Background: an optimization exercise with open tools, aiming at small area. Do not read the settings as production practice.
Where RTL was checked, it was by simulation tests only, not by an equivalence proof against the original.
The series may have gaps, and a smaller design here may also do less where the tests do not look.
Function not checked in runs 3 and 4: the RTL went through the layout flow alone.
Power and IR drop assume default switching activity. The clock port is modelled as an ideal driver; clocking choices that lean on that would not hold on a real chip.

Figure 1. Zoomed window (run 1).
Window x 272 to 297, y 272 to 297 µm. Cells in grey, sequential cells in the stronger grey; small squares are vias.
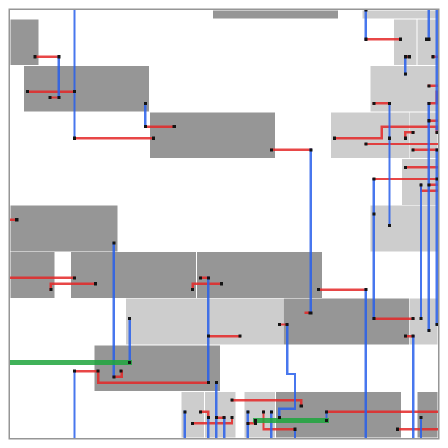
Figure 2. Sequential cells coloured by netlist name (run 1).
Scale bar: 100 µm. Other sequential cells in the stronger grey, the rest of the logic in the fainter grey.
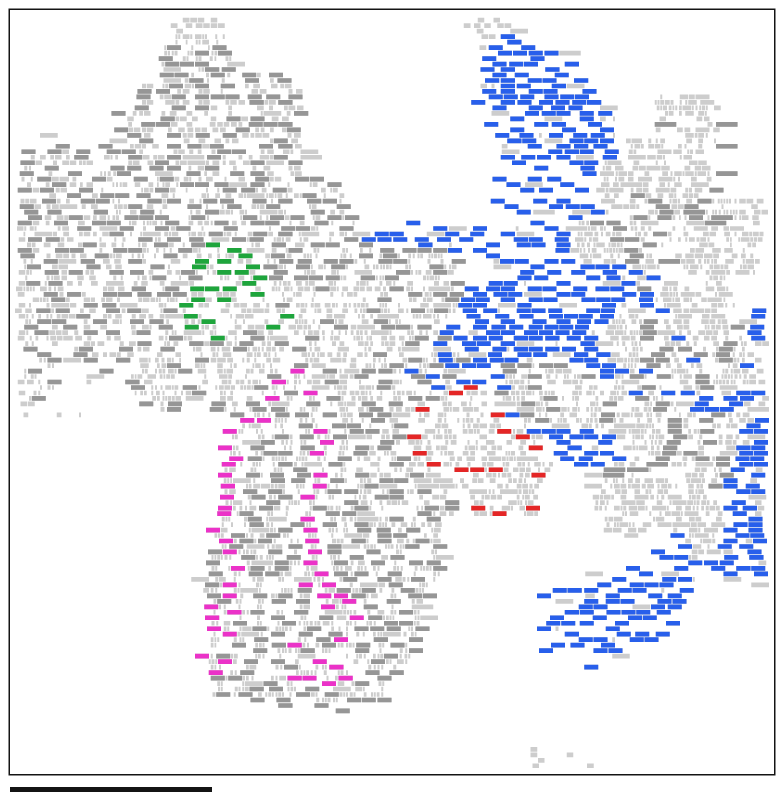
Figure 3. Sequential cells coloured by instance or generate block (run 1).
Other sequential cells in the stronger grey, the rest of the logic in the fainter grey.
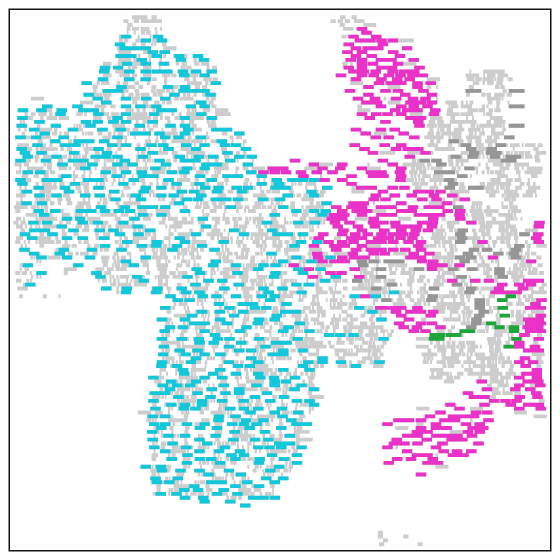
==> flow/design.v <==
module  hdmi_delay_line
  #(parameter G_WIDTH = 40, G_DEPTH = 11)
   (
    input                i_clk,
    input [G_WIDTH-1:0]  i_d,
    output [G_WIDTH-1:0] o_q
    );
   reg [0:G_DEPTH-1][G_WIDTH-1:0] q_pipe;
   always @(posedge i_clk) begin
      q_pipe   <= { i_d, q_pipe[0 : G_DEPTH-2] };
   end
   assign o_q = q_pipe[G_DEPTH-1];
endmodule
module encoder
(
 input CLK,
 input [7:0] DATA,
 input [1:0] C,
 input VDE,    
 input ADE,    
 input [3:0] AUX,
 output reg [9:0] ENCODED
 );
   wire [8:0]     xored;
   wire [8:0]     xnored;
   wire [3:0]     ones;
   reg [8:0]      data_word;
   reg [8:0]      data_word_inv;
   wire [3:0]     data_word_disparity;
   reg [3:0]      dc_bias;
   assign xored[0] = DATA[0];
   assign xored[1] = DATA[1] ^ xored[0];
   assign xored[2] = DATA[2] ^ xored[1];
   assign xored[3] = DATA[3] ^ xored[2];
   assign xored[4] = DATA[4] ^ xored[3];
   assign xored[5] = DATA[5] ^ xored[4];
   assign xored[6] = DATA[6] ^ xored[5];
   assign xored[7] = DATA[7] ^ xored[6];
   assign xored[8] = 1'b1;
   assign xnored[0] = DATA[0];
   assign xnored[1] = DATA[1] ~^ xnored[0];
   assign xnored[2] = DATA[2] ~^ xnored[1];
   assign xnored[3] = DATA[3] ~^ xnored[2];
   assign xnored[4] = DATA[4] ~^ xnored[3];
   assign xnored[5] = DATA[5] ~^ xnored[4];
   assign xnored[6] = DATA[6] ~^ xnored[5];
   assign xnored[7] = DATA[7] ~^ xnored[6];
   assign xnored[8] = 1'b0;
   assign ones = 4'b0 + DATA[0] + DATA[1] + DATA[2] + DATA[3] + DATA[4] + DATA[5] + DATA[6] + DATA[7];
   always @(ones, DATA[0], xnored, xored) begin
      if (ones > 4 || (ones == 4 && !DATA[0])) begin
         data_word     = xnored;
         data_word_inv = ~xnored;
      end else begin
         data_word     = xored;
         data_word_inv = ~xored;
      end
   end
   assign data_word_disparity = 4'b1100 + data_word[0] + data_word[1] + data_word[2] + data_word[3] + data_word[4] + data_word[5] + data_word[6] + data_word[7];
   always @(posedge CLK) begin
      if (VDE) begin
         if (dc_bias == 0 || data_word_disparity == 0) begin
            if (data_word[8]) begin
               ENCODED <= {2'b01, data_word[7:0]};
               dc_bias <= dc_bias + data_word_disparity;
            end else begin
               ENCODED <= {2'b10, data_word_inv[7:0]};
               dc_bias <= dc_bias - data_word_disparity;
            end
         end else if ((!dc_bias[3] && !data_word_disparity[3]) || (dc_bias[3] && data_word_disparity[3])) begin
            ENCODED <= {1'b1, data_word[8], data_word_inv[7:0]};
            dc_bias <= dc_bias + data_word[8] - data_word_disparity;
         end else begin
            ENCODED <= {1'b0, data_word};
            dc_bias <= dc_bias - data_word_inv[8] + data_word_disparity;
         end
      end else if (ADE) begin
         case (AUX)
           4'b0000 : ENCODED <= 10'b1010011100;
           4'b0001 : ENCODED <= 10'b1001100011;
           4'b0010 : ENCODED <= 10'b1011100100;
           4'b0011 : ENCODED <= 10'b1011100010;
           4'b0100 : ENCODED <= 10'b0101110001;
           4'b0101 : ENCODED <= 10'b0100011110;
           4'b0110 : ENCODED <= 10'b0110001110;
           4'b0111 : ENCODED <= 10'b0100111100;
           4'b1000 : ENCODED <= 10'b1011001100;
           4'b1001 : ENCODED <= 10'b0100111001;
           4'b1010 : ENCODED <= 10'b0110011100;
           4'b1011 : ENCODED <= 10'b1011000110;
           4'b1100 : ENCODED <= 10'b1010001110;
           4'b1101 : ENCODED <= 10'b1001110001;
           4'b1110 : ENCODED <= 10'b0101100011;
           default : ENCODED <= 10'b1011000011;
         endcase
      end else begin
         case (C)
           2'b00   : ENCODED <= 10'b1101010100;
           2'b01   : ENCODED <= 10'b0010101011;
           2'b10   : ENCODED <= 10'b0101010100;
           default : ENCODED <= 10'b1010101011;
         endcase
         dc_bias <= 0;
      end
   end
endmodule
module hdmidataencoder
#(parameter FREQ=27000000, FS=48000, CTS=27000, N=6144)
(
   input          i_pixclk,
   input          i_reset,
   input          i_hSync,
   input          i_vSync,
   input          i_blank,
   input          i_audio_enable,
   input          i_aspect_169,
   input [15:0]   i_audioL,
   input [15:0]   i_audioR,
   output [3:0]   o_d0,
   output [3:0]   o_d1,
   output [3:0]   o_d2,
   output         o_data
);
localparam [16:0] CTS_ = CTS;                      
localparam [16:0] AUDIO_TIMER_ADDITION = FS/1000;  
localparam [16:0] AUDIO_TIMER_LIMIT = FREQ/1000;   
localparam [191:0] channelStatus = (FS == 48000)?192'hc202004004:(FS == 44100)?192'hc200004004:192'hc203004004;
localparam [55:0] audioRegenPacket = {N[7:0], N[15:8], 8'h00, CTS[7:0], CTS[15:8], 16'h0000};
reg [23:0] audioPacketHeader;
reg [55:0] audioSubPacket0, audioSubPacket1, audioSubPacket2, audioSubPacket3;
reg [55:0] audioSample;
reg [7:0] channelStatusIdx;
reg [16:0] audioTimer;
reg [16:0] ctsTimer;
reg [1:0] samplesHead;
reg [3:0] dataChannel0;
reg [3:0] dataChannel1;
reg [3:0] dataChannel2;
reg [23:0] packetHeader;
reg [55:0] subpacket0, subpacket1, subpacket2, subpacket3;
reg [7:0] bchHdr;
reg [7:0] bchCode0, bchCode1, bchCode2, bchCode3;
reg [4:0] dataOffset;
reg tercData;
reg [15:0] audioRAvg;
reg [15:0] audioLAvg;
reg [15:0] counterX;
reg firstHSyncChange;
reg oddLine;
reg prevHSync;
reg prevBlank;
reg allowGeneration;
reg [3:0] dataChannel0_q;
reg [3:0] dataChannel1_q;
reg [3:0] dataChannel2_q;
reg tercData_q;
reg [23:0] pkH;
reg [55:0] pkD0, pkD1, pkD2, pkD3;
reg [8:0] ecc1;
reg [9:0] ecc2;
function [7:0] ECCcode;  
   input [7:0] code;
   input bita;
   input passthroughData;
   begin
      ECCcode = {code[6:0], 1'b0} ^ (((code[7] ^ bita) && passthroughData) ? 8'hC1 : 8'h00);
   end
endfunction
function [8:0] ECCu;
   input [7:0] code;
   input bita;
   input passthroughData;
   begin
      ECCu = {passthroughData?bita:code[7], ECCcode(code, bita, passthroughData)};
   end
endfunction
function [9:0] ECC2u;
   input [7:0] code;
   input bita;
   input bitb;
   input passthroughData;
   begin
      ECC2u = {passthroughData?bita:code[7],
               passthroughData?bitb:(code[6]^(((code[7]^bita) && passthroughData)?1'b1:1'b0)),
               ECCcode(ECCcode(code, bita, passthroughData), bitb, passthroughData)};
   end
endfunction
task SendPacket;
   input firstPacket;
begin
   dataChannel0[0]=i_hSync;
   dataChannel0[1]=i_vSync;
   dataChannel0[3]=(!firstPacket || dataOffset)?1'b1:1'b0;
   ecc1=ECCu(bchHdr, pkH[0], dataOffset<24?1'b1:1'b0);
   dataChannel0[2]=ecc1[8]; bchHdr=ecc1[7:0];
   ecc2=ECC2u(bchCode0, pkD0[0], pkD0[1], dataOffset<28?1'b1:1'b0);
   dataChannel1[0]=ecc2[9]; dataChannel2[0]=ecc2[8]; bchCode0=ecc2[7:0];
   ecc2=ECC2u(bchCode1, pkD1[0], pkD1[1], dataOffset<28?1'b1:1'b0);
   dataChannel1[1]=ecc2[9]; dataChannel2[1]=ecc2[8]; bchCode1=ecc2[7:0];
   ecc2=ECC2u(bchCode2, pkD2[0], pkD2[1], dataOffset<28?1'b1:1'b0);
   dataChannel1[2]=ecc2[9]; dataChannel2[2]=ecc2[8]; bchCode2=ecc2[7:0];
   ecc2=ECC2u(bchCode3, pkD3[0], pkD3[1], dataOffset<28?1'b1:1'b0);
   dataChannel1[3]=ecc2[9]; dataChannel2[3]=ecc2[8]; bchCode3=ecc2[7:0];
   pkH=pkH[23:1];
   pkD0=pkD0[55:2];
   pkD1=pkD1[55:2];
   pkD2=pkD2[55:2];
   pkD3=pkD3[55:2];
   dataOffset=dataOffset+5'b1;
end
endtask
task InfoGen;
begin
   if (ctsTimer >= CTS_) begin
      packetHeader=24'h000001;   
      subpacket0=audioRegenPacket;
      subpacket1=audioRegenPacket;
      subpacket2=audioRegenPacket;
      subpacket3=audioRegenPacket;
      ctsTimer = ctsTimer - CTS_ + 1'b1;
   end else begin
      if (!oddLine) begin
         packetHeader=24'h0D0282;   
         if (i_aspect_169) begin
            subpacket0=56'h000000002A1035;
         end else begin
            subpacket0=56'h00000000191046;
         end
         subpacket1=56'h00000000000000;
      end else begin
         packetHeader=24'h0A0184;   
         subpacket0=56'h00000000001160;
         subpacket1=56'h00000000000000;
      end
      subpacket2=56'h00000000000000;
      subpacket3=56'h00000000000000;
   end
end
endtask
task AproximateAudio;
begin
   audioLAvg = i_audioL;
   audioRAvg = i_audioR;
end
endtask
task AudioGen;
begin
   if (!( allowGeneration && counterX >= 32 && counterX < 64)) begin
      if (audioTimer>=AUDIO_TIMER_LIMIT) begin
         audioTimer=audioTimer-AUDIO_TIMER_LIMIT+AUDIO_TIMER_ADDITION;
         audioPacketHeader=audioPacketHeader|24'h000002|((channelStatusIdx==0?24'h100100:24'h000100)<<samplesHead);
         audioSample=((audioLAvg<<8)|(audioRAvg<<32)
                        |((^audioLAvg)?56'h08000000000000:56'h0)   
                        |((^audioRAvg)?56'h80000000000000:56'h0))  
                        ^(channelStatus[channelStatusIdx]?56'hCC000000000000:56'h0);
         case (samplesHead)
            2'd0: audioSubPacket0=audioSample;
            2'd1: audioSubPacket1=audioSample;
            2'd2: audioSubPacket2=audioSample;
            default: audioSubPacket3=audioSample;
         endcase  
         if (channelStatusIdx<191)
            channelStatusIdx=channelStatusIdx+8'd1;
         else
            channelStatusIdx=0;
         samplesHead=samplesHead+2'd1;
      end else begin
         audioTimer=audioTimer+AUDIO_TIMER_ADDITION;
         AproximateAudio();
      end
   end else begin
      audioTimer=audioTimer+AUDIO_TIMER_ADDITION;
      AproximateAudio();
      samplesHead=0;
   end
end
endtask
task SendPackets;
begin
   if (counterX<32) begin
      tercData=1;
      pkH=packetHeader; pkD0=subpacket0; pkD1=subpacket1; pkD2=subpacket2; pkD3=subpacket3;
      SendPacket(1);
      packetHeader=pkH; subpacket0=pkD0; subpacket1=pkD1; subpacket2=pkD2; subpacket3=pkD3;
   end else if (counterX<64)  begin
      pkH=audioPacketHeader; pkD0=audioSubPacket0; pkD1=audioSubPacket1; pkD2=audioSubPacket2; pkD3=audioSubPacket3;
      SendPacket(0);
      audioPacketHeader=pkH; audioSubPacket0=pkD0; audioSubPacket1=pkD1; audioSubPacket2=pkD2; audioSubPacket3=pkD3;
   end else begin
      tercData=0;
   end
end
endtask
always @(posedge i_pixclk)
if (i_reset) begin
   audioPacketHeader=0;
   audioSubPacket0=0;
   audioSubPacket1=0;
   audioSubPacket2=0;
   audioSubPacket3=0;
   channelStatusIdx=0;
   audioTimer=0;
   samplesHead=0;
   ctsTimer=0;
   dataChannel0_q<=0;
   dataChannel1_q<=0;
   dataChannel2_q<=0;
   tercData_q<=0;
   packetHeader=0;
   subpacket0=0;
   subpacket1=0;
   subpacket2=0;
   subpacket3=0;
   bchHdr=0;
   bchCode0=0;
   bchCode1=0;
   bchCode2=0;
   bchCode3=0;
   dataOffset=0;
   oddLine<=0;
   counterX<=0;
   prevHSync<=0;
   prevBlank<=0;
   firstHSyncChange<=0;
   allowGeneration<=0;
   audioRAvg=0;
   audioLAvg=0;
end else begin
   dataChannel0 = dataChannel0_q;
   dataChannel1 = dataChannel1_q;
   dataChannel2 = dataChannel2_q;
   tercData = tercData_q;
   AudioGen();
   if(allowGeneration) begin
      SendPackets();
   end else begin
      tercData=0;
   end
   ctsTimer = ctsTimer + 1'b1;
   if((prevBlank == 0) && (i_blank == 1))
      firstHSyncChange <= 1;
   if((prevBlank == 1) && (i_blank == 0))
      allowGeneration <= 0;
   if(prevHSync != i_hSync) begin
      if(firstHSyncChange) begin
         InfoGen();
         oddLine <= ! oddLine;
         counterX  <= 0;
         allowGeneration <= i_audio_enable;
      end else begin
         counterX  <= counterX + 1'b1;
      end
      firstHSyncChange <= !firstHSyncChange;
   end else
      counterX  <= counterX + 1'b1;
   prevBlank <= i_blank;
   prevHSync <= i_hSync;
   dataChannel0_q <= dataChannel0;
   dataChannel1_q <= dataChannel1;
   dataChannel2_q <= dataChannel2;
   tercData_q <= tercData;
end
assign o_d0 = dataChannel0_q;
assign o_d1 = dataChannel1_q;
assign o_d2 = dataChannel2_q;
assign o_data = tercData_q;
endmodule
module hdmi
#(parameter FREQ=25200000, FS=48000, CTS=25200, N=6144)
 (
   input        I_CLK_PIXEL,
   input        I_RESET,      
   input [7:0]  I_R,
   input [7:0]  I_G,
   input [7:0]  I_B,
   input        I_BLANK,
   input        I_HSYNC,
   input        I_VSYNC,
   input        I_ASPECT_169,
   input        I_AUDIO_ENABLE,
   input [15:0] I_AUDIO_PCM_L,
   input [15:0] I_AUDIO_PCM_R,
   output [9:0] O_RED,    
   output [9:0] O_GREEN,  
   output [9:0] O_BLUE    
);
   wire [9:0]   red;
   wire [9:0]   green;
   wire [9:0]   blue;
   wire [9:0]   enc0out;
   wire [9:0]   enc1out;
   wire [9:0]   enc2out;
   wire [29:0]  tx_in;
   wire [3:0]   tmds_d;
   wire         data;
   wire [3:0]   dataPacket0;
   wire [3:0]   dataPacket1;
   wire [3:0]   dataPacket2;
   wire [39:0]  delayLineIn;
   wire [39:0]  delayLineOut;
   wire [7:0]   ROut;
   wire [7:0]   GOut;
   wire [7:0]   BOut;
   wire         hSyncOut;
   wire         vSyncOut;
   wire         vdeOut;
   wire         dataOut;
   wire [1:0]   vhSyncOut;
   reg          prevBlank;
   reg          prevData;
   wire [3:0]   dataPacket0Out;
   wire [3:0]   dataPacket1Out;
   wire [3:0]   dataPacket2Out;
   reg          ctl0;
   reg          ctl1;
   reg          ctl2;
   reg          ctl3;
   wire [1:0]   ctl_10;
   wire [1:0]   ctl_32;
   reg [2:0]    state;
   reg [10:0]   clockCounter;
   assign delayLineIn[39:32] = I_R;
   assign delayLineIn[31:24] = I_G;
   assign delayLineIn[23:16] = I_B;
   assign delayLineIn[15] = I_HSYNC;
   assign delayLineIn[14] = I_VSYNC;
   assign delayLineIn[13] = !I_BLANK;
   assign delayLineIn[12] = data;
   assign delayLineIn[11:8] = dataPacket0;
   assign delayLineIn[7:4] = dataPacket1;
   assign delayLineIn[3:0] = dataPacket2;
   assign ROut = delayLineOut[39:32];
   assign GOut = delayLineOut[31:24];
   assign BOut = delayLineOut[23:16];
   assign hSyncOut = delayLineOut[15];
   assign vSyncOut = delayLineOut[14];
   assign vdeOut = delayLineOut[13];
   assign dataOut = delayLineOut[12];
   assign dataPacket0Out = delayLineOut[11:8];
   assign dataPacket1Out = delayLineOut[7:4];
   assign dataPacket2Out = delayLineOut[3:0];
   assign vhSyncOut = {vSyncOut , hSyncOut};
   assign ctl_10 = {ctl1, ctl0};
   assign ctl_32 = {ctl3, ctl2};
   always @(posedge I_CLK_PIXEL) begin
      if (I_RESET) begin
         state <= 3'b000;
         clockCounter <= 0;
         ctl0 <= 1'b0;
         ctl1 <= 1'b0;
         ctl2 <= 1'b0;
         ctl3 <= 1'b0;
      end else if (!prevBlank  && I_BLANK) begin
         state <= 3'b000;
         clockCounter <= 0;
      end else begin
         case (state)
            3'b000:
               if (!prevData && data) begin       
                  state <= 3'b100;
                  ctl0 <= 1'b1;
                  ctl1 <= 1'b0;
                  ctl2 <= 1'b1;
                  ctl3 <= 1'b0;
                  clockCounter <= 0;
               end else if (prevBlank && !I_BLANK) begin  
                  state <= 3'b010;
                  ctl0 <= 1'b1;
                  ctl1 <= 1'b0;
                  ctl2 <= 1'b0;
                  ctl3 <= 1'b0;
                  clockCounter <= 0;
               end
            3'b100:                     
               if (clockCounter == 8) begin
                  state <= 3'b101;
                  ctl0 <= 1'b0;
                  ctl1 <= 1'b0;
                  ctl2 <= 1'b0;
                  ctl3 <= 1'b0;
                  clockCounter <= 0;
               end else begin
                  clockCounter <= clockCounter + 1'b1;
               end
            3'b101:                     
               if (clockCounter == 1) begin
                  state <= 3'b111;
                  clockCounter <= 0;
               end else begin
                  clockCounter <= clockCounter + 1'b1;
               end
            3'b111:
               if (clockCounter == 11) begin                   
                  state <= 3'b110;
                  clockCounter <= 0;
               end else if (prevBlank && !I_BLANK) begin  
                  state <= 3'b010;
                  ctl0 <= 1'b1;
                  ctl1 <= 1'b0;
                  ctl2 <= 1'b0;
                  ctl3 <= 1'b0;
                  clockCounter <= 0;
               end else if (!data) begin                          
                  clockCounter <= clockCounter + 1'b1;
               end
            3'b110:                    
               if (clockCounter == 1) begin
                  state <= 3'b000;
                  clockCounter <= 0;
               end else begin
                  clockCounter <= clockCounter + 1'b1;
               end
            3'b010:                      
               if (clockCounter == 8)  begin
                  state <= 3'b011;
                  ctl0 <= 1'b0;
                  ctl1 <= 1'b0;
                  ctl2 <= 1'b0;
                  ctl3 <= 1'b0;
                  clockCounter <= 0;
               end else begin
                  clockCounter <= clockCounter + 1'b1;
               end
            3'b011:                     
               if (clockCounter == 1)  begin
                  state <= 3'b001;
                  clockCounter <= 0;
               end else begin
                  clockCounter <= clockCounter + 1'b1;
               end
            3'b001:
               if (clockCounter == 11)  begin                  
                  state <= 3'b000;
                  clockCounter <= 0;
               end else if (I_BLANK) begin                          
                  clockCounter <= clockCounter + 1'b1;
               end
         endcase
      end
      prevBlank <= I_RESET ? 1'b0 : I_BLANK;
      prevData <= I_RESET ? 1'b0 : data;
   end
   assign blue =  ((state == 3'b101 || state == 3'b110) && vhSyncOut == 2'b00) ? 10'b1010001110 :
                  ((state == 3'b101 || state == 3'b110) && vhSyncOut == 2'b01) ? 10'b1001110001 :
                  ((state == 3'b101 || state == 3'b110) && vhSyncOut == 2'b10) ? 10'b0101100011 :
                  ((state == 3'b101 || state == 3'b110) && vhSyncOut == 2'b11) ? 10'b1011000011 :
                  (state == 3'b011)                                                          ? 10'b1011001100 : enc0out;
   assign green = (state == 3'b011                                 ) ? 10'b0100110011 :
                  (state == 3'b101 || state == 3'b110) ? 10'b0100110011 : enc1out;
   assign red =   (state == 3'b011                                 ) ? 10'b1011001100 :
                  (state == 3'b101 || state == 3'b110) ? 10'b0100110011 : enc2out;
   hdmi_delay_line delay_line
     (
      .i_clk(I_CLK_PIXEL),
      .i_d(delayLineIn),
      .o_q(delayLineOut)
      );
   hdmidataencoder
     #(
       .FREQ(FREQ),
       .FS(FS),
       .CTS(CTS),
       .N(N)
       )
   dataencoder
     (
      .i_pixclk    (I_CLK_PIXEL),
      .i_reset     (I_RESET),
      .i_aspect_169 (I_ASPECT_169),
      .i_blank     (I_BLANK),
      .i_hSync     (I_HSYNC),
      .i_vSync     (I_VSYNC),
      .i_audio_enable  (I_AUDIO_ENABLE),
      .i_audioL    (I_AUDIO_PCM_L),
      .i_audioR    (I_AUDIO_PCM_R),
      .o_d0        (dataPacket0),
      .o_d1        (dataPacket1),
      .o_d2        (dataPacket2),
      .o_data      (data)
      );
   encoder enc0
     (
      .CLK      (I_CLK_PIXEL),
      .DATA     (BOut),
      .C        (vhSyncOut),
      .VDE      (vdeOut),
      .ADE      (dataOut),
      .AUX      (dataPacket0Out),
      .ENCODED  (enc0out)
     );
   encoder enc1
     (
     .CLK      (I_CLK_PIXEL),
     .DATA     (GOut),
     .C        (ctl_10),
     .VDE      (vdeOut),
     .ADE      (dataOut),
     .AUX      (dataPacket1Out),
     .ENCODED  (enc1out)
      );
   encoder enc2
     (
      .CLK     (I_CLK_PIXEL),
      .DATA    (ROut),
      .C       (ctl_32),
      .VDE     (vdeOut),
      .ADE     (dataOut),
      .AUX     (dataPacket2Out),
      .ENCODED (enc2out)
      );
assign O_RED   = red;
assign O_GREEN = green;
assign O_BLUE  = blue;
endmodule
==> flow/run.sh <==
#!/bin/bash
# synth_recipe.tcl (not shown) runs the flow's synth.tcl, then flattens the netlist and writes it again
# the make line also repeats each setting of config.mk as NAME=value (left out here)
make -C /OpenROAD-flow-scripts/flow DESIGN_CONFIG=/design/flow/config.mk WORK_HOME=/design/flow/orfs CLKGATE_MAP_FILE= SYNTH_SCRIPT=/design/flow/synth_recipe.tcl finish
==> flow/config.mk <==
export PLATFORM = sky130hd
export DESIGN_NAME = hdmi
export DESIGN_NICKNAME = hdmi
export VERILOG_FILES = /design/flow/design.v
export SDC_FILE = /design/flow/constraint.sdc
export NUM_CORES = 4
export LEC_CHECK = 0
export CAP_MARGIN = 20
export CORE_MARGIN = 2
export CORE_UTILIZATION = 30
export SLEW_MARGIN = 20
==> flow/constraint.sdc <==
create_clock -name core_clock -period 10.0 [get_ports {I_CLK_PIXEL}]
set_input_delay 2.0000 -clock core_clock [delete_from_list [all_inputs] [get_ports {I_CLK_PIXEL}]]
set_output_delay 2.0000 -clock core_clock [all_outputs]
set_load 0.01 [all_outputs]
==> results.toml, run 1 <==
[hold_path]
worstHoldPathType = "register to register"
hold_end = "delay_line.q_pipe[17]"
hp-start = "delay_line.q_pipe[57]"
hold_depth = 0

[cells_and_area]
buffer_area_frac = 0.02398
area_growth_pct = 15.49
clk_share = 0.08254
n_clock_buffer = 153
multi_input_cells = 2733
fin_nets = 4472
final_area_um2 = 48740
n_all_inverters = 128
final_common_cell = "dfxtp_1"
most-common-layout-cells = "1154 x dfxtp_1, 660 x nand2_1, 384 x a21oi_1, 291 x nor2_1, 206 x mux2i_1"
n_all_buffers = 121
top_register = "delay_line.q_pipe"
seqCellArea_um2 = 23460

[synthesis]
synthSimpleGateAreaFrac = 0.1241
ys_async_sr_fraction = 0
ys_seq_elements = 1166
yosysTopAreaCellShare = 0.5475
synth_most_common_cell = "dfxtp_1"
synth_top_family_by_area = "compound AO/OA/AOI/OAI gates"
syn_nets = 4495
synthesis.instances = 4289
synth_fa_ha_area_frac = 0.04928
synth_common_cells = "1154 x dfxtp_1, 664 x nand2_1, 385 x a21oi_1, 291 x nor2_1, 206 x mux2i_1"
synth_area_leaders = "dfxtp_1 55%, nand2_1 5.9%, mux2i_1 4.9%"
synth-compound-area-share = 0.1388
synth_cell_types = 94
yosysTopAreaCell = "dfxtp_1"
syn-cell-area_um2 = 42200
seq_area_frac_synth = 0.5560
synth.avg_cell_area_um2 = 9.839
muxShareOfSynthArea = 0.05046
synth_edf_count = 12
synth_xor_xnor_area_share = 0.04418

[sta]
max_freq_mhz = 118.0
whs_ps = 287.5
tightestPinTransition_ps = 1099
setup_violations = 0
grt_setup_unrepaired = "no"
timing.final.crit_share = 0.8472
finalClockSkew_ps = 43.61
finalWorstSetupSlack_ps = 1528

[place]
place_ws_ps = 1336
dp.cells = 6022

[cts]
root_buffer = "clkbuf_16"
clkTransAtPathRegs_ps = 60
post_cts_buffers = 0
cts_tree = "built"
hold_buffers = 0
clockBufferDepth = 3

[global_route]
use_met1 = 0.1541
antenna_found_initial = 1
first_global_vias = 27245
grtUsageMet2 = 0.1840
grt_use_met3 = 0.02188

[critical_path]
arrival_ps = 8890
endpoint_kind = "register"
reg2reg_to = "enc2.dc_bias[3]"
crit_top_cell = "fa_1"
r2r_cells = 28
slowest_delay_ps = 730
cp_top_family = "adder cells"
critPathMaxFanout = 10

[floorplan]
fp.dieW_um = 379.1
core_area_um2 = 139500
taps = 1876
rows = 137
io_pins = 93
die_h_um = 379.1
start_util = 0.3024

[power_and_ir_drop]
p_sw_frac = 0.3302
p_clk_frac = 0.303
p_switching_mw = 4.884
p_leak_nw = 19.14
p_comb_frac = 0.358
intPower_mw = 9.905
p_clk_mw = 4.48
power.total_mw = 14.79
p_per_area_nw_per_um2 = 303.4

[detailed_routing]
totalWireLength_um = 83830
vias = 28860
postRouteAntennaNets = 0
wl_met3_um = 3321
wire_per_inst_um = 13.44
drtIter0Drc = 1765

[status]
status = "complete, no violations"

[run]
maxCapViolations = 0
## Picture notes: Figure 1
- M1: red
- M3: green
- M2: blue
- cells with their middle in the window: 20
- sequential cells in the window: 8
- netlist names of flops here include: `delay_line.q_pipe` (7)
- most frequent: dfxtp_1 (8)

## Picture notes: Figure 2
- `dataencoder.subpacket1`: magenta (placed flops 56)
- `dataencoder.audioPacketHeader`: green (placed flops 24)
- `dataencoder.ctsTimer`: red (placed flops 17; where middle)
- `delay_line.q_pipe`: blue (placed flops 428)
- not coloured: 641
fraction of area in registers: 0.4814
P_seq: 5.01 mW
Final Util: 0.3493

## Picture notes: Figure 3
- `enc1`: green (placed flops 14; where right middle)
- `dataencoder`: cyan (placed flops 647)
- `delay_line`: magenta (placed flops 428)
- not coloured: 77
Final Non-Filler Cells: 6238
DIE AREA: 143700 µm²

--- run 2 (changed files replaced; the others as in run 1) ---
==> flow/design.v <==
module  hdmi_delay_line
  #(parameter G_WIDTH = 40, G_DEPTH = 11)
   (
    input                i_clk,
    input [G_WIDTH-1:0]  i_d,
    output [G_WIDTH-1:0] o_q
    );
   reg [G_WIDTH*G_DEPTH-1:0] q_pipe;
   always @(posedge i_clk) begin
      q_pipe <= {q_pipe, i_d};   
   end
   assign o_q = q_pipe[G_WIDTH*G_DEPTH-1 -: G_WIDTH];
endmodule
module encoder
(
 input CLK,
 input [7:0] DATA,
 input [1:0] C,
 input VDE,    
 input ADE,    
 input [3:0] AUX,
 output reg [9:0] ENCODED
 );
   wire [8:0]     xored;
   wire [8:0]     xnored;
   wire [3:0]     ones;
   reg [8:0]      data_word;
   reg [8:0]      data_word_inv;
   wire [3:0]     data_word_disparity;
   reg [3:0]      dc_bias;
   assign xored[0] = DATA[0];
   assign xored[1] = DATA[1] ^ xored[0];
   assign xored[2] = DATA[2] ^ xored[1];
   assign xored[3] = DATA[3] ^ xored[2];
   assign xored[4] = DATA[4] ^ xored[3];
   assign xored[5] = DATA[5] ^ xored[4];
   assign xored[6] = DATA[6] ^ xored[5];
   assign xored[7] = DATA[7] ^ xored[6];
   assign xored[8] = 1'b1;
   assign xnored[0] = DATA[0];
   assign xnored[1] = DATA[1] ~^ xnored[0];
   assign xnored[2] = DATA[2] ~^ xnored[1];
   assign xnored[3] = DATA[3] ~^ xnored[2];
   assign xnored[4] = DATA[4] ~^ xnored[3];
   assign xnored[5] = DATA[5] ~^ xnored[4];
   assign xnored[6] = DATA[6] ~^ xnored[5];
   assign xnored[7] = DATA[7] ~^ xnored[6];
   assign xnored[8] = 1'b0;
   assign ones = 4'b0 + DATA[0] + DATA[1] + DATA[2] + DATA[3] + DATA[4] + DATA[5] + DATA[6] + DATA[7];
   always @(ones, DATA[0], xnored, xored) begin
      if (ones > 4 || (ones == 4 && !DATA[0])) begin
         data_word     = xnored;
         data_word_inv = ~xnored;
      end else begin
         data_word     = xored;
         data_word_inv = ~xored;
      end
   end
   assign data_word_disparity = 4'b1100 + data_word[0] + data_word[1] + data_word[2] + data_word[3] + data_word[4] + data_word[5] + data_word[6] + data_word[7];
   always @(posedge CLK) begin
      if (VDE) begin
         if (dc_bias == 0 || data_word_disparity == 0) begin
            if (data_word[8]) begin
               ENCODED <= {2'b01, data_word[7:0]};
               dc_bias <= dc_bias + data_word_disparity;
            end else begin
               ENCODED <= {2'b10, data_word_inv[7:0]};
               dc_bias <= dc_bias - data_word_disparity;
            end
         end else if ((!dc_bias[3] && !data_word_disparity[3]) || (dc_bias[3] && data_word_disparity[3])) begin
            ENCODED <= {1'b1, data_word[8], data_word_inv[7:0]};
            dc_bias <= dc_bias + data_word[8] - data_word_disparity;
         end else begin
            ENCODED <= {1'b0, data_word};
            dc_bias <= dc_bias - data_word_inv[8] + data_word_disparity;
         end
      end else if (ADE) begin
         case (AUX)
           4'b0000 : ENCODED <= 10'b1010011100;
           4'b0001 : ENCODED <= 10'b1001100011;
           4'b0010 : ENCODED <= 10'b1011100100;
           4'b0011 : ENCODED <= 10'b1011100010;
           4'b0100 : ENCODED <= 10'b0101110001;
           4'b0101 : ENCODED <= 10'b0100011110;
           4'b0110 : ENCODED <= 10'b0110001110;
           4'b0111 : ENCODED <= 10'b0100111100;
           4'b1000 : ENCODED <= 10'b1011001100;
           4'b1001 : ENCODED <= 10'b0100111001;
           4'b1010 : ENCODED <= 10'b0110011100;
           4'b1011 : ENCODED <= 10'b1011000110;
           4'b1100 : ENCODED <= 10'b1010001110;
           4'b1101 : ENCODED <= 10'b1001110001;
           4'b1110 : ENCODED <= 10'b0101100011;
           default : ENCODED <= 10'b1011000011;
         endcase
      end else begin
         case (C)
           2'b00   : ENCODED <= 10'b1101010100;
           2'b01   : ENCODED <= 10'b0010101011;
           2'b10   : ENCODED <= 10'b0101010100;
           default : ENCODED <= 10'b1010101011;
         endcase
         dc_bias <= 0;
      end
   end
endmodule
module hdmidataencoder
#(parameter FREQ=27000000, FS=48000, CTS=27000, N=6144)
(
   input          i_pixclk,
   input          i_reset,
   input          i_hSync,
   input          i_vSync,
   input          i_blank,
   input          i_audio_enable,
   input          i_aspect_169,
   input [15:0]   i_audioL,
   input [15:0]   i_audioR,
   output [1:0]   o_d0,         
   output [3:0]   o_d1,
   output [3:0]   o_d2,
   output         o_data,
   output reg     o_prevBlank   
);
localparam [16:0] CTS_ = CTS;
localparam integer ATIMER_LIMIT = FREQ/FS;          
localparam [191:0] channelStatus = (FS == 48000)?192'hc202004004:(FS == 44100)?192'hc200004004:192'hc203004004;
localparam [55:0] audioRegenPacket = {N[7:0], N[15:8], 8'h00, CTS[7:0], CTS[15:8], 16'h0000};
reg [15:0] counterX;
reg        firstHSyncChange;
reg        oddLine;
reg        prevHSync;
reg        allowGeneration;
reg        wrapped;
reg [1:0]  pktType;             
reg [16:0] ctsTimer;
reg [9:0]  audioTimer;
reg [7:0]  channelStatusIdx;
reg [1:0]  samplesHead;
reg [23:0] audioPacketHeader;
reg [15:0] audioLAvg, audioRAvg;
reg [15:0] sL0, sL1, sL2, sL3;
reg [15:0] sR0, sR1, sR2, sR3;
reg [2:0]  sS0, sS1, sS2, sS3;   
reg [4:0]  sC0, sC1, sC2, sC3;   
reg [4:0]  dataOffset;
reg [7:0]  bchHdr, bchCode0, bchCode1, bchCode2, bchCode3;
function [7:0] ECCcode;
   input [7:0] code;
   input bita;
   input passthroughData;
   begin
      ECCcode = {code[6:0], 1'b0} ^ (((code[7] ^ bita) && passthroughData) ? 8'hC1 : 8'h00);
   end
endfunction
function [1:0] SubBits;
   input [15:0] l;
   input [15:0] r;
   input [2:0]  s;
   input [4:0]  cnt;
   reg [63:0] w;
   begin
      w = {8'h00, s[2], s[0], 2'b00, s[1], s[0], 2'b00, r, 8'h00, l, 8'h00};
      SubBits = w[{cnt, 1'b0} +: 2];
   end
endfunction
wire hEdge      = prevHSync != i_hSync;
wire load       = hEdge && firstHSyncChange;
wire lowX       = counterX[15:6] == 10'd0;
wire send1      = allowGeneration && lowX && !counterX[5];
wire send2      = allowGeneration && lowX &&  counterX[5];
wire send       = allowGeneration && lowX;
wire sample     = !send2 && (audioTimer >= ATIMER_LIMIT);
wire [16:0] cts1 = ctsTimer + 1'b1;
wire regen      = cts1 >= CTS_;
reg [23:0] fHdr;
reg [55:0] fSub0;
always @* begin
   case (pktType)
      2'd0: begin fHdr = 24'h000001; fSub0 = audioRegenPacket; end
      2'd1: begin fHdr = 24'h0D0282; fSub0 = 56'h00000000191046; end
      2'd2: begin fHdr = 24'h0D0282; fSub0 = 56'h000000002A1035; end
      default: begin fHdr = 24'h0A0184; fSub0 = 56'h00000000001160; end
   endcase
end
wire [55:0] fSubN = (pktType == 2'd0) ? audioRegenPacket : 56'h0;
wire [31:0] fHdrX  = {8'h00, fHdr};
wire [63:0] fSub0X = {8'h00, fSub0};
wire [63:0] fSubNX = {8'h00, fSubN};
wire        fHdrBit = !wrapped && fHdrX[counterX[4:0]];
wire [1:0]  fSub0Bits = wrapped ? 2'b00 : fSub0X[{counterX[4:0], 1'b0} +: 2];
wire [1:0]  fSubNBits = wrapped ? 2'b00 : fSubNX[{counterX[4:0], 1'b0} +: 2];
wire [1:0] a0 = SubBits(sL0, sR0, sS0, sC0);
wire [1:0] a1 = SubBits(sL1, sR1, sS1, sC1);
wire [1:0] a2 = SubBits(sL2, sR2, sS2, sC2);
wire [1:0] a3 = SubBits(sL3, sR3, sS3, sC3);
wire       hBit = send1 ? fHdrBit : audioPacketHeader[0];
wire [1:0] p0 = send1 ? fSub0Bits : a0;
wire [1:0] p1 = send1 ? fSubNBits : a1;
wire [1:0] p2 = send1 ? fSubNBits : a2;
wire [1:0] p3 = send1 ? fSubNBits : a3;
wire passH = dataOffset < 5'd24;
wire passD = dataOffset < 5'd28;
assign o_d0[0] = passH ? hBit : bchHdr[7];
assign o_d0[1] = !send1 || (dataOffset != 5'd0);
assign o_d1 = passD ? {p3[0], p2[0], p1[0], p0[0]} : {bchCode3[7], bchCode2[7], bchCode1[7], bchCode0[7]};
assign o_d2 = passD ? {p3[1], p2[1], p1[1], p0[1]} : {bchCode3[6], bchCode2[6], bchCode1[6], bchCode0[6]};
assign o_data = send;
wire       csBit = channelStatus[channelStatusIdx];
wire [2:0] sNew  = {(^audioRAvg) ^ csBit, (^audioLAvg) ^ csBit, csBit};
wire [23:0] hdrOr = 24'h000002 | ((channelStatusIdx == 8'd0 ? 24'h100100 : 24'h000100) << samplesHead);
always @(posedge i_pixclk) begin
   audioLAvg <= i_audioL;
   audioRAvg <= i_audioR;
   if (sample) begin
      case (samplesHead)
         2'd0: begin sL0 <= audioLAvg; sR0 <= audioRAvg; sS0 <= sNew; end
         2'd1: begin sL1 <= audioLAvg; sR1 <= audioRAvg; sS1 <= sNew; end
         2'd2: begin sL2 <= audioLAvg; sR2 <= audioRAvg; sS2 <= sNew; end
         default: begin sL3 <= audioLAvg; sR3 <= audioRAvg; sS3 <= sNew; end
      endcase
   end
   if (load)
      pktType <= regen ? 2'd0 : !oddLine ? (i_aspect_169 ? 2'd2 : 2'd1) : 2'd3;
end
always @(posedge i_pixclk)
if (i_reset) begin
   counterX <= 0;
   firstHSyncChange <= 0;
   oddLine <= 0;
   prevHSync <= 0;
   o_prevBlank <= 0;
   allowGeneration <= 0;
   wrapped <= 0;
   ctsTimer <= 0;
   audioTimer <= 0;
   channelStatusIdx <= 0;
   samplesHead <= 0;
   audioPacketHeader <= 0;
   sC0 <= 5'd28; sC1 <= 5'd28; sC2 <= 5'd28; sC3 <= 5'd28;
   dataOffset <= 0;
   bchHdr <= 0;
   bchCode0 <= 0; bchCode1 <= 0; bchCode2 <= 0; bchCode3 <= 0;
end else begin
   if (sample) begin
      audioTimer <= audioTimer - (ATIMER_LIMIT - 1);
      audioPacketHeader <= audioPacketHeader | hdrOr;
      channelStatusIdx <= (channelStatusIdx < 8'd191) ? channelStatusIdx + 8'd1 : 8'd0;
      samplesHead <= samplesHead + 2'd1;
      case (samplesHead)
         2'd0: sC0 <= 0;
         2'd1: sC1 <= 0;
         2'd2: sC2 <= 0;
         default: sC3 <= 0;
      endcase
   end else begin
      audioTimer <= audioTimer + 1'b1;
   end
   if (send2) begin
      samplesHead <= 0;
      audioPacketHeader <= audioPacketHeader >> 1;
      if (sC0 < 5'd28) sC0 <= sC0 + 1'b1;
      if (sC1 < 5'd28) sC1 <= sC1 + 1'b1;
      if (sC2 < 5'd28) sC2 <= sC2 + 1'b1;
      if (sC3 < 5'd28) sC3 <= sC3 + 1'b1;
   end
   if (send) begin
      bchHdr   <= ECCcode(bchHdr, hBit, passH);
      bchCode0 <= ECCcode(ECCcode(bchCode0, p0[0], passD), p0[1], passD);
      bchCode1 <= ECCcode(ECCcode(bchCode1, p1[0], passD), p1[1], passD);
      bchCode2 <= ECCcode(ECCcode(bchCode2, p2[0], passD), p2[1], passD);
      bchCode3 <= ECCcode(ECCcode(bchCode3, p3[0], passD), p3[1], passD);
      dataOffset <= dataOffset + 5'd1;
   end
   ctsTimer <= (load && regen) ? cts1 - CTS_ + 1'b1 : cts1;
   if (!o_prevBlank && i_blank)
      firstHSyncChange <= 1;
   if (o_prevBlank && !i_blank)
      allowGeneration <= 0;
   if (load) begin
      oddLine <= !oddLine;
      counterX <= 0;
      wrapped <= 0;
      allowGeneration <= i_audio_enable;
   end else begin
      counterX <= counterX + 1'b1;
      if (&counterX)
         wrapped <= 1;
   end
   if (hEdge)
      firstHSyncChange <= !firstHSyncChange;
   o_prevBlank <= i_blank;
   prevHSync <= i_hSync;
end
endmodule
module hdmi
#(parameter FREQ=25200000, FS=48000, CTS=25200, N=6144)
 (
   input        I_CLK_PIXEL,
   input        I_RESET,      
   input [7:0]  I_R,
   input [7:0]  I_G,
   input [7:0]  I_B,
   input        I_BLANK,
   input        I_HSYNC,
   input        I_VSYNC,
   input        I_ASPECT_169,
   input        I_AUDIO_ENABLE,
   input [15:0] I_AUDIO_PCM_L,
   input [15:0] I_AUDIO_PCM_R,
   output [9:0] O_RED,    
   output [9:0] O_GREEN,  
   output [9:0] O_BLUE    
);
   wire [9:0]   red;
   wire [9:0]   green;
   wire [9:0]   blue;
   wire [9:0]   enc0out;
   wire [9:0]   enc1out;
   wire [9:0]   enc2out;
   wire         dataNext;
   wire [1:0]   dataPacket0Next;
   wire [3:0]   dataPacket1Next;
   wire [3:0]   dataPacket2Next;
   wire [24:0]  videoOut;       
   wire [1:0]   syncOut11;      
   wire [1:0]   syncOut12;      
   wire [10:0]  dataLineOut;    
   wire [10:0]  dataLine1;      
   wire         data;
   wire [7:0]   ROut;
   wire [7:0]   GOut;
   wire [7:0]   BOut;
   wire         vdeOut;
   wire         dataOut;
   wire [1:0]   vhSyncOut;
   wire         prevBlank;
   reg          prevData;
   wire [3:0]   dataPacket0Out;
   wire [3:0]   dataPacket1Out;
   wire [3:0]   dataPacket2Out;
   reg          ctl0;
   reg          ctl2;
   reg [2:0]    state;
   reg [3:0]    clockCounter;
   hdmi_delay_line #(.G_WIDTH(25), .G_DEPTH(11)) video_line
     (.i_clk(I_CLK_PIXEL), .i_d({I_R, I_G, I_B, !I_BLANK}), .o_q(videoOut));
   hdmi_delay_line #(.G_WIDTH(2), .G_DEPTH(11)) sync_line
     (.i_clk(I_CLK_PIXEL), .i_d({I_VSYNC, I_HSYNC}), .o_q(syncOut11));
   hdmi_delay_line #(.G_WIDTH(2), .G_DEPTH(1)) sync_line2
     (.i_clk(I_CLK_PIXEL), .i_d(syncOut11), .o_q(syncOut12));
   hdmi_delay_line #(.G_WIDTH(11), .G_DEPTH(1)) data_line1
     (.i_clk(I_CLK_PIXEL), .i_d({dataNext, dataPacket0Next, dataPacket1Next, dataPacket2Next}), .o_q(dataLine1));
   hdmi_delay_line #(.G_WIDTH(11), .G_DEPTH(11)) data_line
     (.i_clk(I_CLK_PIXEL), .i_d(dataLine1), .o_q(dataLineOut));
   assign ROut = videoOut[24:17];
   assign GOut = videoOut[16:9];
   assign BOut = videoOut[8:1];
   assign vdeOut = videoOut[0];
   assign vhSyncOut = syncOut11;
   assign data = dataLine1[10];
   assign dataOut = dataLineOut[10];
   assign dataPacket0Out = {dataLineOut[9:8], syncOut12};
   assign dataPacket1Out = dataLineOut[7:4];
   assign dataPacket2Out = dataLineOut[3:0];
   always @(posedge I_CLK_PIXEL) begin
      if (I_RESET) begin
         state <= 3'b000;
         clockCounter <= 0;
         ctl0 <= 1'b0;
         ctl2 <= 1'b0;
      end else if (!prevBlank  && I_BLANK) begin
         state <= 3'b000;
         clockCounter <= 0;
      end else begin
         case (state)
            3'b000:
               if (!prevData && data) begin       
                  state <= 3'b100;
                  ctl0 <= 1'b1;
                  ctl2 <= 1'b1;
                  clockCounter <= 0;
               end else if (prevBlank && !I_BLANK) begin  
                  state <= 3'b010;
                  ctl0 <= 1'b1;
                  ctl2 <= 1'b0;
                  clockCounter <= 0;
               end
            3'b100:                     
               if (clockCounter == 8) begin
                  state <= 3'b101;
                  ctl0 <= 1'b0;
                  ctl2 <= 1'b0;
                  clockCounter <= 0;
               end else begin
                  clockCounter <= clockCounter + 1'b1;
               end
            3'b101:                     
               if (clockCounter == 1) begin
                  state <= 3'b111;
                  clockCounter <= 0;
               end else begin
                  clockCounter <= clockCounter + 1'b1;
               end
            3'b111:
               if (clockCounter == 11) begin                   
                  state <= 3'b110;
                  clockCounter <= 0;
               end else if (prevBlank && !I_BLANK) begin  
                  state <= 3'b010;
                  ctl0 <= 1'b1;
                  ctl2 <= 1'b0;
                  clockCounter <= 0;
               end else if (!data) begin                          
                  clockCounter <= clockCounter + 1'b1;
               end
            3'b110:                    
               if (clockCounter == 1) begin
                  state <= 3'b000;
                  clockCounter <= 0;
               end else begin
                  clockCounter <= clockCounter + 1'b1;
               end
            3'b010:                      
               if (clockCounter == 8)  begin
                  state <= 3'b011;
                  ctl0 <= 1'b0;
                  ctl2 <= 1'b0;
                  clockCounter <= 0;
               end else begin
                  clockCounter <= clockCounter + 1'b1;
               end
            3'b011:                     
               if (clockCounter == 1)  begin
                  state <= 3'b001;
                  clockCounter <= 0;
               end else begin
                  clockCounter <= clockCounter + 1'b1;
               end
            3'b001:
               if (clockCounter == 11)  begin                  
                  state <= 3'b000;
                  clockCounter <= 0;
               end else if (I_BLANK) begin                          
                  clockCounter <= clockCounter + 1'b1;
               end
         endcase
      end
      prevData <= I_RESET ? 1'b0 : data;
   end
   assign blue =  ((state == 3'b101 || state == 3'b110) && vhSyncOut == 2'b00) ? 10'b1010001110 :
                  ((state == 3'b101 || state == 3'b110) && vhSyncOut == 2'b01) ? 10'b1001110001 :
                  ((state == 3'b101 || state == 3'b110) && vhSyncOut == 2'b10) ? 10'b0101100011 :
                  ((state == 3'b101 || state == 3'b110) && vhSyncOut == 2'b11) ? 10'b1011000011 :
                  (state == 3'b011)                                                          ? 10'b1011001100 : enc0out;
   assign green = (state == 3'b011                                 ) ? 10'b0100110011 :
                  (state == 3'b101 || state == 3'b110) ? 10'b0100110011 : enc1out;
   assign red =   (state == 3'b011                                 ) ? 10'b1011001100 :
                  (state == 3'b101 || state == 3'b110) ? 10'b0100110011 : enc2out;
   hdmidataencoder
     #(
       .FREQ(FREQ),
       .FS(FS),
       .CTS(CTS),
       .N(N)
       )
   dataencoder
     (
      .i_pixclk    (I_CLK_PIXEL),
      .i_reset     (I_RESET),
      .i_aspect_169 (I_ASPECT_169),
      .i_blank     (I_BLANK),
      .i_hSync     (I_HSYNC),
      .i_vSync     (I_VSYNC),
      .i_audio_enable  (I_AUDIO_ENABLE),
      .i_audioL    (I_AUDIO_PCM_L),
      .i_audioR    (I_AUDIO_PCM_R),
      .o_d0        (dataPacket0Next),
      .o_d1        (dataPacket1Next),
      .o_d2        (dataPacket2Next),
      .o_data      (dataNext),
      .o_prevBlank (prevBlank)
      );
   encoder enc0
     (
      .CLK      (I_CLK_PIXEL),
      .DATA     (BOut),
      .C        (vhSyncOut),
      .VDE      (vdeOut),
      .ADE      (dataOut),
      .AUX      (dataPacket0Out),
      .ENCODED  (enc0out)
     );
   encoder enc1
     (
     .CLK      (I_CLK_PIXEL),
     .DATA     (GOut),
     .C        ({1'b0, ctl0}),
     .VDE      (vdeOut),
     .ADE      (dataOut),
     .AUX      (dataPacket1Out),
     .ENCODED  (enc1out)
      );
   encoder enc2
     (
      .CLK     (I_CLK_PIXEL),
      .DATA    (ROut),
      .C       ({1'b0, ctl2}),
      .VDE     (vdeOut),
      .ADE     (dataOut),
      .AUX     (dataPacket2Out),
      .ENCODED (enc2out)
      );
assign O_RED   = red;
assign O_GREEN = green;
assign O_BLUE  = blue;
endmodule
Figure 4. The clock network (run 2).
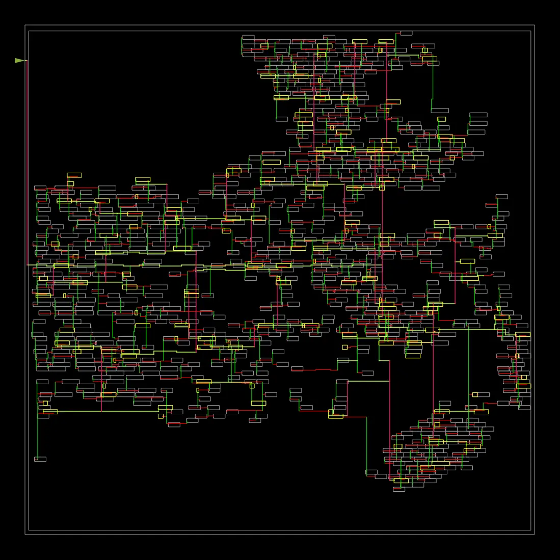
Inserted Clock Buffers: 84
sequential cell count: 823
Clk. pwr: 3.24 mW

Figure 5. Zoomed window (run 2).
Window x 229 to 254, y 229 to 254 µm. Cells in grey, sequential cells in the stronger grey; small squares are vias.
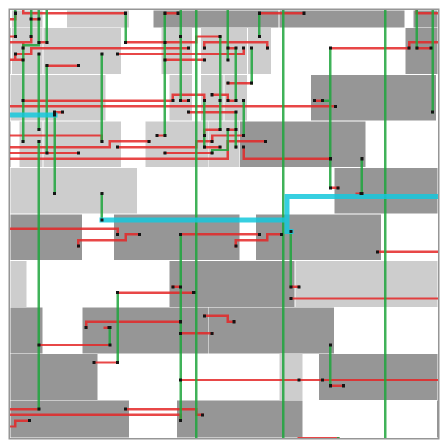
- M3: cyan
- M1: red
- M2: green
- cells with their middle in the window: 29
- sequential cells in the window: 13
- most frequent: dfxtp_1 (13), nand2_1 (3)
- netlist names of flops here include: `video_line.q_pipe` (12)

Figure 6. Signal wires by layer (run 2).
Scale bar: 100 µm.
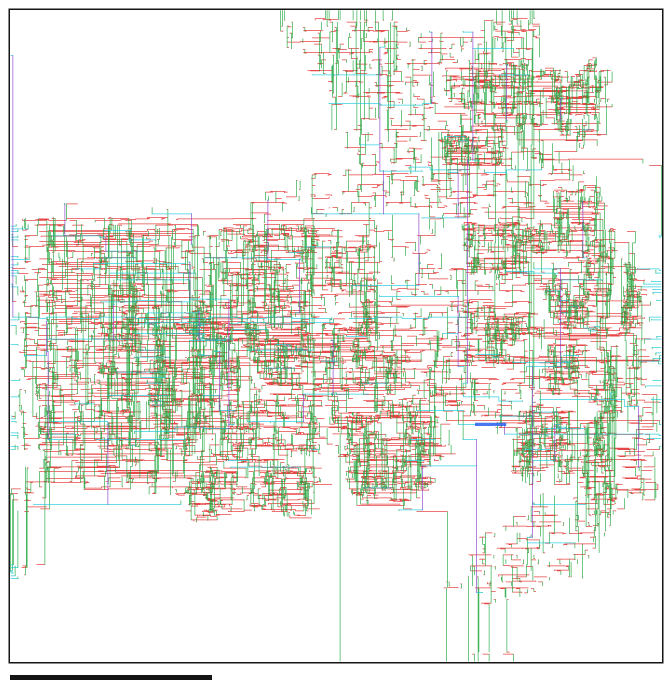
- M2: green (wire length 25.6 mm)
- M1: red (wire length 27.1 mm)
- M3: cyan (wire length 2690 µm)
- M5: blue (wire length 13.8 µm)
- M4: purple (wire length 1240 µm)
Avg WL per Cell: 13.72 µm
final wirelength: 56660 µm
Total GRT Usage: 0.1090

==> run 2 against run 1 <==
Largest power group unchanged. Die area shrank 28%. Clock-buffer cell count down 39. First-iteration DRC count decreased by 34%. Synthesized cell count is 38% lower. Utilization up 0.52 points.
==> results.toml, run 2 <==
[status]
status = "complete, no violations"

[cells_and_area]
n_all_buffers = 110
final_cells = 4130
antenna_cells = 0
top_register = "video_line.q_pipe"
fin_nets = 2968
seq_area_frac = 0.5076
n_clock_buffer = 114
seqCellArea_um2 = 18020
clk_share = 0.08431
multi_input_cells = 1629
multi_input_area_share = 0.3209
most-common-layout-cells = "668 x dfxtp_1, 218 x nand2_1, 213 x nor2_1, 190 x a21oi_1, 154 x edfxtp_1"
n_all_inverters = 112
final_common_cell = "dfxtp_1"
utilization = 0.3545
final_area_um2 = 35500
buffer_area_frac = 0.02961
area_growth_pct = 17.00
largestClassByArea = "sequential cells"

[critical_path]
r2r_cells = 33
crit_top_cell = "fa_1"
endpoint_kind = "register"
cp-start-kind = "register"
arrival_ps = 8800
cp_num_buf_inv = 8
critPathKind = "register to register"
cp_top_family = "adder cells"
reg2reg_to = "enc2.dc_bias[3]"
critPathMaxFanout = 13

[power_and_ir_drop]
p_sw_frac = 0.3578
power.total_mw = 12.65
p_seq_mw = 3.74
p_leak_nw = 13.51
p_comb_frac = 0.449
intPower_mw = 8.121
p_switching_mw = 4.524
powerComb_mw = 5.67
pwr-share-seq = 0.295
p_clk_frac = 0.256
p_per_area_nw_per_um2 = 356.2

[synthesis]
syn_nets = 2884
synth_cell_types = 92
synth_xor_xnor_area_share = 0.06231
synthSimpleGateAreaFrac = 0.1128
yosysTopAreaCellShare = 0.4414
synth.avg_cell_area_um2 = 11.34
ys_async_sr_fraction = 0
yosysTopAreaCell = "dfxtp_1"
synth-compound-area-share = 0.09766
synth_fa_ha_area_frac = 0.06904
synthesis.instances = 2676
syn-cell-area_um2 = 30340
ys_seq_elements = 823
synth_area_leaders = "dfxtp_1 44%, edfxtp_1 15%, ha_1 4.5%"
synth_edf_count = 154
synth_common_cells = "669 x dfxtp_1, 218 x nand2_1, 214 x nor2_1, 190 x a21oi_1, 154 x edfxtp_1"
synth_most_common_cell = "dfxtp_1"
muxShareOfSynthArea = 0.03336
synth_top_family_by_area = "simple AND/OR/NAND/NOR gates"

[floorplan]
dieArea_um2 = 103700
io_pins = 93
rows = 116
die_h_um = 322.0
fp.dieW_um = 322.0
core_area_um2 = 100100
taps = 1298
start_util = 0.3029

[hold_path]
worstHoldPathType = "register to register"
hp-start = "data_line.q_pipe[29]"
hold_depth = 0
hold_end = "data_line.q_pipe[40]"

[sta]
finalClockSkew_ps = 55.39
max_freq_mhz = 119.4
final_hold_viol_count = 0
whs_ps = 270.1
timing.final.crit_share = 0.8378
finalWorstSetupSlack_ps = 1622
tightestPinTransition_ps = 889.5
grt_setup_unrepaired = "no"
slew_headroom = 0.4070

[detailed_routing]
drc = 0
wl_met3_um = 2689
dr.pass1.iters = 5
postRouteAntennaNets = 0
drtIter0Drc = 1163
vias = 18519

[cts]
root_buffer = "clkbuf_16"
post_cts_buffers = 0
hold_buffers = 0
clkTransAtPathRegs_ps = 60
cts_tree = "built"
clockBufferDepth = 3

[place]
place_ws_ps = 1645
dp.cells = 3971

[run]
maxCapViolations = 0

[global_route]
use_met1 = 0.1467
grtUsageMet2 = 0.1744
antenna_found_initial = 1
==> run 3: changes to the inputs <==
--- a/flow/design.v
+++ b/flow/design.v
@@ -22,57 +22,25 @@
  output reg [9:0] ENCODED
  );
-   wire [8:0]     xored;
-   wire [8:0]     xnored;
-   wire [3:0]     ones;
-   reg [8:0]      data_word;
-   reg [8:0]      data_word_inv;
-   wire [3:0]     data_word_disparity;
-   reg [3:0]      dc_bias;
-   assign xored[0] = DATA[0];
-   assign xored[1] = DATA[1] ^ xored[0];
-   assign xored[2] = DATA[2] ^ xored[1];
-   assign xored[3] = DATA[3] ^ xored[2];
-   assign xored[4] = DATA[4] ^ xored[3];
-   assign xored[5] = DATA[5] ^ xored[4];
-   assign xored[6] = DATA[6] ^ xored[5];
-   assign xored[7] = DATA[7] ^ xored[6];
-   assign xored[8] = 1'b1;
-   assign xnored[0] = DATA[0];
-   assign xnored[1] = DATA[1] ~^ xnored[0];
-   assign xnored[2] = DATA[2] ~^ xnored[1];
-   assign xnored[3] = DATA[3] ~^ xnored[2];
-   assign xnored[4] = DATA[4] ~^ xnored[3];
-   assign xnored[5] = DATA[5] ~^ xnored[4];
-   assign xnored[6] = DATA[6] ~^ xnored[5];
-   assign xnored[7] = DATA[7] ~^ xnored[6];
-   assign xnored[8] = 1'b0;
-   assign ones = 4'b0 + DATA[0] + DATA[1] + DATA[2] + DATA[3] + DATA[4] + DATA[5] + DATA[6] + DATA[7];
-   always @(ones, DATA[0], xnored, xored) begin
-      if (ones > 4 || (ones == 4 && !DATA[0])) begin
-         data_word     = xnored;
-         data_word_inv = ~xnored;
-      end else begin
-         data_word     = xored;
-         data_word_inv = ~xored;
-      end
-   end
-   assign data_word_disparity = 4'b1100 + data_word[0] + data_word[1] + data_word[2] + data_word[3] + data_word[4] + data_word[5] + data_word[6] + data_word[7];
+   wire [3:0] ones = DATA[0] + DATA[1] + DATA[2] + DATA[3] + DATA[4] + DATA[5] + DATA[6] + DATA[7];
+   wire       sel  = (ones > 4) || (ones == 4 && !DATA[0]);
+   wire [7:0] px;
+   assign px[0] = DATA[0];
+   genvar k;
+   generate for (k = 1; k < 8; k = k + 1) begin : g_px
+      assign px[k] = px[k-1] ^ DATA[k];
+   end endgenerate
+   wire [7:0] word = px ^ {sel, 1'b0, sel, 1'b0, sel, 1'b0, sel, 1'b0};
+   wire [3:0] n1   = word[0] + word[1] + word[2] + word[3] + word[4] + word[5] + word[6] + word[7];
+   wire [3:0] disp = n1 - 4'd4;
+   reg  [3:0] dc_bias;
+   wire cond0 = (dc_bias == 4'd0) || (n1 == 4'd4);
+   wire inv   = cond0 ? sel : (dc_bias[3] == disp[3]);
+   wire [3:0] dc_next = dc_bias + (inv ? -disp : disp)
+                        + ((!cond0 && inv && !sel) ? 4'd1 : 4'd0)
+                        - ((!cond0 && !inv && sel) ? 4'd1 : 4'd0);
    always @(posedge CLK) begin
       if (VDE) begin
-         if (dc_bias == 0 || data_word_disparity == 0) begin
-            if (data_word[8]) begin
-               ENCODED <= {2'b01, data_word[7:0]};
-               dc_bias <= dc_bias + data_word_disparity;
-            end else begin
-               ENCODED <= {2'b10, data_word_inv[7:0]};
-               dc_bias <= dc_bias - data_word_disparity;
-            end
-         end else if ((!dc_bias[3] && !data_word_disparity[3]) || (dc_bias[3] && data_word_disparity[3])) begin
-            ENCODED <= {1'b1, data_word[8], data_word_inv[7:0]};
-            dc_bias <= dc_bias + data_word[8] - data_word_disparity;
-         end else begin
-            ENCODED <= {1'b0, data_word};
-            dc_bias <= dc_bias - data_word_inv[8] + data_word_disparity;
-         end
+         ENCODED <= {inv, !sel, word ^ {8{inv}}};
+         dc_bias <= dc_next;
       end else if (ADE) begin
          case (AUX)
@@ -139,5 +107,5 @@
 reg [1:0]  samplesHead;
 reg [23:0] audioPacketHeader;
-reg [15:0] audioLAvg, audioRAvg;
+reg        sampleQ;             
 reg [15:0] sL0, sL1, sL2, sL3;
 reg [15:0] sR0, sR1, sR2, sR3;
@@ -171,5 +139,9 @@
 wire send2      = allowGeneration && lowX &&  counterX[5];
 wire send       = allowGeneration && lowX;
-wire sample     = !send2 && (audioTimer >= ATIMER_LIMIT);
+wire sample     = sampleQ;
+wire send2Next  = !load && allowGeneration && !(o_prevBlank && !i_blank)
+                  && (counterX >= 16'd31) && (counterX <= 16'd62);
+wire sampleNext = !sampleQ && !send2Next && (audioTimer >= ATIMER_LIMIT - 1);
+wire [1:0] headNext = send2 ? 2'd0 : samplesHead;
 wire [16:0] cts1 = ctsTimer + 1'b1;
 wire regen      = cts1 >= CTS_;
@@ -208,15 +180,13 @@
 assign o_data = send;
 wire       csBit = channelStatus[channelStatusIdx];
-wire [2:0] sNew  = {(^audioRAvg) ^ csBit, (^audioLAvg) ^ csBit, csBit};
+wire [2:0] sNew  = {(^i_audioR) ^ csBit, (^i_audioL) ^ csBit, csBit};
 wire [23:0] hdrOr = 24'h000002 | ((channelStatusIdx == 8'd0 ? 24'h100100 : 24'h000100) << samplesHead);
 always @(posedge i_pixclk) begin
-   audioLAvg <= i_audioL;
-   audioRAvg <= i_audioR;
-   if (sample) begin
-      case (samplesHead)
-         2'd0: begin sL0 <= audioLAvg; sR0 <= audioRAvg; sS0 <= sNew; end
-         2'd1: begin sL1 <= audioLAvg; sR1 <= audioRAvg; sS1 <= sNew; end
-         2'd2: begin sL2 <= audioLAvg; sR2 <= audioRAvg; sS2 <= sNew; end
-         default: begin sL3 <= audioLAvg; sR3 <= audioRAvg; sS3 <= sNew; end
+   if (sampleNext) begin
+      case (headNext)
+         2'd0: begin sL0 <= i_audioL; sR0 <= i_audioR; sS0 <= sNew; end
+         2'd1: begin sL1 <= i_audioL; sR1 <= i_audioR; sS1 <= sNew; end
+         2'd2: begin sL2 <= i_audioL; sR2 <= i_audioR; sS2 <= sNew; end
+         default: begin sL3 <= i_audioL; sR3 <= i_audioR; sS3 <= sNew; end
       endcase
    end
@@ -235,4 +205,5 @@
    ctsTimer <= 0;
    audioTimer <= 0;
+   sampleQ <= 0;
    channelStatusIdx <= 0;
    samplesHead <= 0;
@@ -243,4 +214,5 @@
    bchCode0 <= 0; bchCode1 <= 0; bchCode2 <= 0; bchCode3 <= 0;
 end else begin
+   sampleQ <= sampleNext;
    if (sample) begin
       audioTimer <= audioTimer - (ATIMER_LIMIT - 1);
--- a/flow/config.mk
+++ b/flow/config.mk
@@ -8,4 +8,7 @@
 export CAP_MARGIN = 20
 export CORE_MARGIN = 2
-export CORE_UTILIZATION = 30
+export CORE_UTILIZATION = 50
+export CTS_BUF_LIST = sky130_fd_sc_hd__clkbuf_16
+export CTS_CLUSTER_DIAMETER = 100
+export CTS_CLUSTER_SIZE = 30
 export SLEW_MARGIN = 20
Figure 7. Sequential cells coloured by netlist name (run 3).
Scale bar: 50 µm. Other sequential cells in the stronger grey, the rest of the logic in the fainter grey.
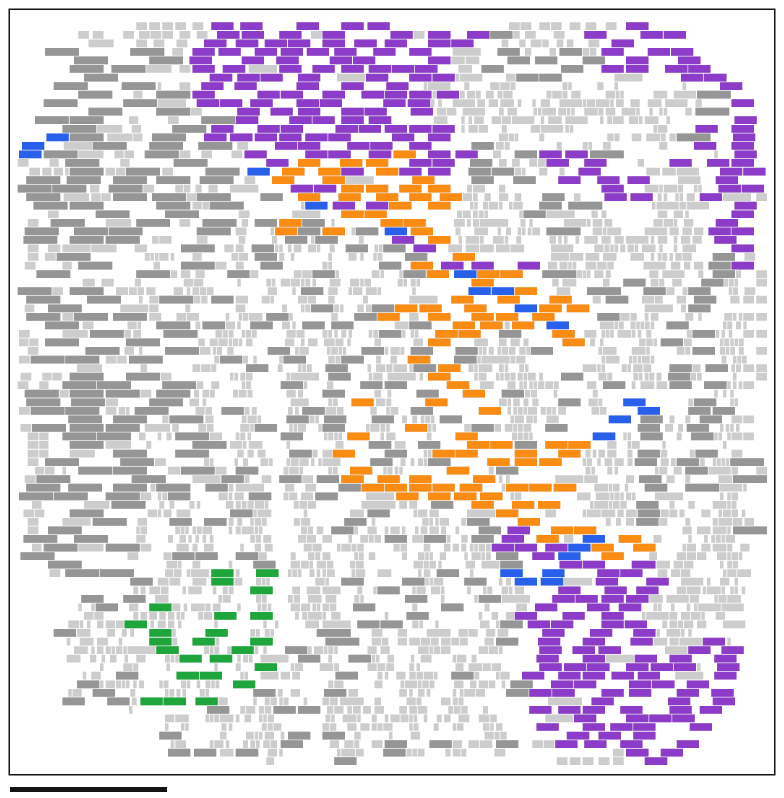
- `data_line.q_pipe`: orange (placed flops 111)
- `dataencoder.audioPacketHeader`: green (placed flops 24; where bottom left)
- `sync_line.q_pipe`: blue (placed flops 22)
- `video_line.q_pipe`: purple (placed flops 275)
- not coloured: 360
FF/Latch Area: 17400 µm²
fraction of area in registers: 0.5560
Final Util: 0.5539

Figure 8. Sequential cells coloured by instance or generate block (run 3).
Other sequential cells in the stronger grey, the rest of the logic in the fainter grey.
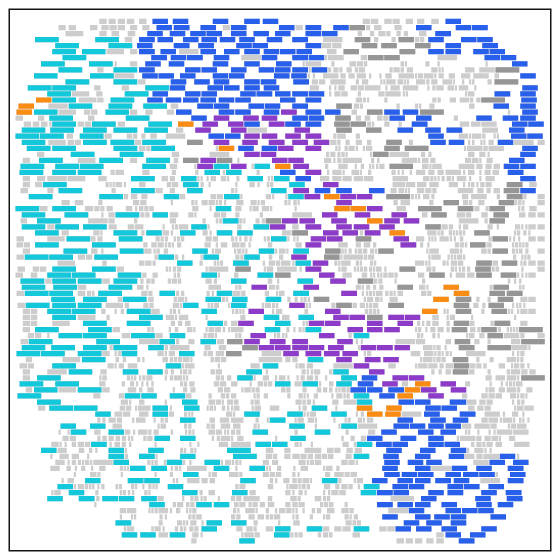
- `video_line`: blue (placed flops 275)
- `sync_line`: orange (placed flops 22)
- `dataencoder`: cyan (placed flops 291)
- `data_line`: purple (placed flops 111)
Final Non-Filler Cells: 3328
DIE AREA: 59130 µm²

Figure 9. The clock network (run 3).
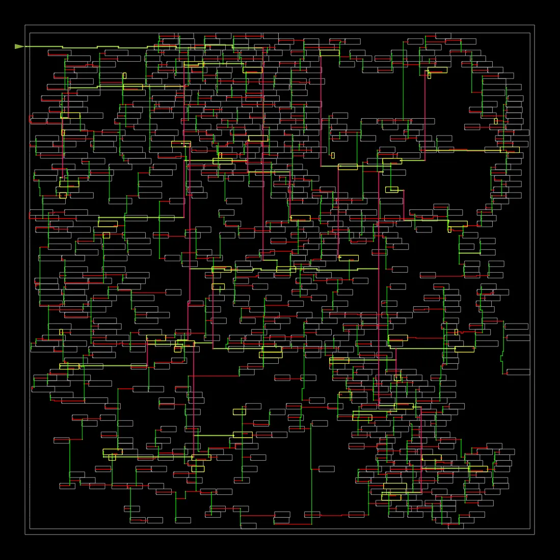
skew final: 33.48 ps
later-pin clock latency in the skew report: 600 ps
Inserted Clock Buffers: 34

==> run 3 against run 2 <==
Hold slack improved by 48 ps. Clock skew fell by 22 ps. Critical path depth increased by 3. Routed wire length shrank 6.2%. Final cell count down 19%. Largest power group unchanged. Cell area down 12%. Power is 21% lower. Register-to-register slack lost 620 ps. Fmax shrank 6.9%. Area after synthesis down 5.7%. Worst setup slack worse by 620 ps.
==> results.toml, run 3 <==
[critical_path]
critPathMaxFanout = 10
crit_top_cell = "fa_1"
r2r_cells = 36
cp_top_family = "adder cells"
cp-start-kind = "register"
arrival_ps = 9340

[synthesis]
synthSimpleGateAreaFrac = 0.1116
yosysTopAreaCell = "dfxtp_1"
synthesis.instances = 2512
synth_common_cells = "638 x dfxtp_1, 228 x nand2_1, 184 x nor2_1, 162 x a21oi_1, 154 x edfxtp_1"
syn-cell-area_um2 = 28600
syn_nets = 2697
synth_most_common_cell = "dfxtp_1"
synth_top_family_by_area = "simple AND/OR/NAND/NOR gates"
ys_async_sr_fraction = 0
synth_xor_xnor_area_share = 0.05569

[detailed_routing]
drtIter0Drc = 1105
vias = 17446
wire_per_inst_um = 15.98
wl_met3_um = 1746

[power_and_ir_drop]
p_seq_mw = 3.64
power.total_mw = 10.04
p_clk_frac = 0.168
powerComb_mw = 4.72
p_comb_frac = 0.470

[run]
maxCapViolations = 0

[cells_and_area]
multi_input_area_share = 0.3307
largestClassByArea = "sequential cells"
n_clock_buffer = 34
buffer_area_frac = 0.03462

[sta]
max_freq_mhz = 111.2
slew_headroom = 0.3304
final_hold_viol_count = 0
finalWorstSetupSlack_ps = 1003
grt_setup_unrepaired = "no"
timing.final.crit_share = 0.8997

[place]
dp.cells = 3273
place_ws_ps = 992.7

[status]
status = "complete, no violations"

[hold_path]
hold_end = "data_line.q_pipe[44]"

[floorplan]
fp.dieW_um = 243.2

[cts]
clkTransAtPathRegs_ps = 110
post_cts_buffers = 0
hold_buffers = 0

[global_route]
antenna_found_initial = 0
grt_usage = 0.1804
==> run 4: changes to the inputs <==
--- a/flow/config.mk
+++ b/flow/config.mk
@@ -9,6 +9,6 @@
 export CORE_MARGIN = 2
 export CORE_UTILIZATION = 50
-export CTS_BUF_LIST = sky130_fd_sc_hd__clkbuf_16
-export CTS_CLUSTER_DIAMETER = 100
-export CTS_CLUSTER_SIZE = 30
+export CTS_BUF_LIST = sky130_fd_sc_hd__clkbuf_8
+export CTS_CLUSTER_DIAMETER = 60
+export CTS_CLUSTER_SIZE = 20
 export SLEW_MARGIN = 20
Figure 10. Zoomed window (run 4).
Window x 170 to 195, y 170 to 195 µm. Cells in grey, sequential cells in the stronger grey; small squares are vias.
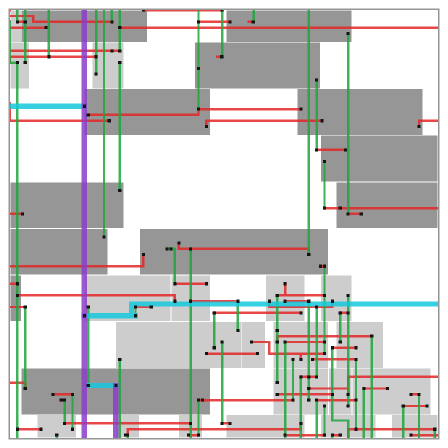
- M1: red
- M2: green
- M4: purple
- M3: cyan
- sequential cells in the window: 11
- netlist names of flops here include: `video_line.q_pipe` (7), `enc0.dc_bias` (2)
- cells with their middle in the window: 29
- most frequent: dfxtp_1 (9), inv_1 (3)

Figure 11. Worst path highlighted (run 4).
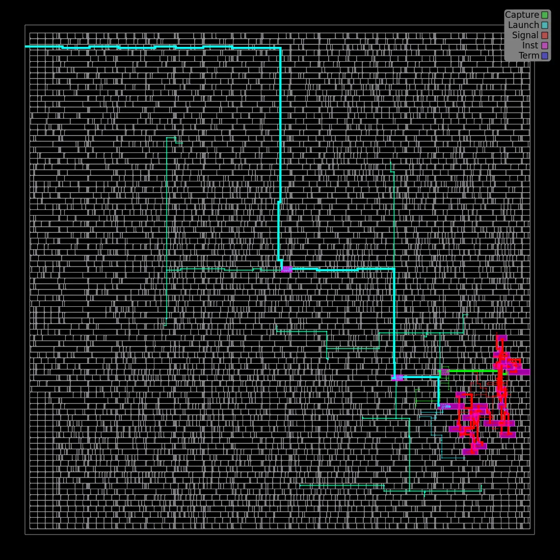
Tmin final: 9001 ps
Setup WS post-layout: 999.3 ps

Figure 12. The clock network (run 4).
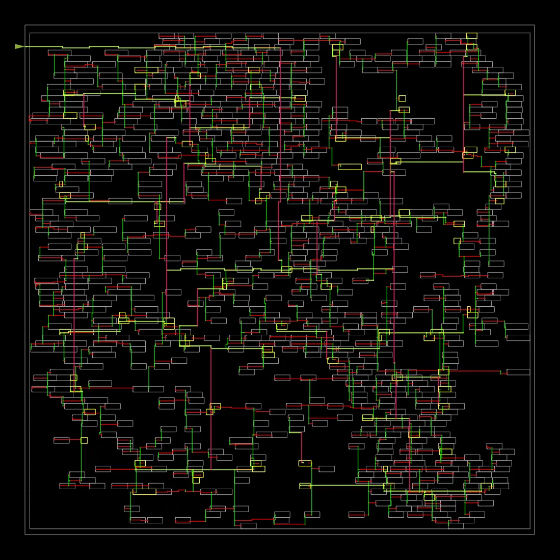
later-pin clock latency in the skew report: 680 ps
CLK BUF: 59
Inserted Clock Buffers: 55

==> run 4 against run 3 <==
Clock skew fell by 3.3 ps. Combinational power barely moved. Worst setup slack got worse by 4.1 ps. Highest routed layer is now met5.
==> results.toml, run 4 <==
[synthesis]
synthesis.instances = 2512
syn_nets = 2697
synth_common_cells = "638 x dfxtp_1, 228 x nand2_1, 184 x nor2_1, 162 x a21oi_1, 154 x edfxtp_1"
synth_xor_xnor_area_share = 0.05569
synth-compound-area-share = 0.09887
synth_top_family_by_area = "simple AND/OR/NAND/NOR gates"
synth_most_common_cell = "dfxtp_1"
yosysTopAreaCell = "dfxtp_1"
ys_async_sr_fraction = 0
ys_seq_elements = 792
syn-cell-area_um2 = 28600
synth.avg_cell_area_um2 = 11.39
synthSimpleGateAreaFrac = 0.1116

[power_and_ir_drop]
p_seq_mw = 3.64
powerComb_mw = 4.71
p_comb_frac = 0.468
p_clk_frac = 0.171
power.total_mw = 10.07

[sta]
final_hold_viol_count = 0
slew_headroom = 0.3297
max_freq_mhz = 111.1
tightestPinTransition_ps = 1004
grt_setup_unrepaired = "no"
finalClockSkew_ps = 30.21
timing.final.crit_share = 0.9001

[cells_and_area]
final_cells = 3366
multi_input_area_share = 0.3295
buffer_area_frac = 0.03449
area_growth_pct = 9.838
seq_area_frac = 0.5538
design.seq.count = 792
final_common_cell = "dfxtp_1"
fill_cells = 4787
largestClassByArea = "sequential cells"
seqCellArea_um2 = 17400
utilization = 0.5561

[floorplan]
taps = 756
rows = 87
core_area_um2 = 56500
fp.dieW_um = 243.2
die_h_um = 243.2
dieArea_um2 = 59130

[critical_path]
cp-start-kind = "register"
cp_top_family = "adder cells"
regToRegSetupSlack_ps = 1000
crit_top_cell = "fa_1"
critPathMaxFanout = 10
arrival_ps = 9420
r2r_cells = 36

[hold_path]
hold_end = "data_line.q_pipe[105]"
worstHoldPathType = "register to register"

[cts]
clkTransAtPathRegs_ps = 110
clockBufferDepth = 3
post_cts_buffers = 0
hold_buffers = 0

[detailed_routing]
dr.pass1.iters = 7
wl_met3_um = 1948
wire_per_inst_um = 15.95
postRouteAntennaNets = 0
vias = 17589
drtIter0Drc = 1149

[place]
dp.cells = 3273
place_ws_ps = 992.7

[global_route]
antenna_found_initial = 1
first_global_vias = 17233
grt_usage = 0.1820
use_met1 = 0.2322

[run]
maxCapViolations = 0

[status]
status = "complete, no violations"
==> run 5: changes to the inputs <==
--- a/flow/design.v
+++ b/flow/design.v
@@ -22,6 +22,19 @@
  output reg [9:0] ENCODED
  );
-   wire [3:0] ones = DATA[0] + DATA[1] + DATA[2] + DATA[3] + DATA[4] + DATA[5] + DATA[6] + DATA[7];
-   wire       sel  = (ones > 4) || (ones == 4 && !DATA[0]);
+   function [3:0] popcount8;
+      input [7:0] v;
+      reg s1, c1, s2, c2, s3, c3, o0, c4, t, c5, o1, c6;
+      begin
+         s1 = v[0] ^ v[1] ^ v[2];  c1 = (v[0] & v[1]) | (v[0] & v[2]) | (v[1] & v[2]);
+         s2 = v[3] ^ v[4] ^ v[5];  c2 = (v[3] & v[4]) | (v[3] & v[5]) | (v[4] & v[5]);
+         s3 = v[6] ^ v[7];         c3 = v[6] & v[7];
+         o0 = s1 ^ s2 ^ s3;        c4 = (s1 & s2) | (s1 & s3) | (s2 & s3);
+         t  = c1 ^ c2 ^ c3;        c5 = (c1 & c2) | (c1 & c3) | (c2 & c3);
+         o1 = t ^ c4;              c6 = t & c4;
+         popcount8 = {c5 & c6, c5 ^ c6, o1, o0};
+      end
+   endfunction
+   wire [3:0] ones = popcount8(DATA);
+   wire       sel  = ones[3] | (ones[2] & (ones[1] | ones[0] | !DATA[0]));
    wire [7:0] px;
    assign px[0] = DATA[0];
@@ -31,12 +44,17 @@
    end endgenerate
    wire [7:0] word = px ^ {sel, 1'b0, sel, 1'b0, sel, 1'b0, sel, 1'b0};
-   wire [3:0] n1   = word[0] + word[1] + word[2] + word[3] + word[4] + word[5] + word[6] + word[7];
-   wire [3:0] disp = n1 - 4'd4;
+   wire [3:0] n1   = popcount8(word);
+   wire [3:0] disp = {!n1[3] & !n1[2], !n1[2], n1[1:0]};
    reg  [3:0] dc_bias;
-   wire cond0 = (dc_bias == 4'd0) || (n1 == 4'd4);
+   wire cond0 = (dc_bias == 4'd0) || (disp == 4'd0);
    wire inv   = cond0 ? sel : (dc_bias[3] == disp[3]);
-   wire [3:0] dc_next = dc_bias + (inv ? -disp : disp)
-                        + ((!cond0 && inv && !sel) ? 4'd1 : 4'd0)
-                        - ((!cond0 && !inv && sel) ? 4'd1 : 4'd0);
+   wire       m = !inv & sel;
+   wire [3:0] xa = disp ^ {4{inv}};
+   wire [3:0] xb = {m, m, inv ^ sel, sel};
+   wire [3:0] cs_s = dc_bias ^ xa ^ xb;
+   wire [3:0] cs_c = (dc_bias & xa) | (dc_bias & xb) | (xa & xb);
+   wire       r1 = cs_s[1] & cs_c[0];
+   wire       r2 = (cs_s[2] & cs_c[1]) | (cs_s[2] & r1) | (cs_c[1] & r1);
+   wire [3:0] dc_next = {cs_s[3] ^ cs_c[2] ^ r2, cs_s[2] ^ cs_c[1] ^ r1, cs_s[1] ^ cs_c[0], cs_s[0]};
    always @(posedge CLK) begin
       if (VDE) begin
@@ -93,4 +111,6 @@
 localparam [16:0] CTS_ = CTS;
 localparam integer ATIMER_LIMIT = FREQ/FS;          
+localparam [9:0]  AT_STEP = 10'd0 - (ATIMER_LIMIT - 1);   
+localparam [16:0] CTS_STEP = 17'd2 - CTS_;                  
 localparam [191:0] channelStatus = (FS == 48000)?192'hc202004004:(FS == 44100)?192'hc200004004:192'hc203004004;
 localparam [55:0] audioRegenPacket = {N[7:0], N[15:8], 8'h00, CTS[7:0], CTS[15:8], 16'h0000};
@@ -144,6 +164,5 @@
 wire sampleNext = !sampleQ && !send2Next && (audioTimer >= ATIMER_LIMIT - 1);
 wire [1:0] headNext = send2 ? 2'd0 : samplesHead;
-wire [16:0] cts1 = ctsTimer + 1'b1;
-wire regen      = cts1 >= CTS_;
+wire regen      = (ctsTimer >= CTS_ - 1'b1) && !(&ctsTimer);
 reg [23:0] fHdr;
 reg [55:0] fSub0;
@@ -194,4 +213,16 @@
       pktType <= regen ? 2'd0 : !oddLine ? (i_aspect_169 ? 2'd2 : 2'd1) : 2'd3;
 end
+wire bchStep = send || i_reset;
+wire passHs  = passH && !i_reset;
+wire passDs  = passD && !i_reset;
+always @(posedge i_pixclk) begin
+   if (bchStep) begin
+      bchHdr   <= ECCcode(bchHdr, hBit, passHs);
+      bchCode0 <= ECCcode(ECCcode(bchCode0, p0[0], passDs), p0[1], passDs);
+      bchCode1 <= ECCcode(ECCcode(bchCode1, p1[0], passDs), p1[1], passDs);
+      bchCode2 <= ECCcode(ECCcode(bchCode2, p2[0], passDs), p2[1], passDs);
+      bchCode3 <= ECCcode(ECCcode(bchCode3, p3[0], passDs), p3[1], passDs);
+   end
+end
 always @(posedge i_pixclk)
 if (i_reset) begin
@@ -211,10 +242,7 @@
    sC0 <= 5'd28; sC1 <= 5'd28; sC2 <= 5'd28; sC3 <= 5'd28;
    dataOffset <= 0;
-   bchHdr <= 0;
-   bchCode0 <= 0; bchCode1 <= 0; bchCode2 <= 0; bchCode3 <= 0;
 end else begin
    sampleQ <= sampleNext;
    if (sample) begin
-      audioTimer <= audioTimer - (ATIMER_LIMIT - 1);
       audioPacketHeader <= audioPacketHeader | hdrOr;
       channelStatusIdx <= (channelStatusIdx < 8'd191) ? channelStatusIdx + 8'd1 : 8'd0;
@@ -226,7 +254,6 @@
          default: sC3 <= 0;
       endcase
-   end else begin
-      audioTimer <= audioTimer + 1'b1;
    end
+   audioTimer <= audioTimer + (sample ? AT_STEP : 10'd1);
    if (send2) begin
       samplesHead <= 0;
@@ -237,13 +264,7 @@
       if (sC3 < 5'd28) sC3 <= sC3 + 1'b1;
    end
-   if (send) begin
-      bchHdr   <= ECCcode(bchHdr, hBit, passH);
-      bchCode0 <= ECCcode(ECCcode(bchCode0, p0[0], passD), p0[1], passD);
-      bchCode1 <= ECCcode(ECCcode(bchCode1, p1[0], passD), p1[1], passD);
-      bchCode2 <= ECCcode(ECCcode(bchCode2, p2[0], passD), p2[1], passD);
-      bchCode3 <= ECCcode(ECCcode(bchCode3, p3[0], passD), p3[1], passD);
+   if (send)
       dataOffset <= dataOffset + 5'd1;
-   end
-   ctsTimer <= (load && regen) ? cts1 - CTS_ + 1'b1 : cts1;
+   ctsTimer <= ctsTimer + ((load && regen) ? CTS_STEP : 17'd1);
    if (!o_prevBlank && i_blank)
       firstHSyncChange <= 1;
--- a/flow/config.mk
+++ b/flow/config.mk
@@ -8,7 +8,8 @@
 export CAP_MARGIN = 20
 export CORE_MARGIN = 2
-export CORE_UTILIZATION = 50
-export CTS_BUF_LIST = sky130_fd_sc_hd__clkbuf_8
-export CTS_CLUSTER_DIAMETER = 60
-export CTS_CLUSTER_SIZE = 20
+export CORE_UTILIZATION = 65
+export CTS_BUF_LIST = sky130_fd_sc_hd__clkbuf_16
+export CTS_CLUSTER_DIAMETER = 100
+export CTS_CLUSTER_SIZE = 34
+export PLACE_DENSITY = 0.75
 export SLEW_MARGIN = 20
Figure 13. Zoomed window (run 5).
Window x 145 to 170, y 145 to 170 µm. Cells in grey, sequential cells in the stronger grey; small squares are vias.
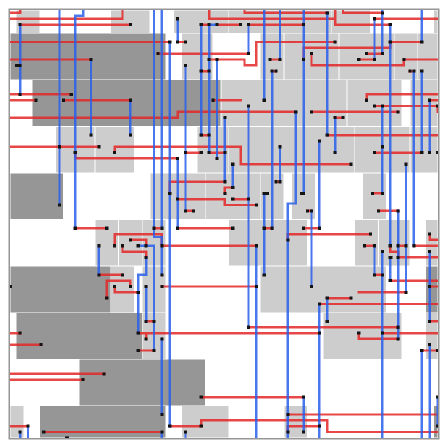

Figure 14. Worst path highlighted (run 5).
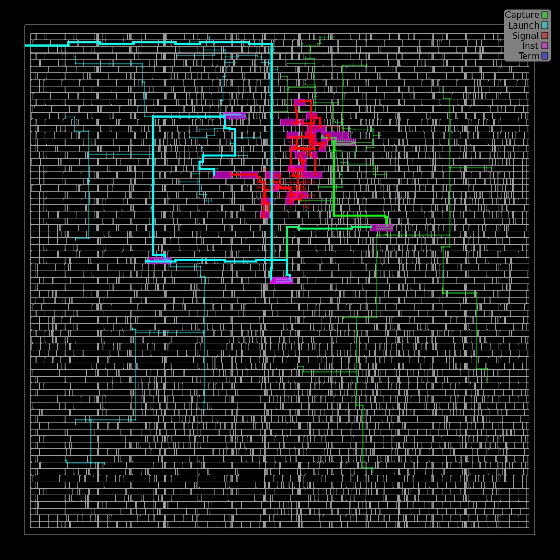
setup tns final: 0 ps
Tmin final: 7552 ps
Final Util: 0.7087
Final Non-Filler Cells: 2827
Setup WS post-layout: 2448 ps

Figure 15. Sequential cells coloured by instance or generate block (run 5).
Other sequential cells in the stronger grey, the rest of the logic in the fainter grey.
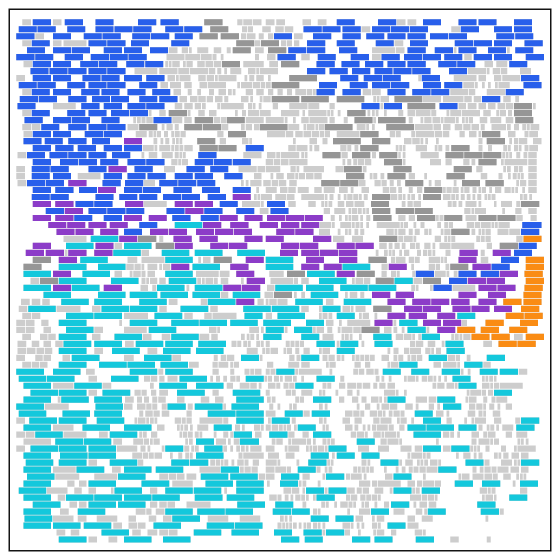
DIE AREA: 44160 µm²

==> run 5 against run 4 <==
Critical path depth is 11 lower. Critical path type unchanged. Sequential power hardly changed. Combinational power is 52% lower. Global-route usage is 3.2 points higher. Non-clock buffer count is 8 lower. Sequential share of layout area is 4.5 points higher. Area after synthesis is 3.4% lower. Sequential cell count stayed put. Register-to-register slack better by 1400 ps. Synthesized cell count is 11% lower.
==> results.toml, run 5 <==
[critical_path]
cp-start-kind = "register"
regToRegSetupSlack_ps = 2450
crit_end = "enc2.dc_bias[3]"
critPathMaxFanout = 10
r2r_cells = 25
crit_top_cell = "ha_1"
cp_top_family = "adder cells"
crit_cells = 25
arrival_ps = 7930

[cts]
post_cts_buffers = 0
root_buffer = "clkbuf_16"
hold_buffers = 0
clockBufferDepth = 3
cts_buffers = 27
clkTransAtPathRegs_ps = 120
clock_latency_ps = 610

[cells_and_area]
design.seq.count = 792
final_common_cell = "dfxtp_1"
n_clock_buffer = 27
largestClassByArea = "sequential cells"
fill_cells = 2950
final_area_um2 = 29730
seqCellArea_um2 = 17800
multi_input_area_share = 0.3056
multi_input_cells = 1246
buffer_area_frac = 0.03435
antenna_cells = 0
area_growth_pct = 7.624
largestRegisters = "video_line.q_pipe (275), data_line.q_pipe (111), dataencoder.audioPacketHeader (24)"
seq_area_frac = 0.5988

[detailed_routing]
top_layer_used = "met4"
vias = 15802
dr.pass1.iters = 5
wire_per_inst_um = 16.58
wl_met3_um = 2020
postRouteAntennaNets = 0
drtIter0Drc = 1058

[sta]
slew_headroom = 0.3057
grt_setup_unrepaired = "no"
finalClockSkew_ps = 34.87
tightestPinTransition_ps = 1012
timing.final.crit_share = 0.7552
final_hold_viol_count = 0
max_freq_mhz = 132.4

[power_and_ir_drop]
power.total_mw = 7.286
p_sw_frac = 0.2937
p_clk_frac = 0.190
powerComb_mw = 2.28
p_comb_frac = 0.312
p_seq_mw = 3.63
p_leak_nw = 11.38

[synthesis]
synth_most_common_cell = "dfxtp_1"
synth.avg_cell_area_um2 = 12.42
ys_seq_elements = 792
synth-compound-area-share = 0.08027
synth_common_cells = "598 x dfxtp_1, 194 x edfxtp_1, 159 x nor2_1, 142 x nand2_1, 127 x a21oi_1"
synth_xor_xnor_area_share = 0.05957
syn-cell-area_um2 = 27620
synth_top_family_by_area = "simple AND/OR/NAND/NOR gates"
synth_flop_cell = "dfxtp_1"
syn_nets = 2404
synthesis.instances = 2224
ys_async_sr_fraction = 0
synthSimpleGateAreaFrac = 0.08883
yosysTopAreaCell = "dfxtp_1"
yosys_warnings = 8

[global_route]
use_met1 = 0.2986
gr-total-overflow = 0
grt_use_met3 = 0.02354
first_global_vias = 15231
antenna_found_initial = 0
grt_usage = 0.2136

[hold_path]
hold_end = "video_line.q_pipe[244]"
worstHoldPathType = "register to register"

[place]
place_ws_ps = 2453
numPortBuffers = 92
dp.cells = 2785
gp_congestion = 0.8787

[floorplan]
fp.dieW_um = 210.1
taps = 539
rows = 75
core_area_um2 = 41950
die_h_um = 210.1

[run]
maxCapViolations = 0

[status]
status = "complete, no violations"
==> run 6: changes to the inputs <==
--- a/flow/config.mk
+++ b/flow/config.mk
@@ -8,8 +8,7 @@
 export CAP_MARGIN = 20
 export CORE_MARGIN = 2
-export CORE_UTILIZATION = 65
+export CORE_UTILIZATION = 50
 export CTS_BUF_LIST = sky130_fd_sc_hd__clkbuf_16
 export CTS_CLUSTER_DIAMETER = 100
-export CTS_CLUSTER_SIZE = 34
-export PLACE_DENSITY = 0.75
+export CTS_CLUSTER_SIZE = 30
 export SLEW_MARGIN = 20
Figure 16. Zoomed window (run 6).
Window x 167 to 192, y 167 to 192 µm. Cells in grey, sequential cells in the stronger grey; small squares are vias.
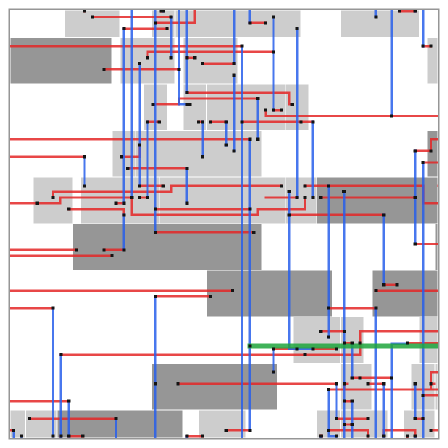

Figure 17. The clock network (run 6).
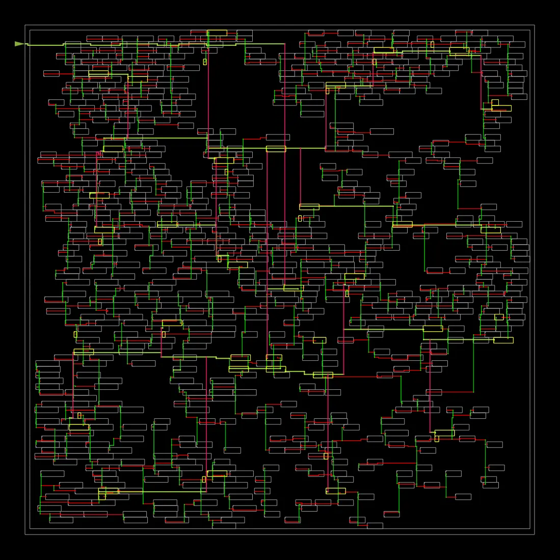
Inserted Clock Buffers: 31
later-pin clock latency in the skew report: 640 ps
skew final: 17.61 ps
CLK BUF: 32

Figure 18. Sequential cells coloured by netlist name (run 6).
Scale bar: 50 µm. Other sequential cells in the stronger grey, the rest of the logic in the fainter grey.
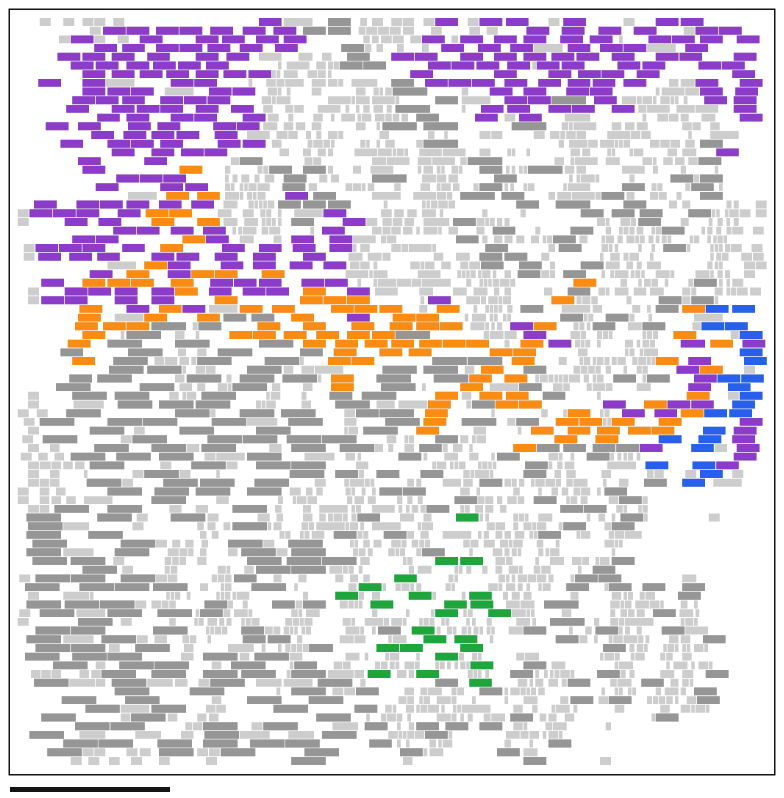
- `dataencoder.audioPacketHeader`: green (placed flops 24; where bottom middle)
- `sync_line.q_pipe`: blue (placed flops 22; where right middle)
- `video_line.q_pipe`: purple (placed flops 275)
- `data_line.q_pipe`: orange (placed flops 111; where a horizontal strip, middle)
- not coloured: 360
P_seq: 3.63 mW
FF/Latch Area: 17800 µm²
Final Util: 0.5485
fraction of area in registers: 0.5913

==> run 6 against run 5 <==
Critical path depth unchanged. Final cell count increased by 6.2%. Non-clock buffer count increased by 1. Highest routed layer unchanged.
==> results.toml, run 6 <==
[cells_and_area]
buffer_area_frac = 0.03417
multi_input_cells = 1246
final_area_um2 = 30100
largestClassByArea = "sequential cells"
antenna_cells = 0
largestRegisters = "video_line.q_pipe (275), data_line.q_pipe (111), dataencoder.audioPacketHeader (24)"
fill_cells = 4623
multi_input_area_share = 0.3018
top_register = "video_line.q_pipe"
area_growth_pct = 8.983
final_cells = 3003
final_common_cell = "dfxtp_1"

[cts]
post_cts_buffers = 0
root_buffer = "clkbuf_16"
clock-sinks = 792
clockBufferDepth = 3
clkTransAtPathRegs_ps = 110
hold_buffers = 0

[global_route]
gr-total-overflow = 0
antenna_found_initial = 0
grt_usage = 0.1690
use_met1 = 0.2390
grt_use_met3 = 0.02217

[synthesis]
syn_nets = 2404
synth_common_cells = "598 x dfxtp_1, 194 x edfxtp_1, 159 x nor2_1, 142 x nand2_1, 127 x a21oi_1"
ys_seq_elements = 792
synth.avg_cell_area_um2 = 12.42
synth_area_leaders = "dfxtp_1 43%, edfxtp_1 21%, ha_1 4.0%"
synth_top_family_by_area = "simple AND/OR/NAND/NOR gates"
yosysTopAreaCell = "dfxtp_1"
synthSimpleGateAreaFrac = 0.08883
synth-compound-area-share = 0.08027
syn-cell-area_um2 = 27620
synth_xor_xnor_area_share = 0.05957
ys_async_sr_fraction = 0
synth_most_common_cell = "dfxtp_1"
yosys_warnings = 8
synth_flop_cell = "dfxtp_1"
synth_cell_types = 77
synthesis.instances = 2224

[power_and_ir_drop]
ir_drop_v = 0.0001794
powerComb_mw = 2.29
p_comb_frac = 0.307
p_leak_nw = 11.47
power.total_mw = 7.450
p_sw_frac = 0.2965
intPower_mw = 5.241
p_clk_mw = 1.54

[floorplan]
dieArea_um2 = 57140
taps = 704
die_h_um = 239.0
fp.dieW_um = 239.0
rows = 86
core_area_um2 = 54880
io_pins = 93

[critical_path]
crit_top_cell = "ha_1"
arrival_ps = 7940
cp-start-kind = "register"
critPathMaxFanout = 10
cp_top_family = "adder cells"
crit_cells = 25
regToRegSetupSlack_ps = 2470
crit_end = "enc2.dc_bias[3]"
r2r_cells = 25

[place]
gp_congestion = 0.8225
place_ws_ps = 2442
dp.cells = 2951
numPortBuffers = 92
hpwl_um = 32200

[sta]
final_hold_viol_count = 0
max_freq_mhz = 132.9
finalWorstSetupSlack_ps = 2474
fin_setup_tns_ps = 0
min_period_ps = 7526
grt_setup_unrepaired = "no"
tightestPinTransition_ps = 1092
slew_headroom = 0.2709
timing.final.crit_share = 0.7526

[detailed_routing]
wl_met3_um = 1983
vias = 15600
wire_per_inst_um = 15.93
postRouteAntennaNets = 0
viasPerCell = 5.195
top_layer_used = "met4"
dr.pass1.iters = 5
drtIter0Drc = 1115

[status]
status = "complete, no violations"

[run]
maxCapViolations = 0

[hold_path]
hold_end = "data_line.q_pipe[24]"
worstHoldPathType = "register to register"
==> run 7: changes to the inputs <==
==> flow/flow/run.sh (new file) <==
#!/bin/bash
# The standard layout (standard.sh: the standard flow's synthesis, floorplan, power grid,
# placement, CTS and routing), with two settings passed to ORFS:
#  - port buffers use the smallest buffer cell;
#  - clock tree synthesis without dummy loads.
# make's full output goes to standard.log in the work folder.
set -euo pipefail
export BUFFER_PORTS_ARGS="-buffer_cell sky130_fd_sc_hd__buf_1"
export CTS_ARGS="-sink_clustering_enable -repair_clock_nets -sink_clustering_size 30 -sink_clustering_max_diameter 100 -buf_list sky130_fd_sc_hd__clkbuf_16 -dont_use_dummy_load"
bash standard.sh > standard.log 2>&1
==> flow/standard.sh (new file) <==
#!/bin/bash
# synth_recipe.tcl (not shown) runs the flow's synth.tcl, then flattens the netlist and writes it again
# the make line also repeats each setting of config.mk as NAME=value (left out here)
make -C /OpenROAD-flow-scripts/flow DESIGN_CONFIG=/design/flow/config.mk WORK_HOME=/design/flow/orfs CLKGATE_MAP_FILE= SYNTH_SCRIPT=/design/flow/synth_recipe.tcl "${@:-finish}"
removed: flow/run.sh
Figure 19. Signal wires by layer (run 7).
Scale bar: 50 µm.
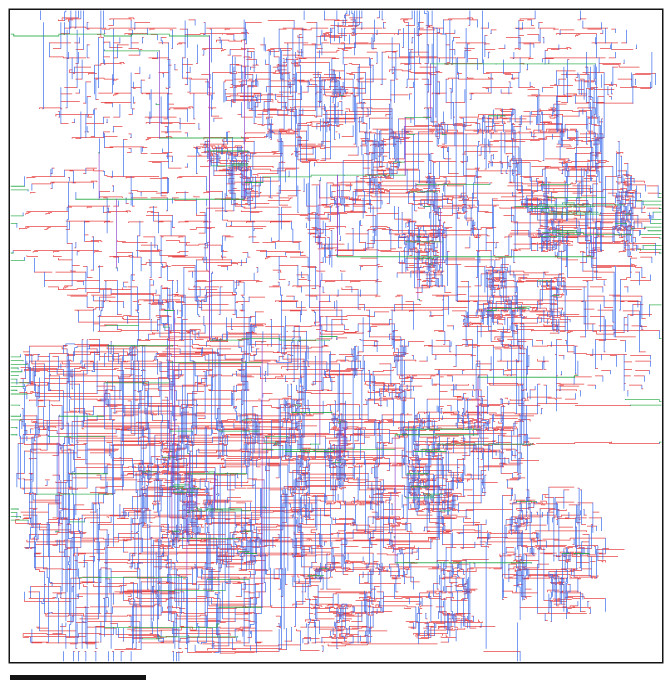
Avg WL per Cell: 15.79 µm
Total GRT Usage: 0.1662
Vias: 15564
final wirelength: 47070 µm

Figure 20. Zoomed window (run 7).
Window x 167 to 192, y 167 to 192 µm. Cells in grey, sequential cells in the stronger grey; small squares are vias.
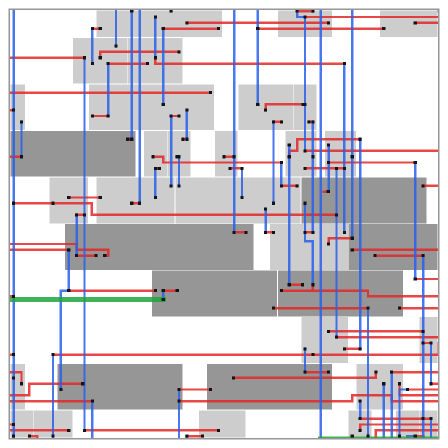

Figure 21. Sequential cells coloured by instance or generate block (run 7).
Other sequential cells in the stronger grey, the rest of the logic in the fainter grey.
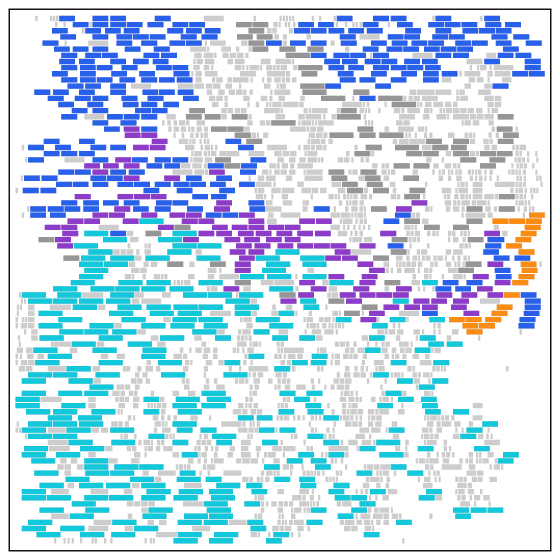
- `video_line`: blue (placed flops 275)
- `data_line`: purple (placed flops 111; where a horizontal strip, middle)
- `dataencoder`: cyan (placed flops 291)
- `sync_line`: orange (placed flops 22; where right middle)
- not coloured: 93
Final Util: 0.5352
Final Non-Filler Cells: 2980

==> run 7 against run 6 <==
Still clean. Clock skew up 31 ps. Sequential share of layout area up 1.5 points. Area after synthesis unchanged. Clock power down 7%. Hold slack worse by 11 ps. Fmax about the same. Power down 2.9%. Routed wire length down 1.6%. Via count down 0.23%. Critical path type unchanged. Critical endpoint unchanged. Largest power group unchanged. Highest routed layer unchanged.
==> results.toml, run 7 <==
[cells_and_area]
largestClassByArea = "sequential cells"
largestRegisters = "video_line.q_pipe (275), data_line.q_pipe (111), dataencoder.audioPacketHeader (24)"
area_growth_pct = 6.338
final_area_um2 = 29370
antenna_cells = 0
seq_area_frac = 0.6060
multi_input_area_share = 0.3094
fill_cells = 4673
top_register = "video_line.q_pipe"
buffer_area_frac = 0.01512
final_common_cell = "dfxtp_1"

[global_route]
gr-total-overflow = 0
use_met1 = 0.2391
grt_use_met3 = 0.01882

[detailed_routing]
postRouteAntennaNets = 0
dr.pass1.iters = 7
top_layer_used = "met4"

[cts]
hold_buffers = 0
root_buffer = "clkbuf_16"
cts_buffers = 31
clock-sinks = 792
clockBufferDepth = 3
post_cts_buffers = 0
clkTransAtPathRegs_ps = 110

[run]
maxCapViolations = 0

[sta]
min_period_ps = 7527
tightestPinTransition_ps = 1082
max_freq_mhz = 132.9
fin_setup_tns_ps = 0
final_hold_viol_count = 0
finalWorstSetupSlack_ps = 2474
finalClockSkew_ps = 48.44
grt_setup_unrepaired = "no"

[synthesis]
synthSimpleGateAreaFrac = 0.08883
synth_xor_xnor_area_share = 0.05957
synthesis.instances = 2224
yosysTopAreaCell = "dfxtp_1"
ys_seq_elements = 792
ys_async_sr_fraction = 0
synth_common_cells = "598 x dfxtp_1, 194 x edfxtp_1, 159 x nor2_1, 142 x nand2_1, 127 x a21oi_1"
yosys_warnings = 8
synth.avg_cell_area_um2 = 12.42
synth_most_common_cell = "dfxtp_1"
syn-cell-area_um2 = 27620

[critical_path]
cp_top_family = "adder cells"
crit_end = "enc2.dc_bias[3]"
critPathMaxFanout = 10
crit_cells = 25
crit_top_cell = "ha_1"
r2r_cells = 25

[place]
hpwl_um = 31780
place_ws_ps = 2417
gp_congestion = 0.8350
dp.cells = 2949

[power_and_ir_drop]
p_seq_mw = 3.63
p_sw_frac = 0.2947
intPower_mw = 5.100

[status]
status = "complete, no violations"

[floorplan]
fp.dieW_um = 239.0
taps = 704
die_h_um = 239.0
core_area_um2 = 54880
io_pins = 93

[hold_path]
worstHoldPathType = "register to register"
==> run 8: changes to the inputs <==
--- a/flow/design.v
+++ b/flow/design.v
@@ -35,6 +35,10 @@
       end
    endfunction
-   wire [3:0] ones = popcount8(DATA);
-   wire       sel  = ones[3] | (ones[2] & (ones[1] | ones[0] | !DATA[0]));
+   wire s1 = DATA[1] ^ DATA[2] ^ DATA[3];
+   wire c1 = (DATA[1] & DATA[2]) | (DATA[1] & DATA[3]) | (DATA[2] & DATA[3]);
+   wire s2 = DATA[4] ^ DATA[5] ^ DATA[6];
+   wire c2 = (DATA[4] & DATA[5]) | (DATA[4] & DATA[6]) | (DATA[5] & DATA[6]);
+   wire c3 = (s1 & s2) | (s1 & DATA[7]) | (s2 & DATA[7]);
+   wire sel = (c1 & c2) | (c1 & c3) | (c2 & c3);
    wire [7:0] px;
    assign px[0] = DATA[0];
--- a/flow/config.mk
+++ b/flow/config.mk
@@ -8,7 +8,5 @@
 export CAP_MARGIN = 20
 export CORE_MARGIN = 2
-export CORE_UTILIZATION = 50
-export CTS_BUF_LIST = sky130_fd_sc_hd__clkbuf_16
-export CTS_CLUSTER_DIAMETER = 100
-export CTS_CLUSTER_SIZE = 30
+export CORE_UTILIZATION = 75
+export PLACE_DENSITY = 0.85
 export SLEW_MARGIN = 20
Figure 22. The clock network (run 8).
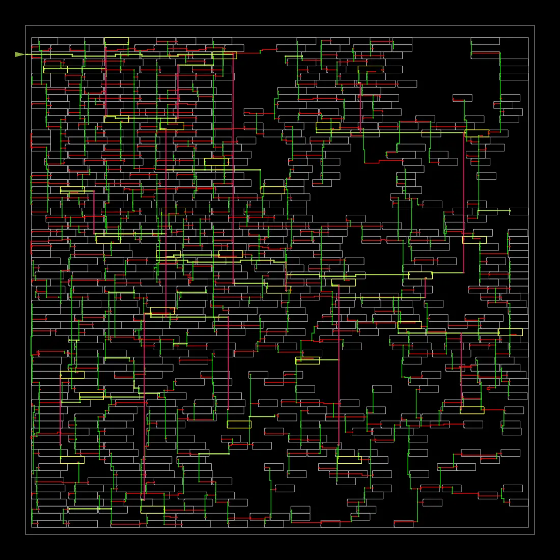
sequential cell count: 792
CLK BUF: 30

Figure 23. Sequential cells coloured by netlist name (run 8).
Scale bar: 50 µm. Other sequential cells in the stronger grey, the rest of the logic in the fainter grey.
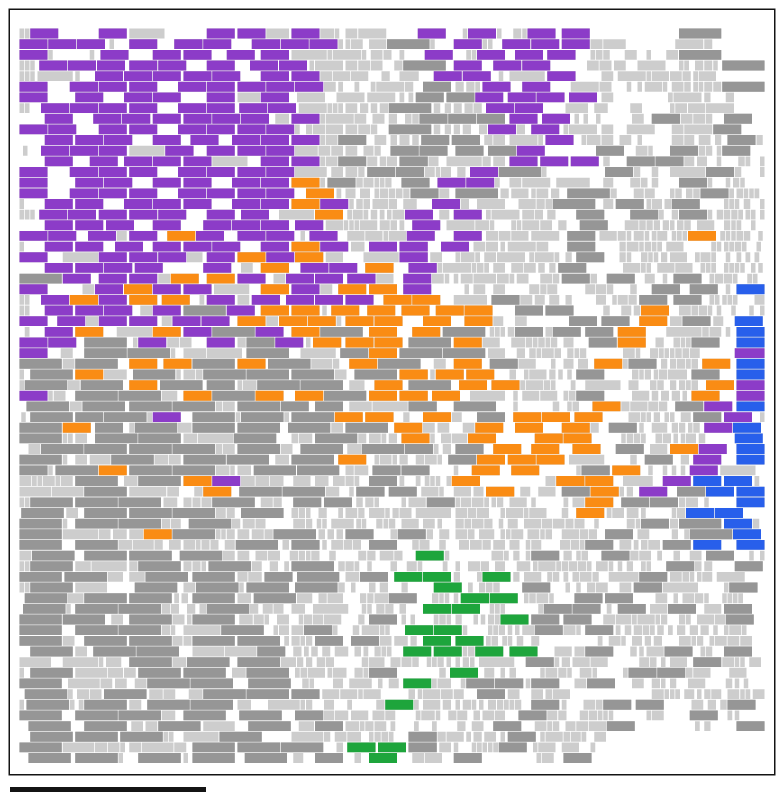
- `data_line.q_pipe`: orange (placed flops 111)
- `dataencoder.audioPacketHeader`: green (placed flops 24; where bottom middle)
- `video_line.q_pipe`: purple (placed flops 275)
- `sync_line.q_pipe`: blue (placed flops 22; where right middle)
- not coloured: 360
FF/Latch Area: 17800 µm²
fraction of area in registers: 0.6179
Final Util: 0.8059

Figure 24. Worst path highlighted (run 8).
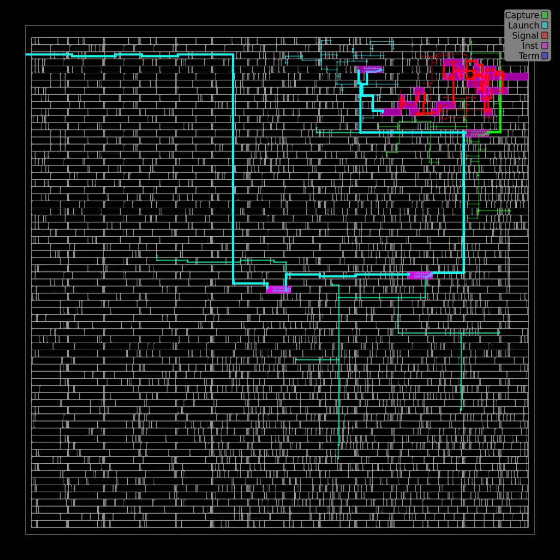
Tmin final: 7509 ps
Setup WS post-layout: 2491 ps
Final Non-Filler Cells: 2708

==> run 8 against run 7 <==
First-iteration DRC count up 84%. Combinational power down 18%. Worst setup slack better by 18 ps. Global-route usage up 11 points. Clock skew up 58 ps. Die area down 33%. Sequential cell count unchanged. Fmax up 0.23%. Critical path depth unchanged. Critical endpoint is now enc0.dc_bias[3]. Highest routed layer is now met5.
==> results.toml, run 8 <==
[critical_path]
crit_end = "enc0.dc_bias[3]"
cp_top_family = "adder cells"
r2r_cells = 25
critPathMaxFanout = 10

[detailed_routing]
postRouteAntennaNets = 0
totalWireLength_um = 52690
vias = 16109
top_layer_used = "met5"

[sta]
tightestPinTransition_ps = 1104
max_freq_mhz = 133.2
final_hold_viol_count = 0
grt_setup_unrepaired = "no"

[place]
dp.cells = 2678
place_ws_ps = 2473
gp_congestion = 0.8523
hpwl_um = 34090

[run]
maxCapViolations = 0

[synthesis]
yosysTopAreaCell = "dfxtp_1"
syn-cell-area_um2 = 27370
synth_xor_xnor_area_share = 0.06358
synth.avg_cell_area_um2 = 12.45
ys_async_sr_fraction = 0
synthesis.instances = 2198
synthSimpleGateAreaFrac = 0.09151

[cts]
root_buffer = "clkbuf_16"
post_cts_buffers = 0
hold_buffers = 0
clockBufferDepth = 3
clock-sinks = 792
clkTransAtPathRegs_ps = 110
cts_buffers = 30

[power_and_ir_drop]
p_sw_frac = 0.2885

[status]
status = "complete, no violations"

[global_route]
grt_use_met3 = 0.03765
use_met1 = 0.3579
grt_usage = 0.2753
gr-total-overflow = 0

[floorplan]
io_pins = 93
core_area_um2 = 35740
taps = 461
die_h_um = 195.0
fp.dieW_um = 195.0

[cells_and_area]
buffer_area_frac = 0.01516
multi_input_area_share = 0.3079
final_common_cell = "dfxtp_1"
largestClassByArea = "sequential cells"

[hold_path]
worstHoldPathType = "register to register"
==> run 9: changes to the inputs <==
--- a/flow/config.mk
+++ b/flow/config.mk
@@ -8,5 +8,5 @@
 export CAP_MARGIN = 20
 export CORE_MARGIN = 2
-export CORE_UTILIZATION = 75
-export PLACE_DENSITY = 0.85
+export CORE_UTILIZATION = 65
+export PLACE_DENSITY = 0.75
 export SLEW_MARGIN = 20
Figure 25. Signal wires by layer (run 9).
Scale bar: 50 µm.
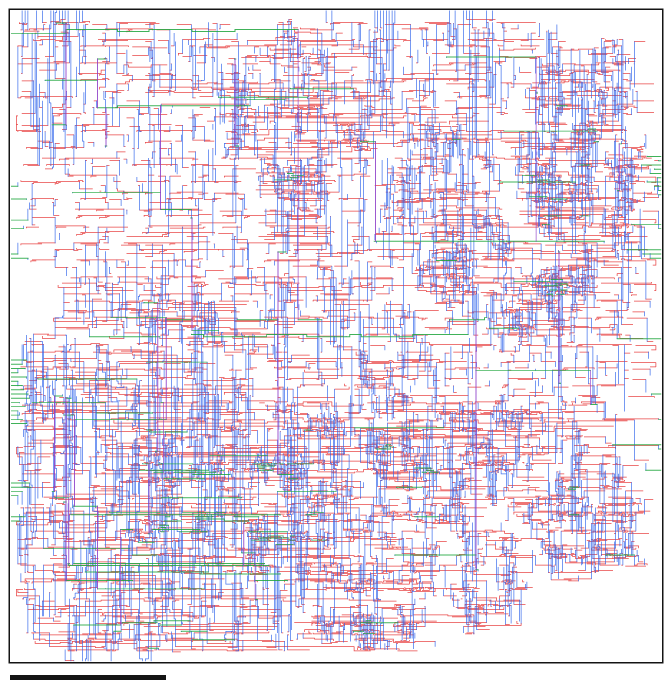
- M4: purple (wire length 912 µm)
- M1: red (wire length 21.8 mm)
- M3: green (wire length 2040 µm)
- M2: blue (wire length 21.7 mm)
Total GRT Usage: 0.2132
Avg WL per Cell: 16.63 µm

Figure 26. The clock network (run 9).
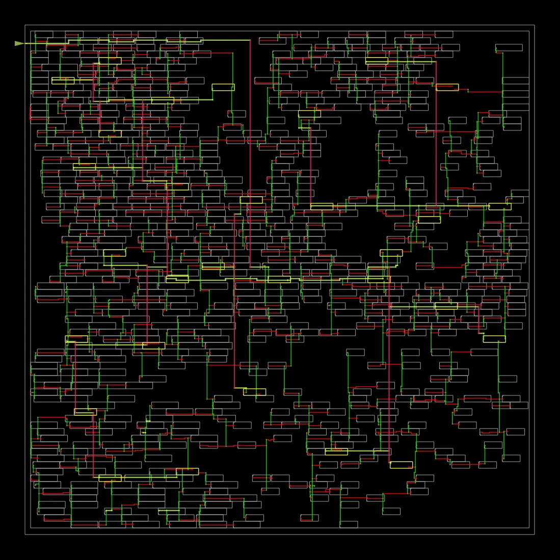
clk sinks: 792
later-pin clock latency in the skew report: 630 ps
skew final: 73.47 ps

Figure 27. Sequential cells coloured by netlist name (run 9).
Scale bar: 50 µm. Other sequential cells in the stronger grey, the rest of the logic in the fainter grey.
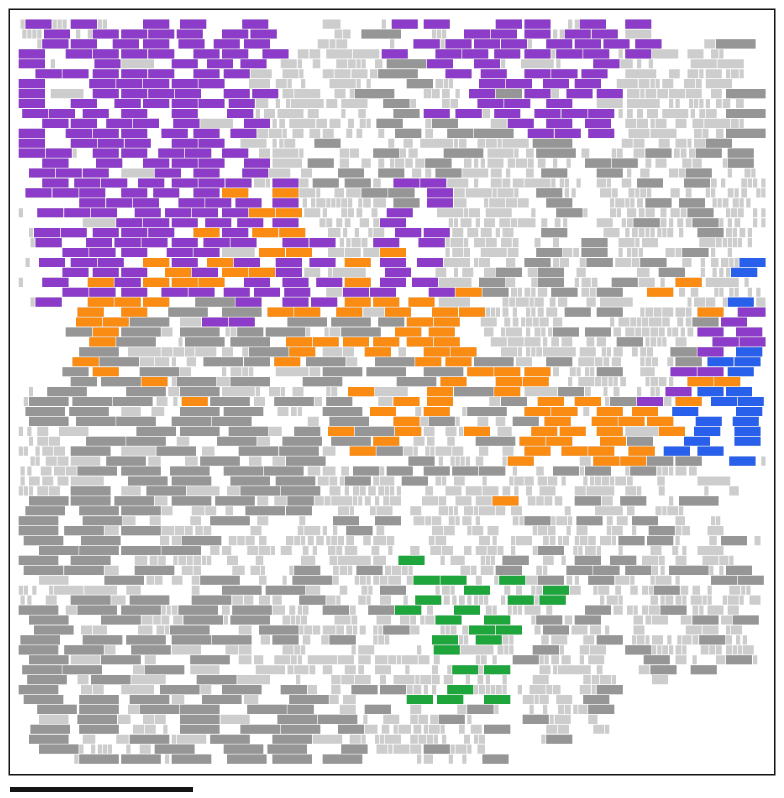
- `data_line.q_pipe`: orange (placed flops 111; where a horizontal strip, middle)
- `sync_line.q_pipe`: blue (placed flops 22; where right middle)
- `video_line.q_pipe`: purple (placed flops 275)
- `dataencoder.audioPacketHeader`: green (placed flops 24; where bottom middle)
P_seq: 3.62 mW
Final Util: 0.6927

==> run 9 against run 8 <==
Via count decreased by 4.6%. Sequential power barely moved. Register-to-register slack worse by 70 ps. Worst setup slack worse by 72 ps. Power is 1.1% lower. Clock-buffer cell count is the same. Sequential cell count is the same. Clock power about the same. Final cell count increased by 3.0%. Die area is 15% higher. Hold slack improved by 31 ps. Clock skew is 33 ps lower. Largest cell class unchanged.
==> results.toml, run 9 <==
[power_and_ir_drop]
ir_drop_v = 0.0002012
p_sw_frac = 0.2816

[place]
hpwl_um = 31840

[synthesis]
synthSimpleGateAreaFrac = 0.09151
synth_common_cells = "598 x dfxtp_1, 194 x edfxtp_1, 176 x nor2_1, 144 x nand2_1, 127 x a21oi_1"
synthesis.instances = 2198
syn-cell-area_um2 = 27370
yosysTopAreaCell = "dfxtp_1"
synth.avg_cell_area_um2 = 12.45

[cts]
clockBufferDepth = 3
cts_buffers = 30
clkTransAtPathRegs_ps = 110
hold_buffers = 0
root_buffer = "clkbuf_16"
post_cts_buffers = 0

[cells_and_area]
design.seq.count = 792
buffer_area_frac = 0.01613
final_cells = 2790
final_common_cell = "dfxtp_1"
seq_area_frac = 0.6153
multi_input_area_share = 0.3065
n_clock_buffer = 30
seqCellArea_um2 = 17800

[global_route]
grt_use_met3 = 0.02946
use_met1 = 0.3010
gr-total-overflow = 0

[sta]
final_hold_viol_count = 0
min_period_ps = 7581
tightestPinTransition_ps = 1096
grt_setup_unrepaired = "no"
max_freq_mhz = 131.9
finalWorstSetupSlack_ps = 2419

[status]
status = "complete, no violations"

[floorplan]
core_area_um2 = 41760
io_pins = 93
rows = 75
fp.dieW_um = 209.2
taps = 539
die_h_um = 209.2

[critical_path]
critPathMaxFanout = 10
r2r_cells = 25

[hold_path]
worstHoldPathType = "register to register"

[detailed_routing]
totalWireLength_um = 46410
top_layer_used = "met4"
postRouteAntennaNets = 0
vias = 15375
drc = 0

[run]
maxCapViolations = 0
==> run 10: too many edits to list; what changed since run 9 <==
flow/design.v: 514 -> 534 lines; modules unchanged: 3
  hdmidataencoder: edited, 196 -> 216 lines
Figure 28. Signal wires by layer (run 10).
Scale bar: 50 µm.
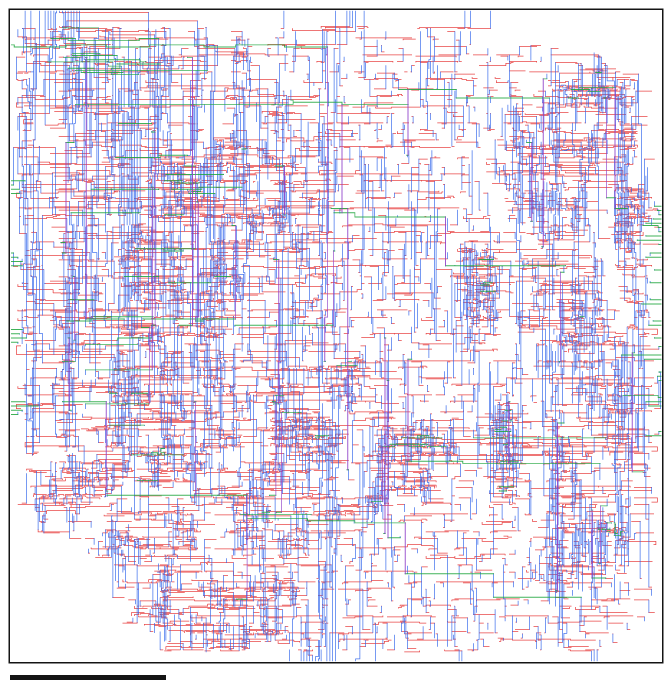
- M1: red (wire length 19300 µm)
- M3: green (wire length 1680 µm)
- M2: blue (wire length 22.3 mm)
- M4: purple (wire length 1500 µm)
final wirelength: 44840 µm
Avg WL per Cell: 16.16 µm
Vias: 15371
Total GRT Usage: 0.2062

Figure 29. Sequential cells coloured by netlist name (run 10).
Scale bar: 50 µm. Other sequential cells in the stronger grey, the rest of the logic in the fainter grey.
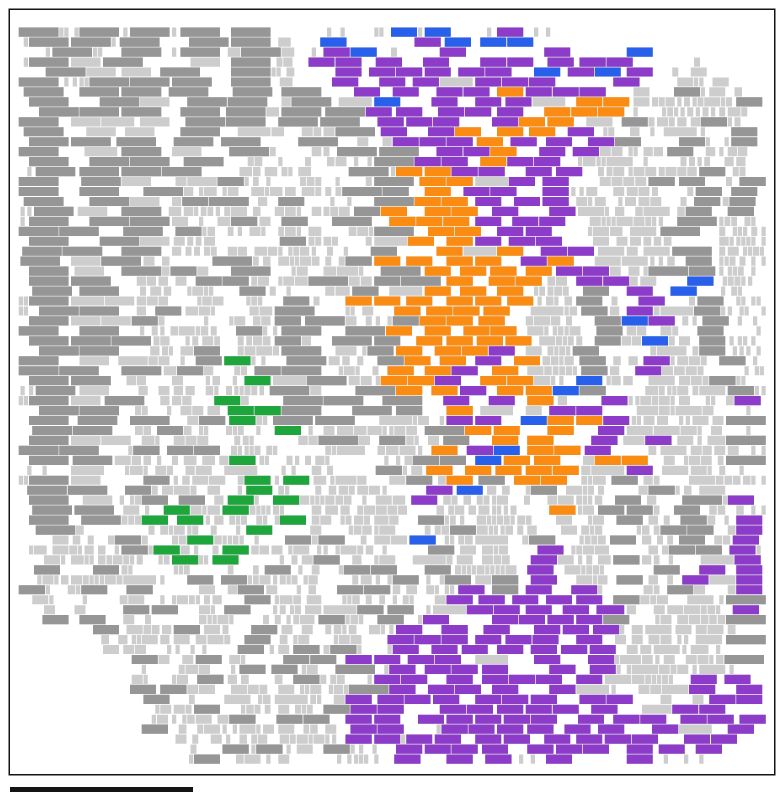
- `video_line.q_pipe`: purple (placed flops 275)
- `data_line.q_pipe`: orange (placed flops 111)
- `dataencoder.audioPacketHeader`: green (placed flops 24)
- `sync_line.q_pipe`: blue (placed flops 22)
- not coloured: 360
fraction of area in registers: 0.6163
FF/Latch Area: 17720 µm²

Figure 30. The clock network (run 10).
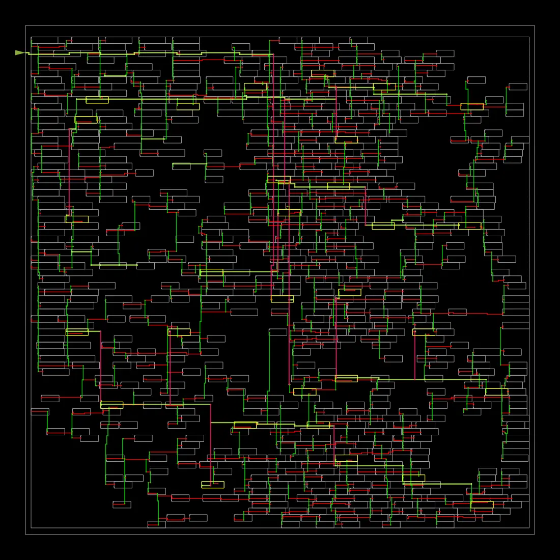
Clk. pwr: 1.38 mW
skew final: 46.90 ps

==> run 10 against run 9 <==
Fmax is 12% higher. Clock-buffer cell count stayed put. Non-clock buffer count is 2 lower. Worst setup slack better by 790 ps. Combinational power is 8% lower. Hold slack better by 21 ps. Die area is 0.49% lower. Sequential share of layout area is 0.10 points higher. Critical path depth is 4 lower. Clock power hardly changed. Critical path type unchanged. Highest routed layer unchanged.
==> results.toml, run 10 <==
[status]
status = "complete, no violations"

[sta]
min_period_ps = 6790
final_hold_viol_count = 0
slew_headroom = 0.3405
max_freq_mhz = 147.3
tightestPinTransition_ps = 987.9
finalWorstSetupSlack_ps = 3210
grt_setup_unrepaired = "no"
whs_ps = 322.2
timing.final.crit_share = 0.6790
setup_violations = 0

[cells_and_area]
largest_register_ffs = 275
largestClassByArea = "sequential cells"
final_cells = 2774
area_growth_pct = 5.554
clk_share = 0.02611
antenna_cells = 0
utilization = 0.6993
multi_input_cells = 1224
n_clock_buffer = 30
final_common_cell = "dfxtp_1"
multi_input_area_um2 = 8823
fin_nets = 2411
buffer_area_frac = 0.01571
largestRegisters = "video_line.q_pipe (275), data_line.q_pipe (111), dataencoder.audioPacketHeader (24)"
design.seq.count = 792
multi_input_area_share = 0.3069
most-common-layout-cells = "605 x dfxtp_1, 186 x edfxtp_1, 165 x nor2_1, 156 x nand2_1, 124 x a21oi_1"
n_all_inverters = 90

[critical_path]
cpMaxStageDelayCell = "mux2i_2"
critPathMaxFanout = 10
endpoint_kind = "register"
cp_top_family = "adder cells"
r2r_cells = 21
crit_required_ps = 10350
arrival_ps = 7140
cp_num_buf_inv = 3
crit_end = "enc1.dc_bias[3]"

[detailed_routing]
wl_met2_um = 22320
drt-met1-wl_um = 19340
postRouteAntennaNets = 0
drc = 0
top_layer_used = "met4"

[place]
place_ws_ps = 2986
postPlaceCellArea_um2 = 27980
hpwl_um = 31000

[synthesis]
synthSimpleGateAreaFrac = 0.09656
synth_most_common_cell = "dfxtp_1"
synth_common_cells = "606 x dfxtp_1, 186 x edfxtp_1, 166 x nor2_1, 156 x nand2_1, 124 x a21oi_1"
yosysTopAreaCellShare = 0.4454
synthesis.instances = 2202
synth_fa_ha_area_frac = 0.05660
synth_xor_xnor_area_share = 0.05770
muxShareOfSynthArea = 0.03615
synth_area_leaders = "dfxtp_1 45%, edfxtp_1 21%, ha_1 3.5%"
synth.avg_cell_area_um2 = 12.37
yosysTopAreaCell = "dfxtp_1"
ys_seq_elements = 792
synth_top_family_by_area = "simple AND/OR/NAND/NOR gates"
syn-cell-area_um2 = 27240
yosys_warnings = 8
syn_nets = 2369

[cts]
root_buffer = "clkbuf_16"
clock-sinks = 792
clockBufferDepth = 3
post_cts_buffers = 0
clkTransAtPathRegs_ps = 110
clock_latency_ps = 600
hold_buffers = 0
cts_buffers = 30
cts_max_level = 1

[floorplan]
taps = 532
core_area_um2 = 41110
rows = 74
io_pins = 93
fp.dieW_um = 208.7
die_h_um = 208.7

[run]
maxCapViolations = 0

[power_and_ir_drop]
p_leak_nw = 10.85
power.total_mw = 6.599
powerComb_mw = 1.59
p_clk_frac = 0.209
p_seq_mw = 3.62
p_comb_frac = 0.241
top_power_group = "sequential cells"
ir_drop_v = 0.0001428
p_sw_frac = 0.2719

[global_route]
first_global_vias = 14806
grt-busiest-layer = "met2"
use_met1 = 0.2607
grt_use_met3 = 0.02299
grtUsageMet2 = 0.3671
gr-total-overflow = 0

[hold_path]
hold_depth = 0
worstHoldPathType = "register to register"
hold_end = "data_line.q_pipe[107]"

==> gallery <==
Signal wires by layer.
image #1
Scale bar: 50 µm.
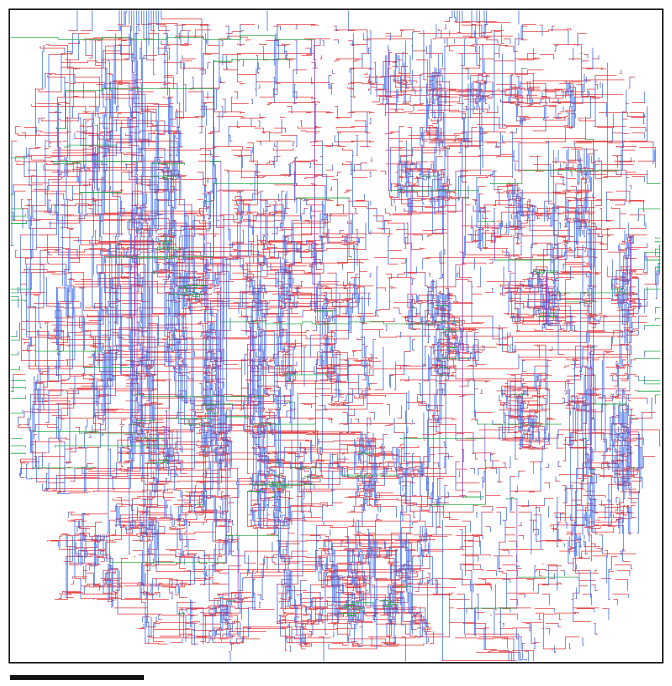
image #2
Scale bar: 50 µm.
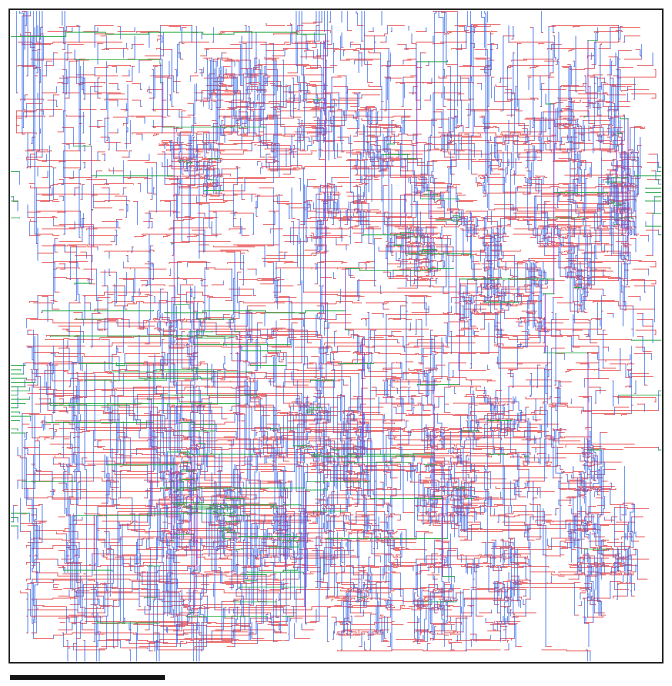
image #3
Scale bar: 100 µm.
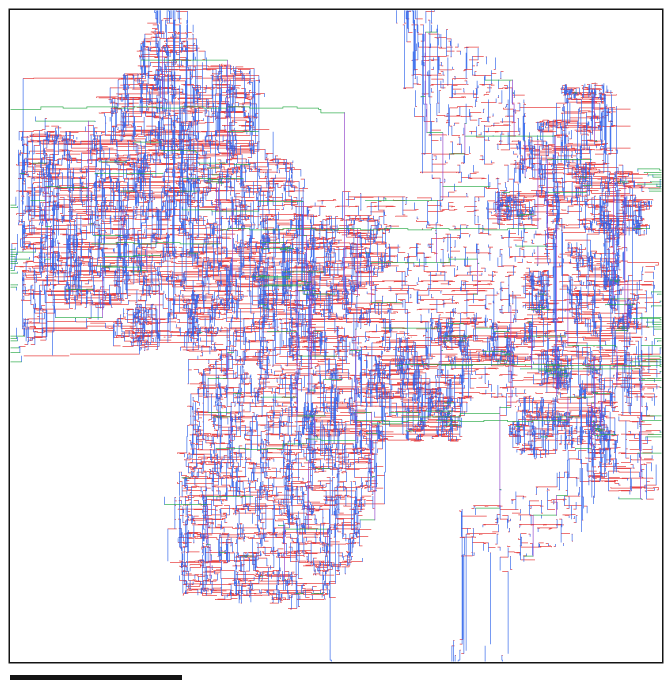
image #4
Scale bar: 50 µm.
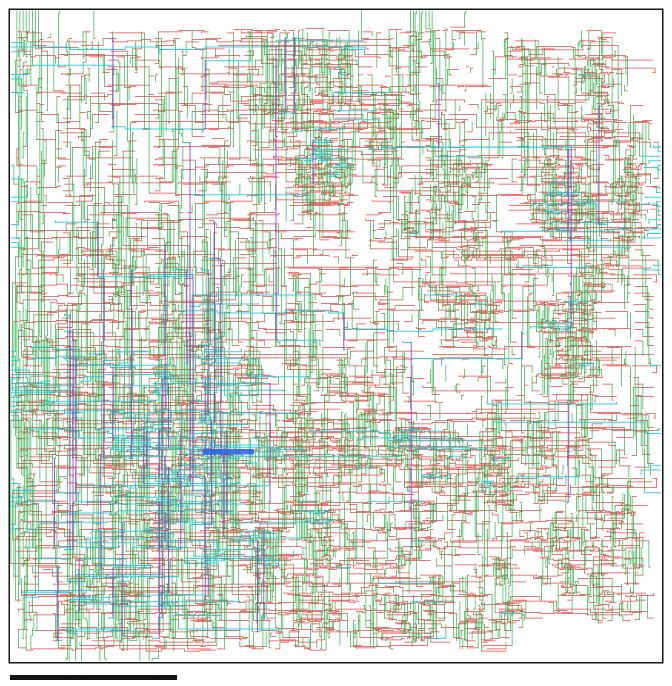
Image #3 is run 1.
Image #4 is run 8.
Image #1 is run 3.
Image #2 is run 5.

Key to image #3:
- M4: purple (wire length 2180 µm)
- M1: red (wire length 40.5 mm)
- M2: blue (wire length 37.8 mm)
- M3: green (wire length 3320 µm)


==> layout pictures side by side <==
The clock network.
(a)
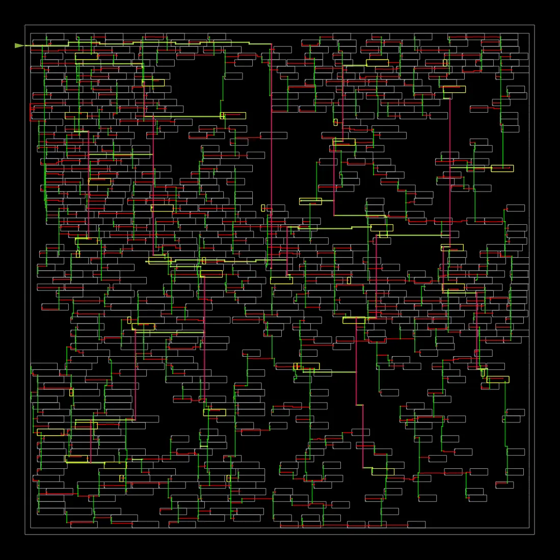
(b)
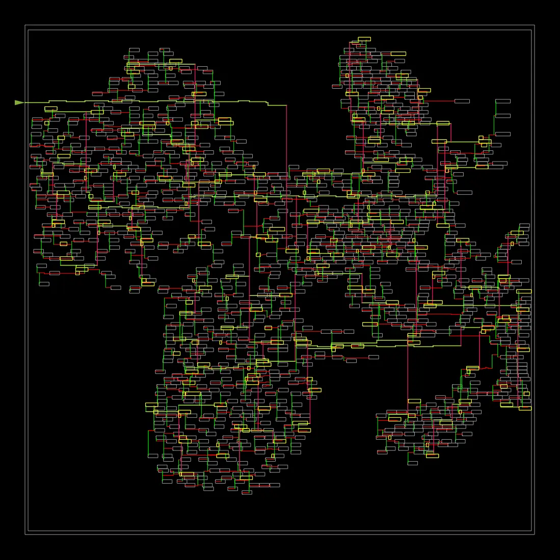
Of these, most clock buffers: (b)
Of these, most sequential cells: (b)
| from | picture |
|---|---|
| run 5 | (a) |
| run 1 | (b) |

[re-timing with driven ports]
How much do the figures lean on ideal ports? The routed layouts below were timed once more, with nothing changed but the port constraints. Step 1 (the two cells are an assumption about what drives the block):
set clk [get_ports {I_CLK_PIXEL}]
set_driving_cell -lib_cell sky130_fd_sc_hd__clkbuf_16 $clk
set_driving_cell -lib_cell sky130_fd_sc_hd__buf_2 [delete_from_list [all_inputs] $clk]
Step 2 times the ports against the registers' clock, not the clock port: input delays grow and output delays shrink by t, the midpoint of the rising clock arrivals with the driver on. Slacks: ideal ports / drivers / drivers and shift; pairs: ideal ports / drivers.
| run | t, ns | setup WS [ns] | worst setup path at the end | slew at the worst register clock pin (ns) | worst slew at a driven data input, ns |
|---|---|---|---|---|---|
| run 1 | 0.780 | 1.528 / 1.528 / 1.528 | register to register | 0.07 / 0.07 | 0.16 |
| run 2 | 0.696 | 1.622 / 1.622 / 1.622 | register to register | 0.07 / 0.07 | 0.12 |
| run 3 | 0.637 | 1.003 / 1.003 / 1.003 | register to register | 0.12 / 0.12 | 0.08 |
| run 4 | 0.714 | 0.999 / 0.999 / 0.999 | register to register | 0.12 / 0.12 | 0.07 |
| run 5 | 0.650 | 2.448 / 2.448 / 2.448 | register to register | 0.12 / 0.12 | 0.06 |
| run 6 | 0.693 | 2.474 / 2.474 / 2.474 | register to register | 0.11 / 0.11 | 0.04 |
| run 7 | 0.666 | 2.474 / 2.474 / 2.474 | register to register | 0.12 / 0.12 | 0.05 |
| run 8 | 0.658 | 2.491 / 2.491 / 2.491 | register to register | 0.12 / 0.12 | 0.05 |
| run 9 | 0.647 | 2.419 / 2.419 / 2.419 | register to register | 0.11 / 0.11 | 0.05 |
| run 10 | 0.635 | 3.210 / 3.210 / 3.210 | register to register | 0.11 / 0.11 | 0.05 |
After both steps setup and hold are still met in every run listed.
